Source: an optimization exercise on an open RTL-to-GDS flow (aim: a short achievable clock period and few clock cycles per item). Production flows keep margins and buffers that such runs may drop.
The RTL was checked by simulation tests, not by an equivalence proof against the original design.
Not every run is shown, and edits may drop behaviour that the tests do not exercise.
No activity file was given, so power comes from the tool's default toggle rates.

Fig. 1: run 1, zoomed window
Region (204, 295) to (254, 345) microns. Cells in gray, sequential cells in the stronger gray; small squares are vias.
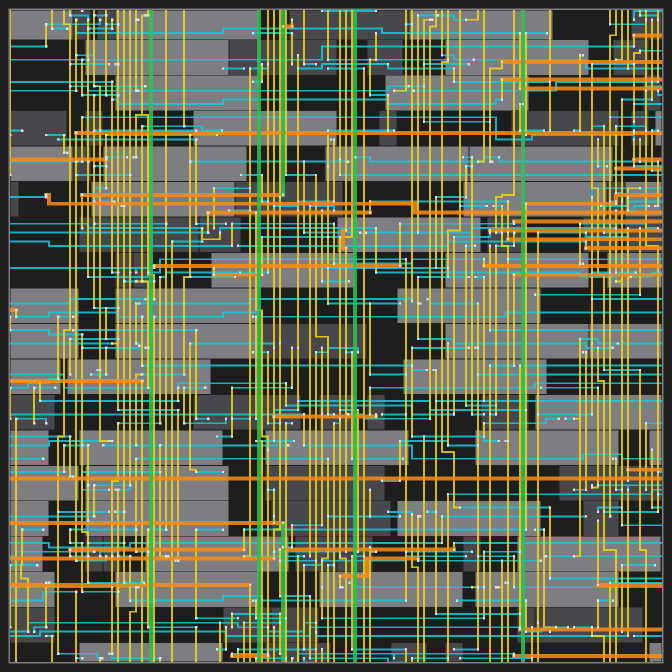
Fig. 2: run 1, register map, names as in the netlist
(1 px per micron) Other sequential cells in the stronger gray, the rest of the logic in the fainter gray.
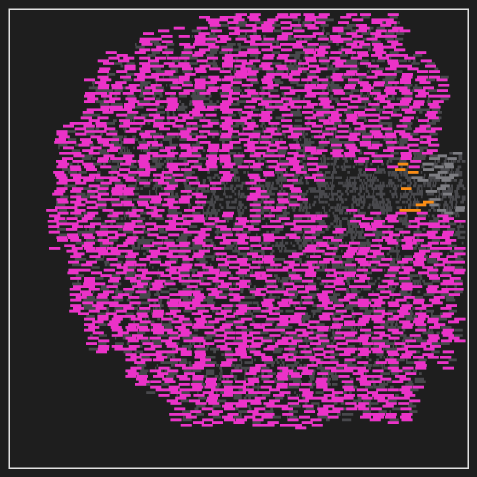
Fig. 3: run 1, cell area per tile
The die is cut into 23 by 23 equal tiles; dark blue is low, red is high, 0 to 100% covered.
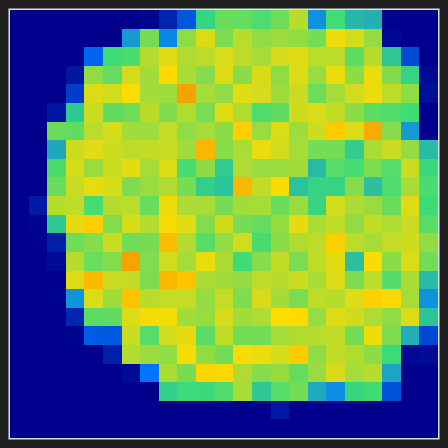
Fig. 4: run 1, the worst timing path
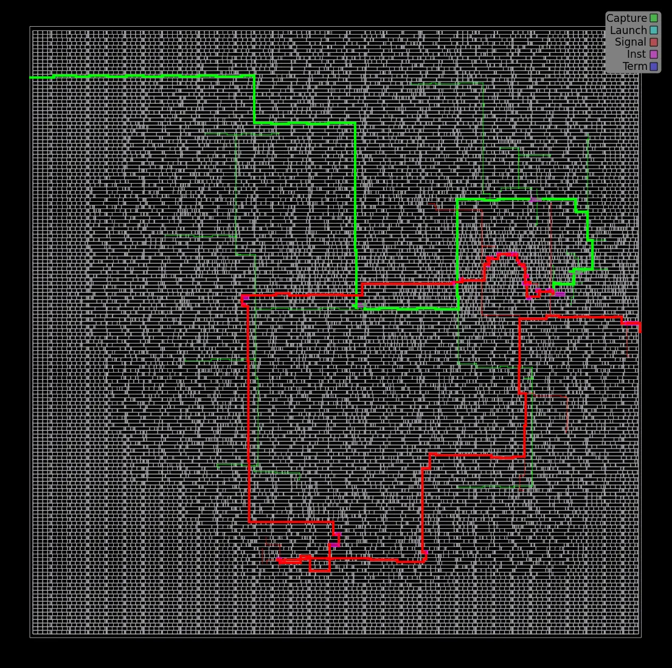
`flow/config.mk`:
```
export PLATFORM = sky130hd
export DESIGN_NAME = core
export DESIGN_NICKNAME = core
export VERILOG_FILES = /design/flow/design.v
export SDC_FILE = /design/flow/constraint.sdc
export NUM_CORES = 4
export LEC_CHECK = 0
export CAP_MARGIN = 20
export CORE_MARGIN = 2
export CORE_UTILIZATION = 40
export SLEW_MARGIN = 20
```
`flow/constraint.sdc`:
```
create_clock -name core_clock -period 6.5 [get_ports {clk}]
set_input_delay 1.3000 -clock core_clock [delete_from_list [all_inputs] [get_ports {clk}]]
set_output_delay 1.3000 -clock core_clock [all_outputs]
set_load 0.01 [all_outputs]
```
`flow/design.v`:
```
`timescale 1ns/1ps
module core (
  input  wire        clk,         
  input  wire        rst,         
  output wire [7:0]  imem_addr,   
  input  wire [15:0] imem_rdata,  
  output reg  [7:0]  out_port,    
  output reg         out_valid,   
  output wire        halted       
);
  reg [7:0] data_mem [0:255];
  reg [7:0] pc;      
  reg [7:0] acc;     
  reg [7:0] ir;      
  reg       fetch;   
  reg       halt;    
  wire [7:0] inst_byte = imem_rdata[7:0];
  assign imem_addr = pc;
  assign halted    = halt;
  always @(posedge clk) begin
    if (!halt && !fetch && ir == 8'h12)
      data_mem[inst_byte] <= acc;
  end
  always @(posedge clk or posedge rst) begin
    if (rst) begin
      pc    <= 8'h00;
      acc   <= 8'h00;
      fetch <= 1'b1;
      halt  <= 1'b0;
      out_port  <= 8'h00;
      out_valid <= 1'b0;
    end
    else begin
      out_valid <= 1'b0;
      if (!halt) begin
      if (fetch) begin
        ir    <= inst_byte;
        pc    <= pc + 1;
        fetch <= 1'b0;
      end
      else begin
        case (ir)
          8'h00: begin
          end
          8'h10: begin
            acc <= inst_byte;
            pc  <= pc + 1;
          end
          8'h11: begin
            acc <= data_mem[inst_byte];
            pc  <= pc + 1;
          end
          8'h12: begin
            pc <= pc + 1;
          end
          8'h20: begin
            acc <= acc + inst_byte;
            pc  <= pc + 1;
          end
          8'h21: begin
            acc <= acc + data_mem[inst_byte];
            pc  <= pc + 1;
          end
          8'h22: begin
            acc <= acc - inst_byte;
            pc  <= pc + 1;
          end
          8'h23: begin
            acc <= acc - data_mem[inst_byte];
            pc  <= pc + 1;
          end
          8'h24: begin
            acc <= acc & inst_byte;
            pc  <= pc + 1;
          end
          8'h25: begin
            acc <= acc & data_mem[inst_byte];
            pc  <= pc + 1;
          end
          8'h26: begin
            acc <= acc | inst_byte;
            pc  <= pc + 1;
          end
          8'h27: begin
            acc <= acc | data_mem[inst_byte];
            pc  <= pc + 1;
          end
          8'h30: begin
            pc <= inst_byte;
          end
          8'h31: begin
            if (acc == 8'h00)
              pc <= inst_byte;
            else
              pc <= pc + 1;
          end
          8'h32: begin
            if (acc != 8'h00)
              pc <= inst_byte;
            else
              pc <= pc + 1;
          end
          8'h40: begin
            out_port  <= acc;
            out_valid <= 1'b1;
          end
          8'hFF: begin
            halt <= 1'b1;
          end
          default: begin
          end
        endcase
        fetch <= 1'b1;
      end
      end
    end
  end
endmodule
```
`flow/run.sh`:
```
#!/bin/bash
# synth_recipe.tcl (not shown) runs the flow's synth.tcl, then flattens the netlist and writes it again
# the make line also repeats each setting of config.mk as NAME=value (left out here)
make -C /OpenROAD-flow-scripts/flow DESIGN_CONFIG=/design/flow/config.mk WORK_HOME=/design/flow/orfs CLKGATE_MAP_FILE= SYNTH_SCRIPT=/design/flow/synth_recipe.tcl finish
```
==> results.json, run 1 <==
{
  "grt_max_degree": 218,
  "timing.rr.end": "acc[7]",
  "fill_cells": 16885,
  "synth.top_cell.area_share_pct": 75.1,
  "firstDrtPassIters": 7,
  "grt_pass1_vias": 43460,
  "async_reset_ff_share_pct": 1.30,
  "final.setup.worst_slack_ns": 0.159,
  "fin_worst_skew_ns": 0.0320,
  "synth_ff_type": "edfxtp_1",
  "ys_types": 82,
  "grt_overflow": 0,
  "place_inst": 7036,
  "clk_pin_slew_ns": 0.07,
  "synth_area_leaders": "edfxtp_1 75%, mux4_2 13%, mux2i_1 1.8%",
  "die-area_sq_um": 209000,
  "total_power_w": 0.0327,
  "numCtsBuffers": 209,
  "ant_nets": 0,
  "num_rows": 166,
  "min_to": "out_port[2]",
  "ctsResizeCount": 6,
  "port_buffers": 27,
  "reg2reg_slack_ns": 0.86,
  "synthCells": 4059,
  "worstPathMaxFanout": 19,
  "cpMaxStageDelayCell": "or4_1",
  "status": "complete, no violations",
  "p_leak_nw": 30.8,
  "timing.hold.ws_ns": 0.478,
  "syn_area_sq_um": 82200,
  "powerDensity_nw_per_um2": 340,
  "yosysTopAreaCell": "edfxtp_1",
  "placed_area_sq_um": 89100,
  "wirelength_microns": 235000,
  "fmax_mhz": 158,
  "slew_headroom_pct": 27.2,
  "via_per_inst": 5.89,
  "crit_path_start_kind": "input port",
  "htreeDepth": 4,
  "worst_pin_slew_ns": 1.09,
  "cts.sinks": 2083,
  "layout_worst_path_cycle_share_pct": 97.6,
  "pin_count": 36,
  "syn_nets": 4091,
  "hold_depth": 2,
  "post_cts_buffers": 0,
  "drc": 0,
  "critPathTopFamily": "compound AO/OA/AOI/OAI gates",
  "die_x_microns": 457,
  "drv_cap": 0,
  "cts_tree": "done"
}
Testbench counts for the RTL of run 1, summed over its fixed seeds: cycles 173,938, instructions 86,873.
Notes on Fig. 1 above:
Green is met4. Yellow is met2. Orange is met3. Cyan is met1.
Most frequent: edfxtp_1 (35), nor2_1 (13), mux4_2 (8). Sequential cells in the window: 35. Netlist names of flops here include `data_mem` (35). 79 logic cells have their middle in the window.

Notes on Fig. 2 above:
Magenta is `data_mem`, flops 2048, where all over the die. Orange is `acc`, flops 8, where east.
Another 27 sequential cells are not colored.
seq pwr: 0.0172 W
register share of the cell area: 64.9%
final core utilization: 47.0%
storage element area: 62400 sq um

Notes on Fig. 3 above:
The mean over all tiles is 44%. The fullest tile reaches 82%. The emptiest ninth of the die: south-west. 4.2% of the tiles are over 75% full.
Initial Util: 40.2%
core area: 205000 sq um

Notes on Fig. 4 above:
Layout Cells excl Fill: 7442
setup TNS: 0 ns
min cycle time layout: 6.34 ns

[run 1: power by group]
| part | switching [W] | internal, W |
|---|---|---|
| clock network | 0.00525 | 0.00669 |
| logic | 0.00267 | 0.000972 |
| registers | 0.000464 | 0.0167 |
| total | 0.00839 | 0.0244 |
[run 1: area by class of cell]
class | instances | share of cell area [%]
antenna | 2 | 0.00520
clock buffer | 245 | 5.64
clock inverter | 142 | 1.44
inverter | 20 | 0.0780
multi-input combinational | 1703 | 19.3
sequential | 2083 | 64.9
tap | 2688 | 3.50
timing repair buffer | 559 | 5.14
[run 1: cell families (layout without fill, tap and decap cells)]
group	after synthesis	after routing	share of synthesized area (%)
mux	638	638	15.1
xor+xnor	11	11	0.117
simple gates	630	630	3.56
fa+ha+maj	14	14	0.222
buf+inv	273	966	1.69
flops	2083	2083	75.9
compound gates	410	410	3.42
other cells	0	2	0
[run 1: per-layer routing]
layer / global-route usage, % / vias to the layer above / wire [microns]
li1: - / 17890 / -
met1: 31.4 / 23415 / 94800
met2: 34.0 / 2157 / 108000
met3: 4.95 / 399 / 22600
met4: 8.88 / 2 / 9770
met5: 0 / - / 8
==> run 2: changes to the inputs <==
==> flow/design.v (replaced) <==
`timescale 1ns/1ps
module core (
  input  wire        clk,         
  input  wire        rst,         
  output wire [7:0]  imem_addr,   
  input  wire [15:0] imem_rdata,  
  output reg  [7:0]  out_port,    
  output reg         out_valid,   
  output wire        halted       
);
  reg [7:0] data_mem [0:255];
  reg [7:0] pc;        
  reg [7:0] acc;
  reg       halt;
  reg       m_valid;
  reg [7:0] m_op;
  reg [7:0] m_arg;
  reg [7:0] m_pc2;     
  reg       x_valid;
  reg [7:0] x_arg;
  reg [7:0] x_b;       
  reg [7:0] x_pc2;
  reg       x_ld, x_add, x_sub, x_and, x_or, x_st, x_out, x_hlt, x_jz, x_jnz;
  assign imem_addr = pc;
  assign halted    = halt;
  wire [7:0] f_op  = imem_rdata[7:0];
  wire [7:0] f_arg = imem_rdata[15:8];
  wire f_two = (f_op == 8'h10) | (f_op == 8'h11) | (f_op == 8'h12) |
               (f_op[7:3] == 5'b00100) |
               (f_op == 8'h30) | (f_op == 8'h31) | (f_op == 8'h32);
  wire f_jump = (f_op == 8'h30) | (f_op == 8'h32);    
  wire [7:0] pc1 = pc + 8'd1;
  wire [7:0] pc2 = pc + 8'd2;
  wire [7:0] f_npc = f_jump ? f_arg : (f_two ? pc2 : pc1);
  wire x_run  = x_valid & ~halt;
  wire acc_z  = (acc == 8'h00);
  wire x_miss = x_run & ((x_jz & acc_z) | (x_jnz & acc_z));
  wire [7:0] x_tgt = x_jz ? x_arg : x_pc2;
  wire m_mem = (m_op == 8'h11) | (m_op == 8'h21) | (m_op == 8'h23) |
               (m_op == 8'h25) | (m_op == 8'h27);
  wire m_fwd = x_run & x_st & (x_arg == m_arg);
  wire [7:0] m_rd = m_fwd ? acc : data_mem[m_arg];
  wire [7:0] m_b  = m_mem ? m_rd : m_arg;
  always @(posedge clk) begin
    if (x_run && x_st)
      data_mem[x_arg] <= acc;
  end
  always @(posedge clk) begin
    m_op  <= f_op;
    m_arg <= f_arg;
    m_pc2 <= pc2;
    x_arg <= m_arg;
    x_b   <= m_b;
    x_pc2 <= m_pc2;
    x_ld  <= (m_op == 8'h10) | (m_op == 8'h11);
    x_add <= (m_op == 8'h20) | (m_op == 8'h21);
    x_sub <= (m_op == 8'h22) | (m_op == 8'h23);
    x_and <= (m_op == 8'h24) | (m_op == 8'h25);
    x_or  <= (m_op == 8'h26) | (m_op == 8'h27);
    x_st  <= (m_op == 8'h12);
    x_out <= (m_op == 8'h40);
    x_hlt <= (m_op == 8'hFF);
    x_jz  <= (m_op == 8'h31);
    x_jnz <= (m_op == 8'h32);
  end
  always @(posedge clk or posedge rst) begin
    if (rst) begin
      pc        <= 8'h00;
      acc       <= 8'h00;
      halt      <= 1'b0;
      m_valid   <= 1'b0;
      x_valid   <= 1'b0;
      out_port  <= 8'h00;
      out_valid <= 1'b0;
    end
    else begin
      out_valid <= 1'b0;
      if (x_miss) begin
        pc      <= x_tgt;
        m_valid <= 1'b0;
        x_valid <= 1'b0;
      end
      else begin
        pc      <= f_npc;
        m_valid <= 1'b1;
        x_valid <= m_valid;
      end
      if (x_run) begin
        if (x_ld)  acc <= x_b;
        if (x_add) acc <= acc + x_b;
        if (x_sub) acc <= acc - x_b;
        if (x_and) acc <= acc & x_b;
        if (x_or)  acc <= acc | x_b;
        if (x_out) begin
          out_port  <= acc;
          out_valid <= 1'b1;
        end
        if (x_hlt) halt <= 1'b1;
      end
    end
  end
endmodule
Fig. 5: run 2, zoomed window
Region (206, 298) to (256, 348) microns. Cells in gray, sequential cells in the stronger gray; small squares are vias.
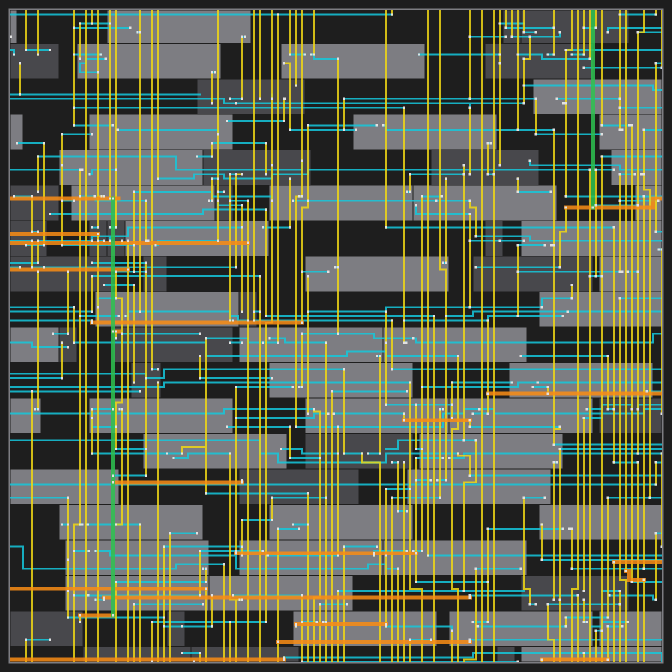
Yellow is met2. Green is met4. Cyan is met1. Orange is met3.
Most frequent: edfxtp_1 (36), mux4_2 (9), nor2_1 (5). 59 logic cells have their middle in the window. Sequential cells in the window: 36. Netlist names of flops here include `data_mem` (36).

Fig. 6: run 2, metal layers overlaid
(1 px per micron)
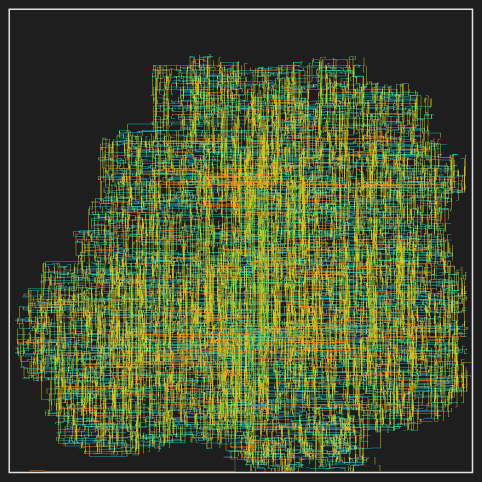
Green is met4, wire length 5050 microns. Yellow is met2, wire length 101 mm. Orange is met3, wire length 14100 microns. Blue is met5, wire length 14.7 microns. Cyan is met1, wire length 88.1 mm.
Total GRT Usage: 19.5%
post-DR wirelength/cell: 29.3 microns

==> run 2 against run 1 <==
Net effect:
- still clean on timing, DRC and antenna
- die area rose by 1.9%
- register-to-register slack improved by 1.3 ns
- final cell count fell by 4.4%
- cell area fell by 2.0%
- clock power barely moved
- clock skew rose by 0.0063 ns
- utilization fell by 1.9 points
- routed wire length fell by 11%
- hold slack got worse by 0.15 ns
- sequential cell count rose by 51
- setup slack improved by 2.0 ns
- synthesized area rose by 1.9%
==> results.json, run 2 <==
{
  "status": "complete, no violations",
  "fin_worst_skew_ns": 0.0383,
  "place_inst": 6717,
  "ctsResizeCount": 0,
  "comb.multi_input.count": 1629,
  "synth.top_cell.area_share_pct": 73.4,
  "p_switching_w": 0.00750,
  "use_met3_pct": 3.18,
  "min_to": "x_pc2[1]",
  "die-area_sq_um": 213000,
  "largest_cell_class": "registers",
  "nonClkBufAreaFrac_pct": 1.29,
  "layout_worst_path_cycle_share_pct": 66.2,
  "worst_pin_slew_ns": 1.27,
  "port_buffers": 35,
  "slew_headroom_pct": 15.4,
  "met1_length_microns": 88100,
  "syn_nets": 4079,
  "cts_tree": "done",
  "ant_nets": 0,
  "drc": 0,
  "cpMaxStageDelayCell": "dfxtp_4",
  "powerDensity_nw_per_um2": 335,
  "pg_clk_w": 0.0122,
  "timing.rr.end": "x_b[0]",
  "timing.hold.ws_ns": 0.326,
  "numCtsBuffers": 211,
  "num_rows": 168,
  "yosysTopAreaCell": "edfxtp_1",
  "grt_max_degree": 221,
  "clock_power_share_pct": 38.7,
  "critPathTopFamily": "flip-flops",
  "met2_usage_pct": 31.3,
  "p_seq_share_pct": 53.3,
  "busiest_layer": "met2",
  "multi_input_area_share_pct": 20.2,
  "fill_cells": 17647
}
Testbench counts for the RTL of run 2, summed over its fixed seeds: cycles 92,013, instructions 86,873.
Fig. 7: run 2, register map, names as in the netlist
(1 px per micron) Other sequential cells in the stronger gray, the rest of the logic in the fainter gray.
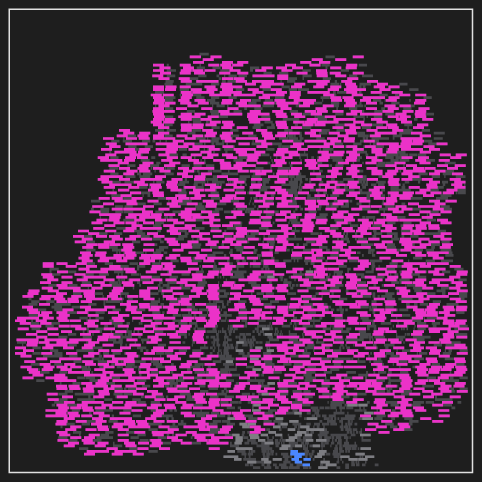
Blue is `m_op`, flops 8. Magenta is `data_mem`, flops 2048, where all over the die.
Another 78 sequential cells are not colored.
register share of the cell area: 67.3%
final core utilization: 45.1%
storage element area: 63400 sq um
seq pwr: 0.0168 W

-- run 2: changes by cell type after synthesis, sizes merged, moves of 20 or more --
cell / previous run / this run
o22ai: 17 / 40
a211oi: 14 / 37
a21oi: 88 / 28
clkbuf: 120 / 86
mux4: 480 / 540
nor2b: 15 / 35
nand2: 124 / 93
a22oi: 127 / 13
dfxtp: 0 / 58
-- run 2: per-stage QoR --
step / power, W / util (%)
after global placement: 0.0196 / 41.7
after global routing: 0.0325 / 45.1
final: 0.0316 / 45.1
after floorplan: 0.0186 / -
after detailed placement: 0.0197 / 41.7
after CTS: 0.0318 / 45.1
-- run 2: logic make-up (layout without fill, tap and decap cells) --
logic type / count (synthesis) / count (layout) / share of synthesized area [%]
XOR/XNOR: 22 / 22 / 0.230
other: 0 / 3 / 0
multiplexers: 693 / 693 / 16.4
AND/OR/NAND/NOR: 598 / 598 / 3.27
adder cells (fa/ha/maj): 27 / 27 / 0.421
AO/OA/AOI/OAI: 289 / 289 / 2.32
flip-flops: 2134 / 2134 / 75.6
buffers and inverters: 271 / 544 / 1.78
==> run 3: changes to the inputs <==
--- a/flow/config.mk
+++ b/flow/config.mk
@@ -6,6 +6,9 @@
 export NUM_CORES = 4
 export LEC_CHECK = 0
+export ABC_CLOCK_PERIOD_IN_PS = 2500
 export CAP_MARGIN = 20
 export CORE_MARGIN = 2
-export CORE_UTILIZATION = 40
+export CORE_UTILIZATION = 50
+export SETUP_SLACK_MARGIN = 4.0
 export SLEW_MARGIN = 20
+export TNS_END_PERCENT = 100
Fig. 8: run 3, register map, names as in the netlist
(1 px per micron) Other sequential cells in the stronger gray, the rest of the logic in the fainter gray.
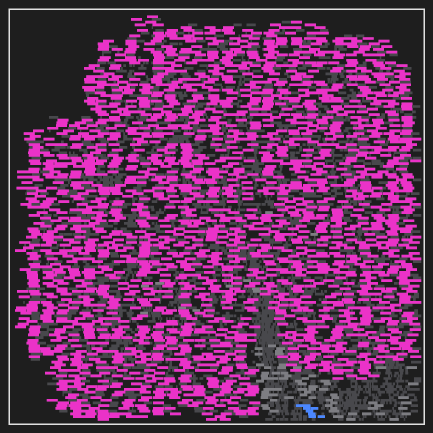
Blue is `m_op`, flops 8, where south-east. Magenta is `data_mem`, flops 2048, where all over the die.
final core utilization: 59.2%
seq pwr: 0.0166 W
register share of the cell area: 64.2%

Fig. 9: run 3, cell area per tile
(1 px per micron) The die is cut into 21 by 21 equal tiles; dark blue is low, red is high, 0 to 100% covered.
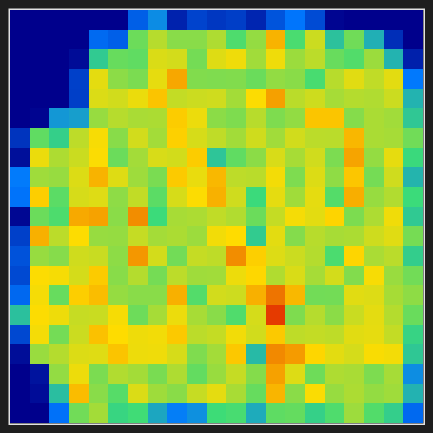
The emptiest ninth of the die: north-west. The mean over all tiles is 56%. 11% of the tiles are over 75% full.
Initial Util: 50.2%
core area: 167000 sq um

==> run 3 against run 2 <==
Net effect:
- sequential power is essentially flat
- utilization grew 14 points
- maximum frequency grew 33%
- largest cell class unchanged
- largest power group unchanged
==> results.json, run 3 <==
{
  "synthCells": 4034,
  "die-area_sq_um": 171000,
  "powerDensity_nw_per_um2": 327,
  "multi_input_area_share_pct": 21.7,
  "multi_input_area_sq_um": 21400,
  "port_buffers": 35,
  "firstDrtPassIters": 5,
  "worst-path-stages": 11,
  "seq_cells": 2134,
  "worst_pin_slew_ns": 1.15,
  "cpMaxStageDelayCell": "o211ai_1",
  "layout_worst_path_cycle_share_pct": 49.6,
  "cts.sinks": 2134,
  "antenna_cells": 2,
  "critPathMaxStageDelay_ns": 0.67,
  "reg2reg_slack_ns": 3.28,
  "synth.top_cell.area_share_pct": 73.4,
  "num_rows": 150,
  "hold_viol_final": 0,
  "total_power_w": 0.0323,
  "fill_cells": 11865,
  "nonClkBufAreaFrac_pct": 4.18,
  "ant_nets": 0,
  "syn_area_sq_um": 83800,
  "min_to": "x_pc2[4]",
  "ys_types": 75,
  "numCtsBuffers": 215,
  "status": "complete, no violations",
  "synth_seq_cells": 2134,
  "pre_cts_ws_ns": 2.29,
  "clock_power_share_pct": 37.6,
  "cts_tree": "done",
  "final_common_cell": "edfxtp_1",
  "largest_cell_class": "registers",
  "place_inst": 6132,
  "yosysTopAreaCell": "edfxtp_1",
  "fin_worst_skew_ns": 0.0422,
  "critPathTopFamily": "compound AO/OA/AOI/OAI gates",
  "slew_headroom_pct": 23.3,
  "comb.multi_input.count": 1629,
  "rr_worst_depth": 11,
  "ctsResizeCount": 659,
  "timing.hold.ws_ns": 0.329,
  "p_switching_w": 0.00794,
  "wire_per_inst_microns": 33.7,
  "synth_ff_type": "edfxtp_1",
  "pg_clk_w": 0.0121,
  "largest_reg_flops": 2048,
  "worstSetupPathType": "flop to flop",
  "seqCellArea_sq_um": 63400,
  "p_seq_share_pct": 51.3,
  "ir_worst_vdd_mv": 0.250,
  "dp_hpwl_microns": 126000,
  "drt_iter0_markers": 5292,
  "rsz0062_at_grt": "true",
  "syn_nets": 4079,
  "grt_max_degree": 195,
  "timing.rr.end": "x_b[0]",
  "drc": 0
}
Fig. 10: run 3, metal layers overlaid
(1 px per micron)
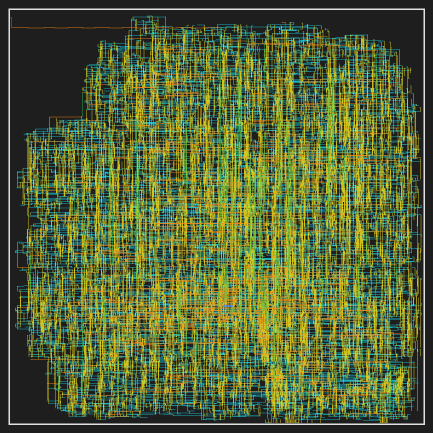
Cyan is met1, wire length 92.4 mm. Orange is met3, wire length 18200 microns. Blue is met5, wire length 8.30 microns. Yellow is met2, wire length 108 mm. Green is met4, wire length 7360 microns.
Routed WL: 226000 microns
Total GRT Usage: 26.5%

## run 3: cell count changes in the layout (fill, tap and decap cells not counted), moves of 20 or more
cell / change
clkinv_2: +20
buf_16: +24
buf_12: +42
o21ai_0: -24
buf_4: +85
nor2_1: -247
nor2_2: +45
nor2_4: +202
buf_6: +31
## run 3: metal layers
| metal | GRT usage [%] | routed length, microns | vias to the layer above | share of wire [%] |
|---|---|---|---|---|
| li1 | - | - | 17394 | - |
| met1 | 38.3 | 92400 | 22848 | 41 |
| met2 | 41.3 | 108000 | 1911 | 48 |
| met3 | 4.76 | 18200 | 353 | 8.0 |
| met4 | 8.56 | 7360 | 2 | 3.3 |
| met5 | 0 | 8 | - | 0.0035 |
## run 3: cells by family (layout without fill, tap and decap cells)
group	after synthesis	count (layout)	share of synthesized area, %
flip-flops	2134	2134	75.6
multiplexers	693	693	16.4
AND/OR/NAND/NOR	598	598	3.27
AO/OA/AOI/OAI	289	289	2.32
buffers and inverters	271	754	1.78
adder cells (fa/ha/maj)	27	27	0.421
XOR/XNOR	22	22	0.230
other	0	2	0
Fig. 11: run 3, zoomed window
Region (182, 264) to (232, 314) microns. Cells in gray, sequential cells in the stronger gray; small squares are vias.
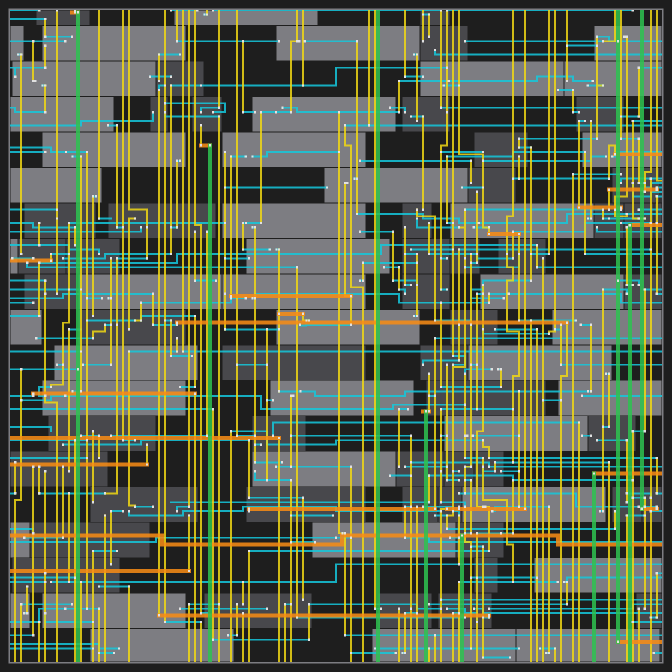

==> run 4: changes to the inputs <==
--- a/flow/design.v
+++ b/flow/design.v
@@ -13,15 +13,24 @@
   reg [7:0] acc;
   reg       halt;
-  reg       m_valid;
-  reg [7:0] m_op;
-  reg [7:0] m_arg;
-  reg [7:0] m_pc2;     
+  reg         m_valid;
+  reg [7:0]   m_op;
+  reg [7:0]   m_arg;
+  reg [127:0] m_part;  
+  reg [15:0]  m_hi;    
+  reg         m_fw;    
+  reg [7:0]   m_fwd;   
+  reg [7:0]   m_pc2;   
   reg       x_valid;
   reg [7:0] x_arg;
   reg [7:0] x_b;       
+  reg       x_fx;      
   reg [7:0] x_pc2;
   reg       x_ld, x_add, x_sub, x_and, x_or, x_st, x_out, x_hlt, x_jz, x_jnz;
+  reg         w_en;
+  reg [7:0]   w_addr, w_data;
+  reg [255:0] w_oh;    
   assign imem_addr = pc;
   assign halted    = halt;
+  integer k;
   wire [7:0] f_op  = imem_rdata[7:0];
   wire [7:0] f_arg = imem_rdata[15:8];
@@ -35,21 +44,43 @@
   wire x_run  = x_valid & ~halt;
   wire acc_z  = (acc == 8'h00);
-  wire x_miss = x_run & ((x_jz & acc_z) | (x_jnz & acc_z));
+  wire x_miss = x_run & (x_jz | x_jnz) & acc_z;
   wire [7:0] x_tgt = x_jz ? x_arg : x_pc2;
+  wire [7:0] x_opnd = x_fx ? w_data : x_b;
   wire m_mem = (m_op == 8'h11) | (m_op == 8'h21) | (m_op == 8'h23) |
                (m_op == 8'h25) | (m_op == 8'h27);
-  wire m_fwd = x_run & x_st & (x_arg == m_arg);
-  wire [7:0] m_rd = m_fwd ? acc : data_mem[m_arg];
-  wire [7:0] m_b  = m_mem ? m_rd : m_arg;
+  reg [7:0] m_rd;
+  always @* begin
+    m_rd = 8'h00;
+    for (k = 0; k < 16; k = k + 1)
+      m_rd = m_rd | ({8{m_hi[k]}} & m_part[8*k +: 8]);
+  end
+  wire [7:0] m_b = ~m_mem ? m_arg :
+                   (w_en && w_addr == m_arg) ? w_data :
+                   m_fw ? m_fwd : m_rd;
+  wire [15:0] f_lo = 16'd1 << f_arg[3:0];
+  reg [127:0] f_part;
+  integer g, l;
+  always @* begin
+    f_part = 128'd0;
+    for (g = 0; g < 16; g = g + 1)
+      for (l = 0; l < 16; l = l + 1)
+        f_part[8*g +: 8] = f_part[8*g +: 8] | ({8{f_lo[l]}} & data_mem[16*g + l]);
+  end
   always @(posedge clk) begin
-    if (x_run && x_st)
-      data_mem[x_arg] <= acc;
+    for (k = 0; k < 256; k = k + 1)
+      if (w_oh[k])
+        data_mem[k] <= w_data;
   end
   always @(posedge clk) begin
     m_op  <= f_op;
     m_arg <= f_arg;
+    m_part <= f_part;
+    m_hi  <= 16'd1 << f_arg[7:4];
+    m_fw  <= w_en & (w_addr == f_arg);
+    m_fwd <= w_data;
     m_pc2 <= pc2;
     x_arg <= m_arg;
     x_b   <= m_b;
+    x_fx  <= m_mem & x_run & x_st & (x_arg == m_arg);
     x_pc2 <= m_pc2;
     x_ld  <= (m_op == 8'h10) | (m_op == 8'h11);
@@ -63,4 +94,6 @@
     x_jz  <= (m_op == 8'h31);
     x_jnz <= (m_op == 8'h32);
+    w_addr <= x_arg;
+    w_data <= acc;
   end
   always @(posedge clk or posedge rst) begin
@@ -71,4 +104,6 @@
       m_valid   <= 1'b0;
       x_valid   <= 1'b0;
+      w_en      <= 1'b0;
+      w_oh      <= 256'd0;
       out_port  <= 8'h00;
       out_valid <= 1'b0;
@@ -86,10 +121,12 @@
         x_valid <= m_valid;
       end
+      w_en <= x_run & x_st;
+      w_oh <= (x_run & x_st) ? (256'd1 << x_arg) : 256'd0;
       if (x_run) begin
-        if (x_ld)  acc <= x_b;
-        if (x_add) acc <= acc + x_b;
-        if (x_sub) acc <= acc - x_b;
-        if (x_and) acc <= acc & x_b;
-        if (x_or)  acc <= acc | x_b;
+        if (x_ld)  acc <= x_opnd;
+        if (x_add) acc <= acc + x_opnd;
+        if (x_sub) acc <= acc - x_opnd;
+        if (x_and) acc <= acc & x_opnd;
+        if (x_or)  acc <= acc | x_opnd;
         if (x_out) begin
           out_port  <= acc;
--- a/flow/config.mk
+++ b/flow/config.mk
@@ -9,5 +9,5 @@
 export CAP_MARGIN = 20
 export CORE_MARGIN = 2
-export CORE_UTILIZATION = 50
+export CORE_UTILIZATION = 45
 export SETUP_SLACK_MARGIN = 4.0
 export SLEW_MARGIN = 20
Fig. 12: run 4, zoomed window
Region (201, 292) to (251, 342) microns. Cells in gray, sequential cells in the stronger gray; small squares are vias.
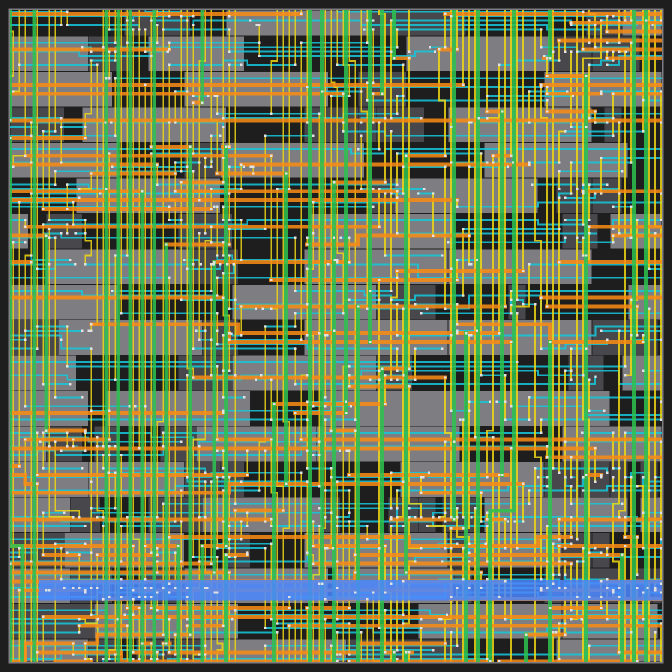
Cyan is met1. Yellow is met2. Blue is met5. Green is met4. Orange is met3.
Most frequent: edfxtp_1 (37), a22oi_1 (10), nand2_1 (8). 107 logic cells have their middle in the window. Netlist names of flops here include `data_mem` (37), `w_oh` (6), `m_part` (5). Sequential cells in the window: 48.

Fig. 13: run 4, metal layers overlaid
(1 px per micron)
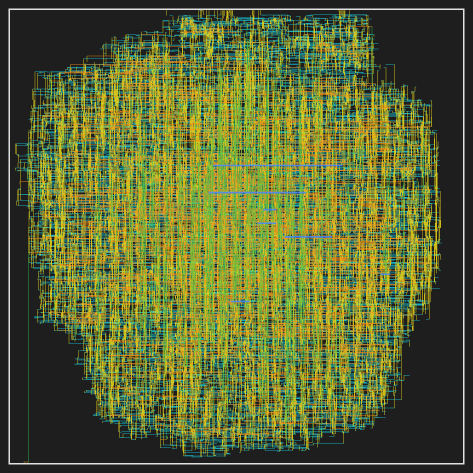
Yellow is met2, wire length 140 mm. Cyan is met1, wire length 121 mm. Blue is met5, wire length 323 microns. Orange is met3, wire length 49.3 mm. Green is met4, wire length 22.7 mm.
vias: 56224
Routed WL: 333000 microns

==> run 4 against run 3 <==
Net effect:
- global-route usage rose by 5.1 points
- critical path depth is 10 lower
- synthesized area grew 8.2%
- still clean
- critical path type is now flop to primary output
==> results.json, run 4 <==
{
  "status": "complete, no violations",
  "routed-wl-met2_microns": 140000,
  "hold_viol_final": 0,
  "clock_power_share_pct": 38.6,
  "seq_cells": 2561,
  "powerDensity_nw_per_um2": 355,
  "initial_core_util_pct": 45.3,
  "numCtsBuffers": 241,
  "reg2reg_slack_ns": 3.82,
  "grt_max_degree": 136,
  "antenna_cells": 24,
  "grt_use_total_pct": 31.5,
  "seqCellArea_sq_um": 73200,
  "dp_hpwl_microns": 184000,
  "place_inst": 7695,
  "busiest_layer": "met2",
  "met1_length_microns": 121000,
  "use_met3_pct": 10.0,
  "synth_seq_cells": 2561,
  "ir_worst_vdd_mv": 0.247,
  "met2_usage_pct": 44.2,
  "port_buffers": 35,
  "largest_reg_flops": 2048,
  "total_power_w": 0.0373,
  "ant_nets": 0
}
Testbench counts for the RTL of run 4, summed over its fixed seeds: cycles 92,013, instructions 86,873.
Fig. 14: run 4, the worst timing path
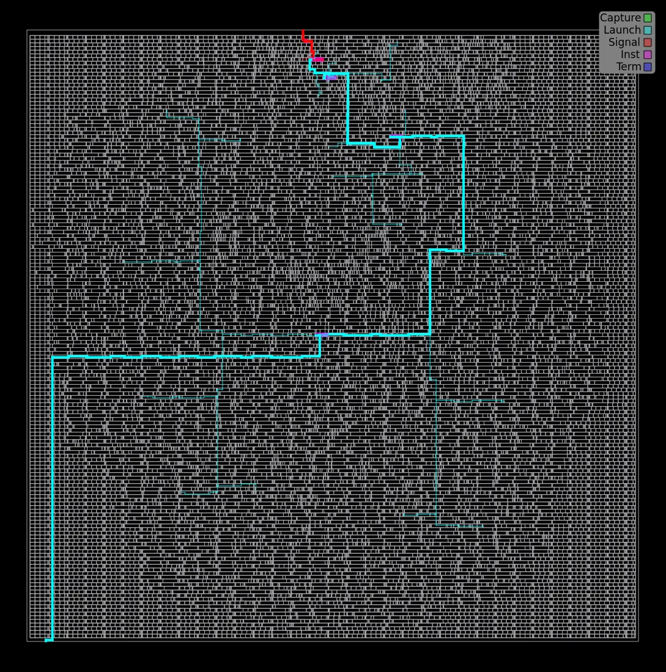
final core utilization: 52.5%
Layout Cells excl Fill: 8315

-- run 4: what timing repair did --
item                       4_1_cts  5_1_grt
setup endpoints to repair      761      561
gates cloned                    22       10
pin swaps                       15       13
resized for setup              195       46
setup buffers                   66       34
hold buffers                     0        0
-- run 4: kinds of logic after synthesis --
family	after synthesis
AOI/OAI and AO/OA	1232
xor gates and xnor gates	34
adders and majority gates	27
buffers and inverters	335
DFF	2561
muxes	89
and+or+nand+nor	906
-- run 4: stage by stage --
step	util (%)	setup WS, ns	area [sq um]
after floorplan	-	1.42	90800
after global placement	47.2	2.12	94400
after detailed placement	47.2	2.10	94400
after CTS	52.1	3.68	104000
after global routing	52.4	3.71	105000
final	52.5	3.74	105000
-- run 4: path summary, 6_finish.rpt --
kind                          start      endpoint  cells past startpoint
min                        m_pc2[7]      x_pc2[7]                      0
min reg2reg                m_pc2[7]      x_pc2[7]                      0
max reg2reg                m_hi[12]        x_b[4]                      5
min in group asynchronous       rst         pc[1]                      2
max                           pc[7]  imem_addr[7]                      1
max in group asynchronous       rst     w_oh[253]                      3
==> run 5: changes to the inputs <==
--- a/flow/design.v
+++ b/flow/design.v
@@ -11,4 +11,5 @@
   reg [7:0] data_mem [0:255];
   reg [7:0] pc;        
+  reg [7:0] ia;        
   reg [7:0] acc;
   reg       halt;
@@ -30,5 +31,5 @@
   reg [7:0]   w_addr, w_data;
   reg [255:0] w_oh;    
-  assign imem_addr = pc;
+  assign imem_addr = ia;
   assign halted    = halt;
   integer k;
@@ -46,5 +47,16 @@
   wire x_miss = x_run & (x_jz | x_jnz) & acc_z;
   wire [7:0] x_tgt = x_jz ? x_arg : x_pc2;
+  wire x_keep = ~x_run | ~(x_ld | x_add | x_sub | x_and | x_or);
+  wire m_jz   = (m_op == 8'h31);
+  wire m_res  = m_valid & (m_jz | (m_op == 8'h32)) & x_keep;
+  wire m_miss = m_res & acc_z;
+  wire [7:0] m_tgt = m_jz ? m_arg : m_pc2;
   wire [7:0] x_opnd = x_fx ? w_data : x_b;
+  always @(posedge clk) begin
+    if (rst)         ia <= 8'h00;
+    else if (x_miss) ia <= x_tgt;
+    else if (m_miss) ia <= m_tgt;
+    else             ia <= f_npc;
+  end
   wire m_mem = (m_op == 8'h11) | (m_op == 8'h21) | (m_op == 8'h23) |
                (m_op == 8'h25) | (m_op == 8'h27);
@@ -92,6 +104,6 @@
     x_out <= (m_op == 8'h40);
     x_hlt <= (m_op == 8'hFF);
-    x_jz  <= (m_op == 8'h31);
-    x_jnz <= (m_op == 8'h32);
+    x_jz  <= (m_op == 8'h31) & ~m_res;
+    x_jnz <= (m_op == 8'h32) & ~m_res;
     w_addr <= x_arg;
     w_data <= acc;
@@ -115,4 +127,9 @@
         m_valid <= 1'b0;
         x_valid <= 1'b0;
+      end
+      else if (m_miss) begin
+        pc      <= m_tgt;
+        m_valid <= 1'b0;
+        x_valid <= m_valid;
       end
       else begin
Fig. 15: run 5, cell area per tile
The die is cut into 23 by 23 equal tiles; dark blue is low, red is high, 0 to 100% covered.
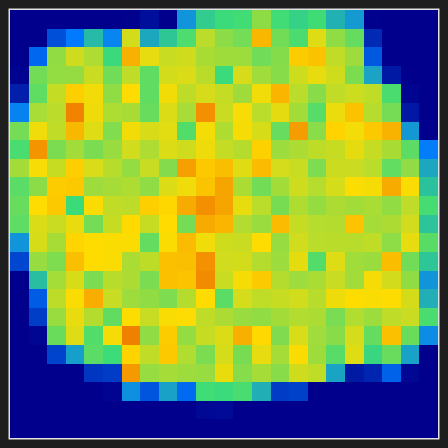
The mean over all tiles is 50%. The fullest tile reaches 85%. The densest ninth of the die: center. 11% of the tiles are over 75% full.
final core utilization: 53.2%
Initial Util: 45.4%
core area: 200000 sq um

Fig. 16: run 5, register map, names as in the netlist
(1 px per micron) Other sequential cells in the stronger gray, the rest of the logic in the fainter gray.
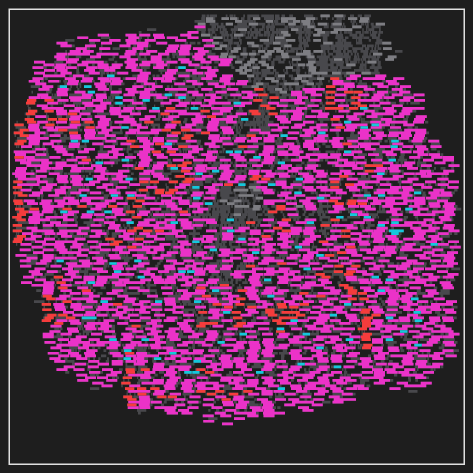
Magenta is `data_mem`, flops 2048. Cyan is `m_part`, flops 128. Red is `w_oh`, flops 256.
Another 137 sequential cells are not colored.
register share of the cell area: 68.9%
seq pwr: 0.0197 W
storage element area: 73400 sq um

Fig. 17: run 5, zoomed window
Region (202, 292) to (252, 342) microns. Cells in gray, sequential cells in the stronger gray; small squares are vias.
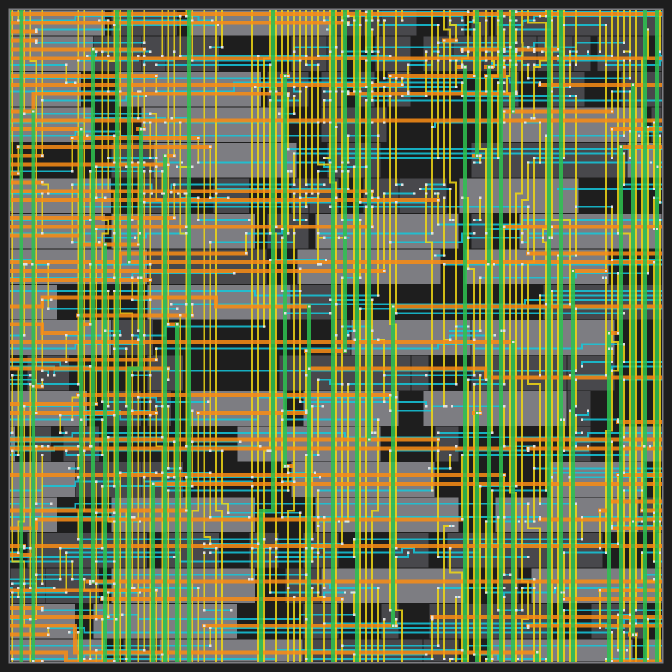
Green is met4. Yellow is met2. Cyan is met1. Orange is met3.
Netlist names of flops here include `data_mem` (32), `m_part` (4), `w_oh` (2). Most frequent: edfxtp_1 (32), buf_4 (14), nand2_1 (12). Sequential cells in the window: 38. 119 logic cells have their middle in the window.

==> run 5 against run 4 <==
Net effect:
- sequential power barely moved
- via count is 0.41% lower
- sequential share of layout area shrank 0.88 points
- sequential cell count up 8
- first-iteration DRC count decreased by 0.95%
- clock power hardly changed
- hold slack gained 0.026 ns
- synthesized cell count rose by 0.56%
- maximum frequency rose by 2.4%
- clock skew shrank 0.0049 ns
- critical path type unchanged
- largest cell class unchanged
==> results.json, run 5 <==
{
  "status": "complete, no violations",
  "seq_cells": 2569,
  "die_y_microns": 453,
  "cts-root-buf": "clkbuf_16",
  "synth_seq_cells": 2569,
  "met2_usage_pct": 46.2,
  "ir_worst_vdd_mv": 0.280,
  "final_layout_size_suffix_gt1_share_pct": 16.9,
  "final_cells": 8367,
  "ant_nets": 0,
  "hold_viol_final": 0,
  "met1_length_microns": 119000,
  "die-area_sq_um": 206000,
  "worstSetupPathType": "flop to primary output",
  "vias": 55991,
  "port_buffers": 35,
  "place_inst": 7736,
  "numCtsBuffers": 239,
  "placed_area_sq_um": 95100,
  "pre_cts_ws_ns": 1.73,
  "final.setup.worst_slack_ns": 3.81,
  "clk_pin_slew_ns": 0.06,
  "dp_hpwl_microns": 183000,
  "antenna_cells": 9,
  "cts_hold_buf": 0,
  "use_met3_pct": 8.94,
  "final_area_sq_um": 107000,
  "powerDensity_nw_per_um2": 351,
  "top_layer_used": "met5",
  "routed-wl-met2_microns": 144000,
  "wirelength_microns": 328000
}
Testbench counts for the RTL of run 5, summed over its fixed seeds: cycles 89,939, instructions 86,873.
-- run 5: changes by cell type after synthesis, sizes merged, moves of 31 or more --
cell,delta
o21ai,+69
nor2,+31
nand3,+39
nand2,-54
nand4,-41
a22oi,-135
clkbuf,+93
a22o,+73
buf,-74
-- run 5: where the power goes --
| group | total [W] | internal [W] | switching (W) |
|---|---|---|---|
| Sequential | 0.0197 | 0.0192 | 0.000490 |
| Clock | 0.0143 | 0.00811 | 0.00624 |
| Combinational | 0.00335 | 0.000861 | 0.00249 |
-- run 5: timing repair --
action / 4_1_cts / 5_1_grt
buffers inserted: 69 / 66
setup endpoints to repair: 671 / 508
gates resized for setup: 230 / 109
pin swaps: 33 / 38
cloned: 21 / 11
-- run 5: worst paths after layout --
| path | start | to | slack, ns | depth (start not counted) |
|---|---|---|---|---|
| worst max-delay path | halt | halted | 3.81 | 1 |
| worst min-delay path | m_pc2[3] | x_pc2[3] | 0.35 | 0 |
| worst max register to register | m_hi[1] | x_b[1] | 3.90 | 6 |
| worst min register to register | m_pc2[3] | x_pc2[3] | 0.35 | 0 |
| max in group asynchronous | rst | w_oh[54] | 4.25 | 4 |
| min in group asynchronous | rst | w_oh[140] | 1.14 | 2 |
Fig. 18: run 5, the worst timing path
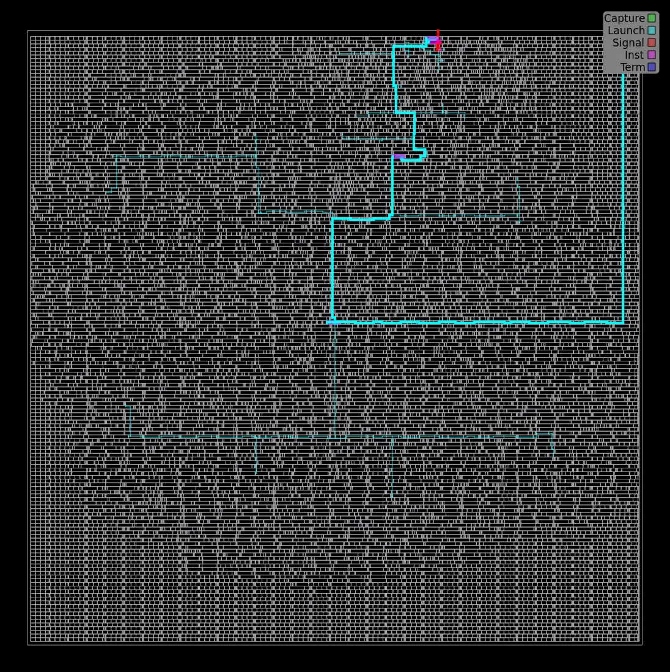

==> run 6: changes to the inputs <==
--- a/flow/design.v
+++ b/flow/design.v
@@ -11,5 +11,4 @@
   reg [7:0] data_mem [0:255];
   reg [7:0] pc;        
-  reg [7:0] ia;        
   reg [7:0] acc;
   reg       halt;
@@ -26,10 +25,9 @@
   reg [7:0] x_b;       
   reg       x_fx;      
-  reg [7:0] x_pc2;
-  reg       x_ld, x_add, x_sub, x_and, x_or, x_st, x_out, x_hlt, x_jz, x_jnz;
+  reg       x_ld, x_add, x_sub, x_and, x_or, x_st, x_out, x_hlt;
   reg         w_en;
   reg [7:0]   w_addr, w_data;
   reg [255:0] w_oh;    
-  assign imem_addr = ia;
+  assign imem_addr = pc;
   assign halted    = halt;
   integer k;
@@ -44,19 +42,18 @@
   wire [7:0] f_npc = f_jump ? f_arg : (f_two ? pc2 : pc1);
   wire x_run  = x_valid & ~halt;
-  wire acc_z  = (acc == 8'h00);
-  wire x_miss = x_run & (x_jz | x_jnz) & acc_z;
-  wire [7:0] x_tgt = x_jz ? x_arg : x_pc2;
-  wire x_keep = ~x_run | ~(x_ld | x_add | x_sub | x_and | x_or);
+  wire [7:0] x_opnd = x_fx ? w_data : x_b;
+  wire [7:0] sxor = acc ^ x_opnd;
+  wire [7:0] sor  = acc | x_opnd;
+  wire add_z = ~sxor[0] & (sxor[7:1] == sor[6:0]);
+  wire x_z = ~x_run ? (acc == 8'h00) :
+             x_ld  ? (x_opnd == 8'h00) :
+             x_add ? add_z :
+             x_sub ? (acc == x_opnd) :
+             x_and ? ((acc & x_opnd) == 8'h00) :
+             x_or  ? (sor == 8'h00) :
+                     (acc == 8'h00);
   wire m_jz   = (m_op == 8'h31);
-  wire m_res  = m_valid & (m_jz | (m_op == 8'h32)) & x_keep;
-  wire m_miss = m_res & acc_z;
+  wire m_miss = m_valid & (m_jz | (m_op == 8'h32)) & x_z;
   wire [7:0] m_tgt = m_jz ? m_arg : m_pc2;
-  wire [7:0] x_opnd = x_fx ? w_data : x_b;
-  always @(posedge clk) begin
-    if (rst)         ia <= 8'h00;
-    else if (x_miss) ia <= x_tgt;
-    else if (m_miss) ia <= m_tgt;
-    else             ia <= f_npc;
-  end
   wire m_mem = (m_op == 8'h11) | (m_op == 8'h21) | (m_op == 8'h23) |
                (m_op == 8'h25) | (m_op == 8'h27);
@@ -95,5 +92,4 @@
     x_b   <= m_b;
     x_fx  <= m_mem & x_run & x_st & (x_arg == m_arg);
-    x_pc2 <= m_pc2;
     x_ld  <= (m_op == 8'h10) | (m_op == 8'h11);
     x_add <= (m_op == 8'h20) | (m_op == 8'h21);
@@ -104,6 +100,4 @@
     x_out <= (m_op == 8'h40);
     x_hlt <= (m_op == 8'hFF);
-    x_jz  <= (m_op == 8'h31) & ~m_res;
-    x_jnz <= (m_op == 8'h32) & ~m_res;
     w_addr <= x_arg;
     w_data <= acc;
@@ -123,18 +117,12 @@
     else begin
       out_valid <= 1'b0;
-      if (x_miss) begin
-        pc      <= x_tgt;
-        m_valid <= 1'b0;
-        x_valid <= 1'b0;
-      end
-      else if (m_miss) begin
+      x_valid <= m_valid;
+      if (m_miss) begin
         pc      <= m_tgt;
         m_valid <= 1'b0;
-        x_valid <= m_valid;
       end
       else begin
         pc      <= f_npc;
         m_valid <= 1'b1;
-        x_valid <= m_valid;
       end
       w_en <= x_run & x_st;
Fig. 19: run 6, the worst timing path
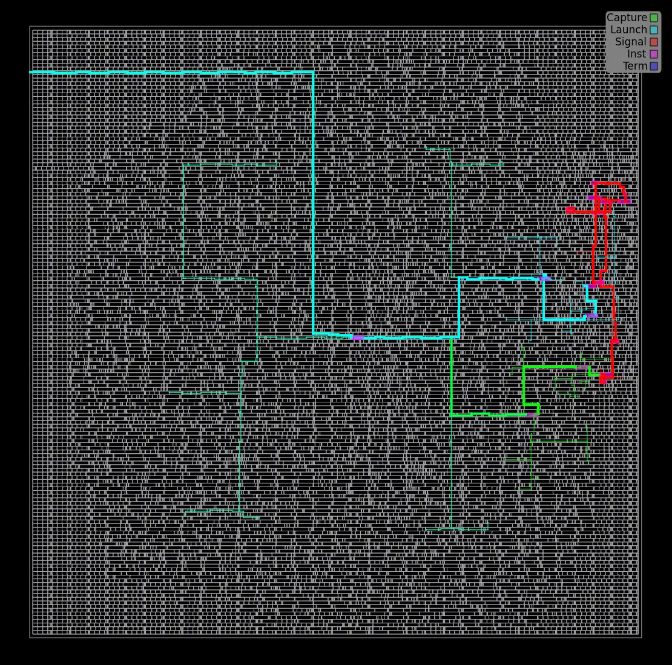
Layout Cells excl Fill: 8340
Setup WS post-layout: 3.53 ns
min cycle time layout: 2.97 ns
final core utilization: 52.8%

Fig. 20: run 6, metal layers overlaid
(1 px per micron)
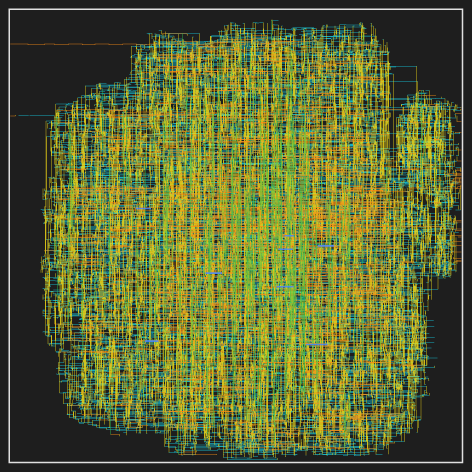
Orange is met3, wire length 42.2 mm. Yellow is met2, wire length 142 mm. Blue is met5, wire length 111 microns. Green is met4, wire length 20.3 mm. Cyan is met1, wire length 116 mm.
vias: 54898
Total GRT Usage: 30.7%

==> run 6 against run 5 <==
Net effect:
- critical path depth up 10
- largest power group unchanged
- critical path type is now flop to flop
- global-route usage is 0.36 points lower
- utilization fell by 0.43 points
- clock skew down 0.0047 ns
- sequential share of layout area rose by 0.51 points
==> results.json, run 6 <==
{
  "status": "complete, no violations",
  "hold_depth": 0,
  "initial_core_util_pct": 45.2,
  "regToRegStartpoint": "x_fx",
  "core_sq_um": 199000,
  "crit_path_start_kind": "flop",
  "timing.rr.end": "pc[4]",
  "hold_path.class": "flop to flop",
  "setup.worst_path.start": "x_fx",
  "met1_length_microns": 116000,
  "nets": 5506,
  "synthXorXnorAreaFrac_pct": 0.466,
  "post_cts_buffers": 88,
  "wirelength_microns": 320000,
  "min_to": "x_valid",
  "dp_hpwl_microns": 178000,
  "use_met3_pct": 8.06,
  "fmax_mhz": 337,
  "powerDensity_nw_per_um2": 350,
  "ir_worst_vdd_mv": 0.284,
  "synth_seq_cells": 2551,
  "final_area_sq_um": 105000,
  "synth-compound-area-share_pct": 10.8,
  "cts_hold_buf": 0,
  "cts-root-buf": "clkbuf_16",
  "area_growth_pct": 16.6,
  "die_y_microns": 452,
  "top_layer_used": "met5",
  "placed_area_sq_um": 94200,
  "rr_worst_depth": 11,
  "final_layout_size_suffix_gt1_share_pct": 15.5,
  "port_buffers": 35,
  "worst-path-stages": 11,
  "die-area_sq_um": 204000,
  "pre_cts_ws_ns": 1.57,
  "numCtsBuffers": 240,
  "ctsResizeCount": 222,
  "min_from": "m_valid",
  "reg2reg_slack_ns": 3.53,
  "place_inst": 7733,
  "ant_nets": 0,
  "worstSetupPathType": "flop to flop",
  "synthCells": 5235,
  "hold_viol_final": 0,
  "routed-wl-met2_microns": 142000,
  "met2_usage_pct": 46.1,
  "crit_end": "pc[4]",
  "clk_pin_slew_ns": 0.06
}
Testbench counts for the RTL of run 6, summed over its fixed seeds: cycles 89,731, instructions 86,873.
Fig. 21: run 6, register map, names as in the netlist
(1 px per micron) Other sequential cells in the stronger gray, the rest of the logic in the fainter gray.
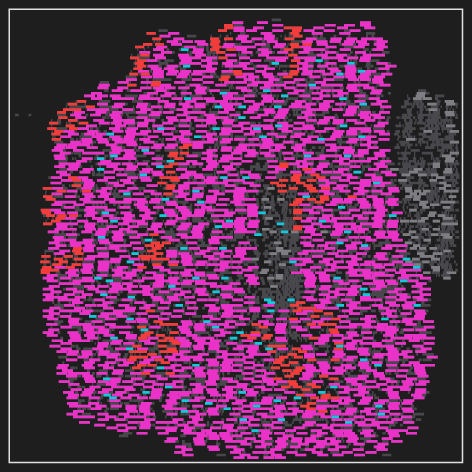
Red is `w_oh`, flops 256. Magenta is `data_mem`, flops 2048, where all over the die. Cyan is `m_part`, flops 128.
Another 119 sequential cells are not colored.
register share of the cell area: 69.4%
storage element area: 73000 sq um
seq pwr: 0.0193 W

run 6: changes by cell type in the layout (fill, tap and decap cells not counted), moves of 13 or more:
| cell | previous run | this run |
|---|---|---|
| o21ai_0 | 90 | 73 |
| a222oi_1 | 87 | 71 |
| dfxtp_1 | 221 | 208 |
| nand2_1 | 121 | 176 |
| a22o_1 | 274 | 208 |
| a21oi_1 | 66 | 81 |
| mux2i_1 | 65 | 85 |
| mux2_2 | 48 | 32 |
| o2111a_1 | 38 | 22 |
| buf_4 | 201 | 159 |
| a22oi_1 | 421 | 501 |
| a221oi_2 | 40 | 15 |
| nand4_1 | 93 | 123 |
run 6: report_power, final:
group	switching, W	leakage, nW	internal, W
clock	0.00621	4.00	0.00818
combinational	0.00231	6.94	0.000846
sequential	0.000419	24.1	0.0188
total	0.00893	35.0	0.0279
run 6: final cells by class:
class	count	area [sq um]	share of cell area (%)
flip-flops and latches	2551	73000	69.4
inverters	31	125	0.119
well taps	2656	3320	3.16
diodes	5	12.5	0.0119
clock inverters	105	1160	1.10
multi-input cells	2344	17000	16.2
clock buffers	356	7030	6.68
repair buffers	292	3520	3.34
## Run 7: files that changed since run 6, shown whole
==> flow/design.v <==
`timescale 1ns/1ps
module core (
  input  wire        clk,         
  input  wire        rst,         
  output wire [7:0]  imem_addr,   
  input  wire [15:0] imem_rdata,  
  output reg  [7:0]  out_port,    
  output reg         out_valid,   
  output wire        halted       
);
  function automatic f_len2(input [7:0] op);      
    f_len2 = (op == 8'h10) | (op == 8'h11) | (op == 8'h12) |
             (op[7:3] == 5'b00100) |
             (op == 8'h30) | (op == 8'h31) | (op == 8'h32);
  endfunction
  function automatic f_ctl(input [7:0] op);       
    f_ctl = (op == 8'h30) | (op == 8'h31) | (op == 8'h32);
  endfunction
  function automatic f_take(input [7:0] op);      
    f_take = (op == 8'h30) | (op == 8'h32);
  endfunction
  function automatic f_alu(input [7:0] op);       
    f_alu = (op[7:3] == 5'b00100);
  endfunction
  function automatic f_mem(input [7:0] op);       
    f_mem = (op == 8'h11) | (op == 8'h21) | (op == 8'h23) |
            (op == 8'h25) | (op == 8'h27);
  endfunction
  reg [7:0]   data_mem [0:255];
  reg [7:0]   c_d [0:63];
  reg [1:0]   c_t [0:63];
  reg [63:0]  c_v;
  reg [7:0]   pc;                  
  reg [7:0]   ia;                  
  reg [7:0]   q2, q3;              
  reg         qv2, qv3;            
  reg [7:0]   acc;
  reg         halt;
  assign imem_addr = ia;
  assign halted    = halt;
  integer k, g, l;
  reg         mA_v, mB_v;
  reg [7:0]   mA_op, mA_arg, mB_op, mB_arg, m_alt;
  reg [127:0] mA_part, mB_part;    
  reg [15:0]  mA_hi, mB_hi;        
  reg         mA_fw, mB_fw;        
  reg [7:0]   m_fwd;               
  reg       xA_v, xB_v;
  reg [7:0] xA_arg, xB_arg, xA_b, xB_b, x_alt;
  reg       xA_fx, xB_fx, xB_fp;
  reg       xA_ld, xA_add, xA_sub, xA_and, xA_or, xA_st, xA_out, xA_hlt, xA_br;
  reg       xB_ld, xB_add, xB_sub, xB_and, xB_or, xB_st, xB_out, xB_br;
  reg         w_en;
  reg [7:0]   w_addr, w_data;
  reg [255:0] w_oh;                
  wire runA = xA_v & ~halt;
  wire runB = xB_v & ~halt;
  wire [7:0] opndA = xA_fx ? w_data : xA_b;
  reg  [7:0] accA;
  always @* begin
    accA = acc;
    if (runA) begin
      if (xA_ld)  accA = opndA;
      if (xA_add) accA = acc + opndA;
      if (xA_sub) accA = acc - opndA;
      if (xA_and) accA = acc & opndA;
      if (xA_or)  accA = acc | opndA;
    end
  end
  wire [7:0] sxor = acc ^ opndA;
  wire [7:0] sor  = acc | opndA;
  wire add_z = ~sxor[0] & (sxor[7:1] == sor[6:0]);
  wire zA = ~runA ? (acc == 8'h00) :
            xA_ld  ? (opndA == 8'h00) :
            xA_add ? add_z :
            xA_sub ? (acc == opndA) :
            xA_and ? ((acc & opndA) == 8'h00) :
            xA_or  ? (sor == 8'h00) :
                     (acc == 8'h00);
  wire [7:0] opndB = xB_fp ? acc : (xB_fx ? w_data : xB_b);
  wire [7:0] baseB = (runA & xA_ld) ? opndA : acc;
  reg  [7:0] accB;
  always @* begin
    accB = accA;
    if (runB) begin
      if (xB_ld)  accB = opndB;
      if (xB_add) accB = baseB + opndB;
      if (xB_sub) accB = baseB - opndB;
      if (xB_and) accB = baseB & opndB;
      if (xB_or)  accB = baseB | opndB;
    end
  end
  wire x_miss = (runA & xA_br & (acc == 8'h00)) | (runB & xB_br & zA);
  wire       x_st     = (runA & xA_st) | (runB & xB_st);
  wire [7:0] x_staddr = xA_st ? xA_arg : xB_arg;
  wire [7:0] b0 = imem_rdata[7:0];
  wire [7:0] b1 = imem_rdata[15:8];
  wire a_two = f_len2(b0);
  wire [7:0] opB  = a_two ? q2 : b1;
  wire [7:0] argB = a_two ? q3 : q2;
  wire b_two  = a_two ? f_len2(q2) : f_len2(b1);
  wire b_take = a_two ? f_take(q2) : f_take(b1);
  wire b_alu  = a_two ? f_alu(q2)  : f_alu(b1);
  wire b_ok   = a_two ? (qv2 & (~b_two | qv3)) : (~b_two | qv2);
  wire pair = b_ok & ~f_ctl(b0) & (b0 != 8'hFF) & (opB != 8'hFF) &
              ~((b0 == 8'h40) & (opB == 8'h40)) &
              ~((b0 == 8'h12) & (opB == 8'h12)) &
              ~(f_alu(b0) & b_alu);
  wire [7:0] pc1 = pc + 8'd1;
  wire [7:0] pc2 = pc + 8'd2;
  wire [7:0] pc3 = pc + 8'd3;
  wire [7:0] pc4 = pc + 8'd4;
  wire a_take = f_take(b0);
  wire s_b1   = ~pair & a_take;
  wire s_q2   = pair & b_take & ~a_two;
  wire s_q3   = pair & b_take & a_two;
  wire s_seq1 = ~pair & ~a_take & ~a_two;
  wire s_seq2 = (~pair & ~a_take & a_two) | (pair & ~b_take & ~a_two & ~b_two);
  wire s_seq3 = pair & ~b_take & (a_two ^ b_two);
  wire s_seq4 = pair & ~b_take & a_two & b_two;
  function automatic [8:0] c_rdo(input [7:0] a, input integer off);
    reg [10:0] w;
    reg [1:0]  et;
    integer    i;
    begin
      w = 11'd0;
      for (i = 0; i < 64; i = i + 1)
        w = w | ({11{a[5:0] == i}} &
                 {c_v[(i + off) % 64], c_t[(i + off) % 64], c_d[(i + off) % 64]});
      et = a[7:6] + (({26'd0, a[5:0]} + off) > 63);
      c_rdo = {w[10] & (w[9:8] == et), w[7:0]};
    end
  endfunction
  wire [8:0] p3 = c_rdo(pc, 3);
  wire [8:0] p4 = c_rdo(pc, 4);
  wire [8:0] p5 = c_rdo(pc, 5);
  wire [8:0] p6 = c_rdo(pc, 6);
  wire [8:0] p7 = c_rdo(pc, 7);
  wire [8:0] tb_2 = c_rdo(b1, 2);
  wire [8:0] tb_3 = c_rdo(b1, 3);
  wire [8:0] t2_2 = c_rdo(q2, 2);
  wire [8:0] t2_3 = c_rdo(q2, 3);
  wire [8:0] t3_2 = c_rdo(q3, 2);
  wire [8:0] t3_3 = c_rdo(q3, 3);
  reg [7:0]  n_pc;
  reg [17:0] n_q;                  
  always @* begin
    n_pc = pc; n_q = 18'd0;
    if (x_miss) begin
      n_pc = x_alt;                
    end else begin
      case (1'b1)
        s_b1:   begin n_pc = b1;  n_q = {tb_3, tb_2}; end
        s_q2:   begin n_pc = q2;  n_q = {t2_3, t2_2}; end
        s_q3:   begin n_pc = q3;  n_q = {t3_3, t3_2}; end
        s_seq1: begin n_pc = pc1; n_q = {p4, p3}; end
        s_seq2: begin n_pc = pc2; n_q = {p5, p4}; end
        s_seq3: begin n_pc = pc3; n_q = {p6, p5}; end
        s_seq4: begin n_pc = pc4; n_q = {p7, p6}; end
        default: ;
      endcase
    end
  end
  wire [7:0] f_alt = pair ? ((opB == 8'h31) ? argB : (a_two ? pc4 : pc3))
                          : ((b0 == 8'h31) ? b1 : pc2);
  always @(posedge clk) begin
    c_d[pc[5:0]]  <= b0;
    c_t[pc[5:0]]  <= pc[7:6];
    c_d[pc1[5:0]] <= b1;
    c_t[pc1[5:0]] <= pc1[7:6];
  end
  always @(posedge clk) begin
    if (rst) ia <= 8'h00;
    else     ia <= n_pc;
  end
  wire mA_mem = f_mem(mA_op);
  wire mB_mem = f_mem(mB_op);
  reg [7:0] memA, memB;
  always @* begin
    memA = 8'h00; memB = 8'h00;
    for (k = 0; k < 16; k = k + 1) begin
      memA = memA | ({8{mA_hi[k]}} & mA_part[8*k +: 8]);
      memB = memB | ({8{mB_hi[k]}} & mB_part[8*k +: 8]);
    end
  end
  wire [7:0] rdA = (w_en && w_addr == mA_arg) ? w_data : mA_fw ? m_fwd : memA;
  wire [7:0] rdB = (w_en && w_addr == mB_arg) ? w_data : mB_fw ? m_fwd : memB;
  wire [15:0] loA = 16'd1 << b1[3:0];
  wire [15:0] loB = 16'd1 << argB[3:0];
  reg [127:0] partA, partB;
  always @* begin
    partA = 128'd0; partB = 128'd0;
    for (g = 0; g < 16; g = g + 1)
      for (l = 0; l < 16; l = l + 1) begin
        partA[8*g +: 8] = partA[8*g +: 8] | ({8{loA[l]}} & data_mem[16*g + l]);
        partB[8*g +: 8] = partB[8*g +: 8] | ({8{loB[l]}} & data_mem[16*g + l]);
      end
  end
  always @(posedge clk) begin
    for (k = 0; k < 256; k = k + 1)
      if (w_oh[k])
        data_mem[k] <= w_data;
  end
  always @(posedge clk) begin
    q2      <= n_q[7:0];
    q3      <= n_q[16:9];
    mA_op   <= b0;
    mA_arg  <= b1;
    mA_part <= partA;
    mA_hi   <= 16'd1 << b1[7:4];
    mA_fw   <= w_en & (w_addr == b1);
    m_fwd   <= w_data;
    mB_op   <= opB;
    mB_arg  <= argB;
    mB_part <= partB;
    mB_hi   <= 16'd1 << argB[7:4];
    mB_fw   <= w_en & (w_addr == argB);
    m_alt   <= f_alt;
    xA_arg <= mA_arg;
    xB_arg <= mB_arg;
    xA_b   <= mA_mem ? rdA : mA_arg;
    xB_b   <= mB_mem ? rdB : mB_arg;
    xA_fx  <= mA_mem & x_st & (x_staddr == mA_arg);
    xB_fx  <= mB_mem & x_st & (x_staddr == mB_arg);
    xB_fp  <= mB_mem & (mA_op == 8'h12) & (mA_arg == mB_arg);
    x_alt  <= m_alt;
    xA_ld  <= (mA_op == 8'h10) | (mA_op == 8'h11);
    xA_add <= (mA_op == 8'h20) | (mA_op == 8'h21);
    xA_sub <= (mA_op == 8'h22) | (mA_op == 8'h23);
    xA_and <= (mA_op == 8'h24) | (mA_op == 8'h25);
    xA_or  <= (mA_op == 8'h26) | (mA_op == 8'h27);
    xA_st  <= (mA_op == 8'h12);
    xA_out <= (mA_op == 8'h40);
    xA_hlt <= (mA_op == 8'hFF);
    xA_br  <= (mA_op == 8'h31) | (mA_op == 8'h32);
    xB_ld  <= (mB_op == 8'h10) | (mB_op == 8'h11);
    xB_add <= (mB_op == 8'h20) | (mB_op == 8'h21);
    xB_sub <= (mB_op == 8'h22) | (mB_op == 8'h23);
    xB_and <= (mB_op == 8'h24) | (mB_op == 8'h25);
    xB_or  <= (mB_op == 8'h26) | (mB_op == 8'h27);
    xB_st  <= (mB_op == 8'h12);
    xB_out <= (mB_op == 8'h40);
    xB_br  <= (mB_op == 8'h31) | (mB_op == 8'h32);
    w_addr <= x_staddr;
    w_data <= xA_st ? acc : accA;
  end
  always @(posedge clk or posedge rst) begin
    if (rst) begin
      pc        <= 8'h00;
      qv2       <= 1'b0;
      qv3       <= 1'b0;
      c_v       <= 64'd0;
      acc       <= 8'h00;
      halt      <= 1'b0;
      mA_v      <= 1'b0;
      mB_v      <= 1'b0;
      xA_v      <= 1'b0;
      xB_v      <= 1'b0;
      w_en      <= 1'b0;
      w_oh      <= 256'd0;
      out_port  <= 8'h00;
      out_valid <= 1'b0;
    end
    else begin
      c_v[pc[5:0]]  <= 1'b1;
      c_v[pc1[5:0]] <= 1'b1;
      pc   <= n_pc;
      qv2  <= n_q[8];
      qv3  <= n_q[17];
      if (x_miss) begin
        mA_v <= 1'b0;
        mB_v <= 1'b0;
        xA_v <= 1'b0;
        xB_v <= 1'b0;
      end
      else begin
        mA_v <= 1'b1;
        mB_v <= pair;
        xA_v <= mA_v;
        xB_v <= mB_v;
      end
      acc       <= accB;
      w_en      <= x_st;
      w_oh      <= x_st ? (256'd1 << x_staddr) : 256'd0;
      out_valid <= 1'b0;
      if (runA & xA_out) begin
        out_port  <= acc;
        out_valid <= 1'b1;
      end
      if (runB & xB_out) begin
        out_port  <= accA;
        out_valid <= 1'b1;
      end
      if (runA & xA_hlt) halt <= 1'b1;
    end
  end
endmodule
==> flow/config.mk <==
export PLATFORM = sky130hd
export DESIGN_NAME = core
export DESIGN_NICKNAME = core
export VERILOG_FILES = /design/flow/design.v
export SDC_FILE = /design/flow/constraint.sdc
export NUM_CORES = 4
export LEC_CHECK = 0
export ABC_CLOCK_PERIOD_IN_PS = 2500
export CAP_MARGIN = 20
export CORE_MARGIN = 2
export CORE_UTILIZATION = 45
export SETUP_SLACK_MARGIN = 3.3
export SLEW_MARGIN = 20
export TNS_END_PERCENT = 20
==> run 7 against run 6 <==
Net effect:
- the run now fails in 5_1_grt
- synthesized area grew 110%
- synthesized cell count grew to 3.3 times the previous value
==> results.json, run 7 <==
{
  "synth_top_family_by_area": "compound AO/OA/AOI/OAI gates",
  "grt_pass1_wl_microns": 2470000,
  "dp_hpwl_microns": 974000,
  "synth-edff-count": 2688,
  "grt_overflow": 4149,
  "htreeDepth": 5,
  "initial_core_util_pct": 45.3,
  "die_x_microns": 652,
  "numCtsBuffers": 362,
  "synthMuxAreaShare_pct": 2.77,
  "cts_hold_buf": 0,
  "grt_max_degree": 208,
  "synth-compound-area-share_pct": 28.2,
  "synth_seq_cells": 3479,
  "syn_nets": 17231,
  "pin_count": 36,
  "synth_area_leaders": "edfxtp_1 43%, a221oi_1 8.6%, a22o_1 8.5%",
  "async_reset_ff_share_pct": 10.1,
  "synth_ff_type": "edfxtp_1",
  "cts.path.max_buffers": 4,
  "grt_use_total_pct": 85.9,
  "syn_avg_cell_area_sq_um": 11.0,
  "ys_types": 100,
  "synth_top_cells_by_count": "2688 x edfxtp_1, 2083 x clkbuf_1, 2041 x a22oi_1, 1858 x a221oi_1, 1840 x a22o_1",
  "failed_stage": "5_1_grt",
  "synthXorXnorAreaFrac_pct": 0.858,
  "place.gp.congestion": 1.25,
  "yosysTopAreaCell": "edfxtp_1",
  "placed_area_sq_um": 201000,
  "synth_warnings": 2,
  "status": "aborted with a tool error",
  "synth.top_cell.area_share_pct": 42.8,
  "port_buffers": 35,
  "syn_area_sq_um": 189000,
  "yosys.area_share.adder_pct": 0.689,
  "pre_cts_ws_ns": 0.717,
  "synthSimpleGateAreaFrac_pct": 10.2,
  "synthCells": 17113,
  "grt_pass1_vias": 226970,
  "num_rows": 237,
  "seq_area_frac_synth_pct": 52.1,
  "cts-root-buf": "clkbuf_16",
  "cts.sinks": 3479,
  "synth_most_common_cell": "edfxtp_1",
  "die_y_microns": 652,
  "stop_error": "[ERROR GRT-0116] Global routing finished with congestion. Check the congestion regions in the DRC Viewer."
}
Testbench counts for the RTL of run 7, summed over its fixed seeds: cycles 62,744, instructions 86,873.
run 7: changes by cell type after synthesis, sizes merged, moves of 640 or more:
| cell | change |
|---|---|
| edfxtp | +640 |
| a22o | +1632 |
| clkbuf | +1821 |
| a221oi | +1712 |
| a22oi | +1538 |
| nand2 | +799 |
run 7: power by group through the flow:
stage / logic (W) / registers (W) / clock network (W)
2_1_floorplan: 0.0166 / 0.0300 / 0
3_3_place_gp: 0.0351 / 0.0337 / 0
3_5_place_dp: 0.0351 / 0.0337 / 0
4_1_cts: 0.0393 / 0.0330 / 0.0224
run 7: per-stage QoR:
stage / hold WS, ns / setup TNS [ns] / cells
2_1_floorplan: 0.310 / -0.870 / 17113
3_3_place_gp: 0.311 / 0 / 21471
3_5_place_dp: 0.312 / 0 / 21476
4_1_cts: 0.322 / 0 / 22629
run 7: layer usage:
metal | global-route usage (%) | GRT overflow
met5 | 64.1 | 131
met1 | 87.7 | 804
met4 | 79.6 | 831
met2 | 94.6 | 1499
met3 | 78.4 | 884
run 7: what timing repair did:
| item | CTS |
|---|---|
| gates cloned | 40 |
| endpoints found under the setup margin | 1919 |
| setup buffers | 435 |
| endpoints found under the hold margin | 0 |
| resized for setup | 745 |
| pin swaps | 200 |
==> run 8: changes to the inputs <==
--- a/flow/design.v
+++ b/flow/design.v
@@ -120,14 +120,18 @@
   wire s_seq4 = pair & ~b_take & a_two & b_two;
   function automatic [8:0] c_rdo(input [7:0] a, input integer off);
-    reg [10:0] w;
-    reg [1:0]  et;
-    integer    i;
+    reg [8:0] w;
+    reg [1:0] t0, t1;
+    reg       hit;
+    integer   i, e;
     begin
-      w = 11'd0;
-      for (i = 0; i < 64; i = i + 1)
-        w = w | ({11{a[5:0] == i}} &
-                 {c_v[(i + off) % 64], c_t[(i + off) % 64], c_d[(i + off) % 64]});
-      et = a[7:6] + (({26'd0, a[5:0]} + off) > 63);
-      c_rdo = {w[10] & (w[9:8] == et), w[7:0]};
+      w = 9'd0;
+      t0 = a[7:6];
+      t1 = a[7:6] + 2'd1;
+      for (i = 0; i < 64; i = i + 1) begin
+        e = (i + off) % 64;
+        hit = c_v[e] & (c_t[e] == ((i + off >= 64) ? t1 : t0));
+        w = w | ({9{a[5:0] == i}} & {hit, c_d[e]});
+      end
+      c_rdo = w;
     end
   endfunction
@@ -187,14 +191,17 @@
   wire [7:0] rdB = (w_en && w_addr == mB_arg) ? w_data : mB_fw ? m_fwd : memB;
   wire [15:0] loA = 16'd1 << b1[3:0];
-  wire [15:0] loB = 16'd1 << argB[3:0];
-  reg [127:0] partA, partB;
+  wire [15:0] lo2 = 16'd1 << q2[3:0];
+  wire [15:0] lo3 = 16'd1 << q3[3:0];
+  reg [127:0] partA, part2, part3;
   always @* begin
-    partA = 128'd0; partB = 128'd0;
+    partA = 128'd0; part2 = 128'd0; part3 = 128'd0;
     for (g = 0; g < 16; g = g + 1)
       for (l = 0; l < 16; l = l + 1) begin
         partA[8*g +: 8] = partA[8*g +: 8] | ({8{loA[l]}} & data_mem[16*g + l]);
-        partB[8*g +: 8] = partB[8*g +: 8] | ({8{loB[l]}} & data_mem[16*g + l]);
+        part2[8*g +: 8] = part2[8*g +: 8] | ({8{lo2[l]}} & data_mem[16*g + l]);
+        part3[8*g +: 8] = part3[8*g +: 8] | ({8{lo3[l]}} & data_mem[16*g + l]);
       end
   end
+  wire [127:0] partB = a_two ? part3 : part2;
   always @(posedge clk) begin
     for (k = 0; k < 256; k = k + 1)
--- a/flow/config.mk
+++ b/flow/config.mk
@@ -9,5 +9,5 @@
 export CAP_MARGIN = 20
 export CORE_MARGIN = 2
-export CORE_UTILIZATION = 45
+export CORE_UTILIZATION = 30
 export SETUP_SLACK_MARGIN = 3.3
 export SLEW_MARGIN = 20
==> run 8 against run 7 <==
Net effect:
- the flow again stops in 5_1_grt
- synthesized area rose by 4.4%
- synthesized cell count is 8.4% higher
==> results.json, run 8 <==
{
  "synth-edff-count": 2688,
  "synth_seq_cells": 3479,
  "failed_stage": "5_1_grt",
  "cts.path.max_buffers": 4,
  "numCtsBuffers": 383,
  "grtUsageMet1_pct": 61.0,
  "synth_most_common_cell": "a22oi_1",
  "async_reset_ff_share_pct": 10.1,
  "seq_area_frac_synth_pct": 49.9,
  "ys_types": 98,
  "cts_hold_buf": 0,
  "syn_avg_cell_area_sq_um": 10.6,
  "num_rows": 297,
  "synthCells": 18557,
  "status": "aborted with a tool error",
  "die_y_microns": 815,
  "placed_area_sq_um": 217000,
  "grt_use_total_pct": 60.1,
  "synth_warnings": 2,
  "synth.top_cell.area_share_pct": 40.9,
  "grt_overflow": 1,
  "use_met3_pct": 44.5,
  "cts-root-buf": "clkbuf_16",
  "synth_area_leaders": "edfxtp_1 41%, a22oi_1 12%, a221oi_1 6.0%",
  "met2_usage_pct": 75.2,
  "synth_ff_type": "edfxtp_1",
  "port_buffers": 35,
  "htreeDepth": 5,
  "pre_cts_ws_ns": 1.08,
  "dp_hpwl_microns": 1270000,
  "pin_count": 36,
  "syn_area_sq_um": 197000,
  "place_inst": 26469,
  "cts.sinks": 3479,
  "grt_max_degree": 171,
  "syn_nets": 18643,
  "place.gp.congestion": 1.20,
  "yosysTopAreaCell": "edfxtp_1",
  "die_x_microns": 815,
  "synth_top_cells_by_count": "3195 x a22oi_1, 2688 x edfxtp_1, 2032 x clkbuf_1, 1353 x a221oi_1, 1320 x a22o_1",
  "stop_error": "[ERROR GRT-0232] Routing congestion too high. Check the congestion heatmap in the GUI.",
  "initial_core_util_pct": 30.1,
  "busiest_layer": "met2"
}
Testbench counts for the RTL of run 8, summed over its fixed seeds: cycles 62,744, instructions 86,873.
## run 8: cell count changes after synthesis, sizes merged, moves of 59 or more
| cell | change |
|---|---|
| a2111oi | -95 |
| a221oi | -501 |
| a22o | -520 |
| a22oi | +1154 |
| and3 | -237 |
| buf | +59 |
| mux2 | +70 |
| nand3 | +458 |
| nor2 | +154 |
| nor3 | +182 |
| o22ai | +255 |
| xnor2 | +470 |
## run 8: logic make-up after synthesis
group / count (synthesis) / share of synthesized area, %
compound gates: 6966 / 27.8
mux: 561 / 3.15
buf+inv: 2536 / 4.97
simple gates: 4302 / 10.9
flops: 3479 / 49.9
fa+ha+maj: 68 / 0.447
xor+xnor: 645 / 2.87
## run 8: what timing repair did
action | 4_1_cts
resized for setup | 949
setup buffers | 537
pin swaps | 261
cloned | 15
setup endpoints to repair | 1918
## run 8: how the worst max path moves through the flow
| stage | cells after the start | to | start |
|---|---|---|---|
| 2_1_floorplan | 2 | ia[2] | rst |
| 3_3_place_gp | 11 | q3[2] | imem_rdata[8] |
| 3_5_place_dp | 11 | q3[2] | imem_rdata[8] |
| 4_1_cts | 13 | q2[0] | pc[3] |
==> run 9: changes to the inputs <==
--- a/flow/design.v
+++ b/flow/design.v
@@ -28,8 +28,9 @@
   endfunction
   reg [7:0]   data_mem [0:255];
-  reg [7:0]   c_d [0:63];
-  reg [1:0]   c_t [0:63];
-  reg [63:0]  c_v;
+  reg [7:0]   c_d [0:31];
+  reg [2:0]   c_t [0:31];
+  reg [31:0]  c_v;
   reg [7:0]   pc;                  
+  reg [31:0]  pco;                 
   reg [7:0]   ia;                  
   reg [7:0]   q2, q3;              
@@ -121,24 +122,41 @@
   function automatic [8:0] c_rdo(input [7:0] a, input integer off);
     reg [8:0] w;
-    reg [1:0] t0, t1;
+    reg [2:0] t0, t1;
     reg       hit;
     integer   i, e;
     begin
       w = 9'd0;
-      t0 = a[7:6];
-      t1 = a[7:6] + 2'd1;
-      for (i = 0; i < 64; i = i + 1) begin
-        e = (i + off) % 64;
-        hit = c_v[e] & (c_t[e] == ((i + off >= 64) ? t1 : t0));
-        w = w | ({9{a[5:0] == i}} & {hit, c_d[e]});
+      t0 = a[7:5];
+      t1 = a[7:5] + 3'd1;
+      for (i = 0; i < 32; i = i + 1) begin
+        e = (i + off) % 32;
+        hit = c_v[e] & (c_t[e] == ((i + off >= 32) ? t1 : t0));
+        w = w | ({9{a[4:0] == i}} & {hit, c_d[e]});
       end
       c_rdo = w;
     end
   endfunction
-  wire [8:0] p3 = c_rdo(pc, 3);
-  wire [8:0] p4 = c_rdo(pc, 4);
-  wire [8:0] p5 = c_rdo(pc, 5);
-  wire [8:0] p6 = c_rdo(pc, 6);
-  wire [8:0] p7 = c_rdo(pc, 7);
+  function automatic [8:0] c_rdp(input integer off);
+    reg [8:0] w;
+    reg [2:0] t0, t1;
+    reg       hit;
+    integer   i, e;
+    begin
+      w = 9'd0;
+      t0 = pc[7:5];
+      t1 = pc[7:5] + 3'd1;
+      for (i = 0; i < 32; i = i + 1) begin
+        e = (i + off) % 32;
+        hit = c_v[e] & (c_t[e] == ((i + off >= 32) ? t1 : t0));
+        w = w | ({9{pco[i]}} & {hit, c_d[e]});
+      end
+      c_rdp = w;
+    end
+  endfunction
+  wire [8:0] p3 = c_rdp(3);
+  wire [8:0] p4 = c_rdp(4);
+  wire [8:0] p5 = c_rdp(5);
+  wire [8:0] p6 = c_rdp(6);
+  wire [8:0] p7 = c_rdp(7);
   wire [8:0] tb_2 = c_rdo(b1, 2);
   wire [8:0] tb_3 = c_rdo(b1, 3);
@@ -147,4 +165,21 @@
   wire [8:0] t3_2 = c_rdo(q3, 2);
   wire [8:0] t3_3 = c_rdo(q3, 3);
+  reg [31:0] n_pco;
+  always @* begin
+    n_pco = pco;
+    if (x_miss) n_pco = 32'd1 << x_alt[4:0];
+    else begin
+      case (1'b1)
+        s_b1:   n_pco = 32'd1 << b1[4:0];
+        s_q2:   n_pco = 32'd1 << q2[4:0];
+        s_q3:   n_pco = 32'd1 << q3[4:0];
+        s_seq1: n_pco = {pco[30:0], pco[31]};
+        s_seq2: n_pco = {pco[29:0], pco[31:30]};
+        s_seq3: n_pco = {pco[28:0], pco[31:29]};
+        s_seq4: n_pco = {pco[27:0], pco[31:28]};
+        default: ;
+      endcase
+    end
+  end
   reg [7:0]  n_pc;
   reg [17:0] n_q;                  
@@ -169,8 +204,14 @@
                           : ((b0 == 8'h31) ? b1 : pc2);
   always @(posedge clk) begin
-    c_d[pc[5:0]]  <= b0;
-    c_t[pc[5:0]]  <= pc[7:6];
-    c_d[pc1[5:0]] <= b1;
-    c_t[pc1[5:0]] <= pc1[7:6];
+    for (k = 0; k < 32; k = k + 1) begin
+      if (pco[k]) begin
+        c_d[k] <= b0;
+        c_t[k] <= pc[7:5];
+      end
+      if (pco[(k + 31) % 32]) begin
+        c_d[k] <= b1;
+        c_t[k] <= pc1[7:5];
+      end
+    end
   end
   always @(posedge clk) begin
@@ -191,17 +232,14 @@
   wire [7:0] rdB = (w_en && w_addr == mB_arg) ? w_data : mB_fw ? m_fwd : memB;
   wire [15:0] loA = 16'd1 << b1[3:0];
-  wire [15:0] lo2 = 16'd1 << q2[3:0];
-  wire [15:0] lo3 = 16'd1 << q3[3:0];
-  reg [127:0] partA, part2, part3;
+  wire [15:0] loB = 16'd1 << argB[3:0];
+  reg [127:0] partA, partB;
   always @* begin
-    partA = 128'd0; part2 = 128'd0; part3 = 128'd0;
+    partA = 128'd0; partB = 128'd0;
     for (g = 0; g < 16; g = g + 1)
       for (l = 0; l < 16; l = l + 1) begin
         partA[8*g +: 8] = partA[8*g +: 8] | ({8{loA[l]}} & data_mem[16*g + l]);
-        part2[8*g +: 8] = part2[8*g +: 8] | ({8{lo2[l]}} & data_mem[16*g + l]);
-        part3[8*g +: 8] = part3[8*g +: 8] | ({8{lo3[l]}} & data_mem[16*g + l]);
+        partB[8*g +: 8] = partB[8*g +: 8] | ({8{loB[l]}} & data_mem[16*g + l]);
       end
   end
-  wire [127:0] partB = a_two ? part3 : part2;
   always @(posedge clk) begin
     for (k = 0; k < 256; k = k + 1)
@@ -255,7 +293,8 @@
     if (rst) begin
       pc        <= 8'h00;
+      pco       <= 32'd1;
       qv2       <= 1'b0;
       qv3       <= 1'b0;
-      c_v       <= 64'd0;
+      c_v       <= 32'd0;
       acc       <= 8'h00;
       halt      <= 1'b0;
@@ -270,7 +309,7 @@
     end
     else begin
-      c_v[pc[5:0]]  <= 1'b1;
-      c_v[pc1[5:0]] <= 1'b1;
+      c_v  <= c_v | pco | {pco[30:0], pco[31]};
       pc   <= n_pc;
+      pco  <= n_pco;
       qv2  <= n_q[8];
       qv3  <= n_q[17];
--- a/flow/config.mk
+++ b/flow/config.mk
@@ -9,6 +9,6 @@
 export CAP_MARGIN = 20
 export CORE_MARGIN = 2
-export CORE_UTILIZATION = 30
-export SETUP_SLACK_MARGIN = 3.3
+export CORE_UTILIZATION = 35
+export SETUP_SLACK_MARGIN = 3.5
 export SLEW_MARGIN = 20
-export TNS_END_PERCENT = 20
+export TNS_END_PERCENT = 50
==> run 9 against run 8 <==
Net effect:
- the run again fails in 5_1_grt
- synthesized area decreased by 22%
- synthesized cell count decreased by 31%
==> results.json, run 9 <==
{
  "status": "aborted with a tool error",
  "failed_stage": "5_1_grt",
  "stop_error": "[ERROR GRT-0232] Routing congestion too high. Check the congestion heatmap in the GUI.",
  "cts_hold_buf": 0,
  "synth_seq_cells": 3191,
  "num_rows": 243,
  "synth.top_cell.area_share_pct": 46.9,
  "die_y_microns": 666,
  "async_reset_ff_share_pct": 11.1,
  "synth_most_common_cell": "edfxtp_1",
  "grtUsageMet1_pct": 44.7,
  "port_buffers": 35,
  "pin_count": 36,
  "synth_top_cells_by_count": "2400 x edfxtp_1, 1283 x a221oi_1, 1266 x a22o_1, 1210 x clkbuf_1, 1034 x a22oi_1",
  "synth_warnings": 4,
  "synthCells": 12724,
  "use_met3_pct": 19.6,
  "htreeDepth": 5,
  "ctsResizeCount": 607,
  "die_x_microns": 666,
  "synth-edff-count": 2400,
  "syn_area_sq_um": 154000,
  "met2_usage_pct": 52.3,
  "grt_overflow": 1,
  "grt_use_total_pct": 38.3,
  "place.gp.congestion": 1.11,
  "synth_ff_type": "edfxtp_1",
  "initial_core_util_pct": 35.1,
  "pre_cts_ws_ns": 0.903,
  "yosysTopAreaCell": "edfxtp_1",
  "grt_max_degree": 212,
  "seq_area_frac_synth_pct": 58.4,
  "cts.sinks": 3191,
  "cts-root-buf": "clkbuf_16",
  "syn_nets": 12804,
  "ys_types": 103,
  "post_cts_buffers": 304,
  "busiest_layer": "met2",
  "numCtsBuffers": 342,
  "cts.path.max_buffers": 4,
  "dp_hpwl_microns": 508000,
  "place_inst": 17542,
  "synth_area_leaders": "edfxtp_1 47%, a221oi_1 7.3%, a22o_1 7.2%",
  "syn_avg_cell_area_sq_um": 12.1
}
Testbench counts for the RTL of run 9, summed over its fixed seeds: cycles 64,745, instructions 86,873.
[run 9: cell types whose count changed after synthesis, moves of 119 or more]
| cell | before | now |
|---|---|---|
| a22oi_1 | 3195 | 1034 |
| clkbuf_1 | 2032 | 1210 |
| nand3_1 | 765 | 169 |
| nand2_1 | 982 | 685 |
| edfxtp_1 | 2688 | 2400 |
| nor2_1 | 856 | 571 |
| mux2_2 | 463 | 199 |
| o22ai_1 | 308 | 90 |
| nor3_1 | 370 | 170 |
| nand4_1 | 721 | 587 |
| nor4_1 | 206 | 87 |
[run 9: cell families after synthesis]
logic type | count (synthesis) | synth area share (%)
flops | 3191 | 58.4
simple gates | 2611 | 8.50
mux | 283 | 2.01
fa+ha+maj | 62 | 0.525
buf+inv | 1585 | 3.96
xor+xnor | 602 | 3.44
compound gates | 4390 | 23.1
[run 9: per-stage QoR]
| step | utilization [%] | power, W | instance area, sq um |
|---|---|---|---|
| 2_1_floorplan | - | 0.0436 | 154000 |
| 3_3_place_gp | 36.9 | 0.0565 | 162000 |
| 3_5_place_dp | 37.0 | 0.0565 | 162000 |
| 4_1_cts | 41.1 | 0.0782 | 180000 |

## Gallery

Cell area per tile.
The die is cut into 23 by 23 equal tiles; dark blue is low, red is high, 0 to 100% covered.
picture 1
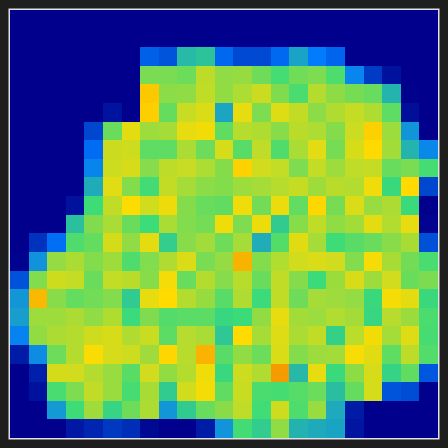
picture 2
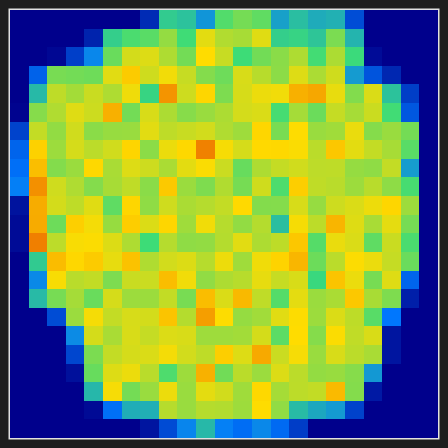
picture 3
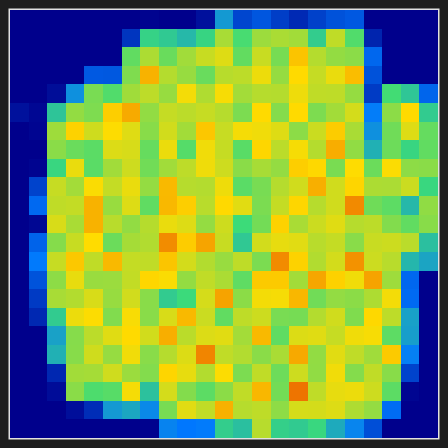
For run 2, see picture 1.
For run 6, see picture 3.
For run 4, see picture 2.
Of these, lowest utilization: picture 1

Key to picture 2:
The mean over all tiles is 50%. 18% of the tiles are nearly empty. The fullest tile reaches 86%. 9.1% of the tiles are over 75% full.

afterwards: timing with drivers on the ports:
The flow's constraints put no driver on any port. The routed layouts listed below were extracted and timed again, unchanged, in two steps. Step 1 sets driving cells, clkbuf_16 on the clock port and buf_2 on the other inputs (assumed; they add their load-dependent delay and slew). Step 2, shift: input delay + t, output delay - t, t = (earliest + latest rising clock arrival at the registers) / 2. This alone moves slack from input paths to output paths. Three values: ideal ports, drivers, drivers and shift; two values: the first two.
run	shift t [ns]	slack for setup (ns)	worst setup path at the end	cell pins on the clock port's net
run 1	0.939	0.159 / 0.155 / -0.783	input to register	1
run 2	0.916	2.200 / 2.200 / 2.200	register to register	1
run 3	0.928	3.278 / 3.278 / 3.278	register to register	1
run 4	0.991	3.740 / 3.646 / 2.698	input to register	1
run 5	0.965	3.806 / 3.681 / 2.716	input to register	1
run 6	0.974	3.530 / 3.530 / 2.712	input to register	1
Met with ideal ports but missed after step 2: setup timing in run 1. The setup slack of run 5, which loses most, moves by -0.125 ns with the drivers and by -1.090 ns with both steps.
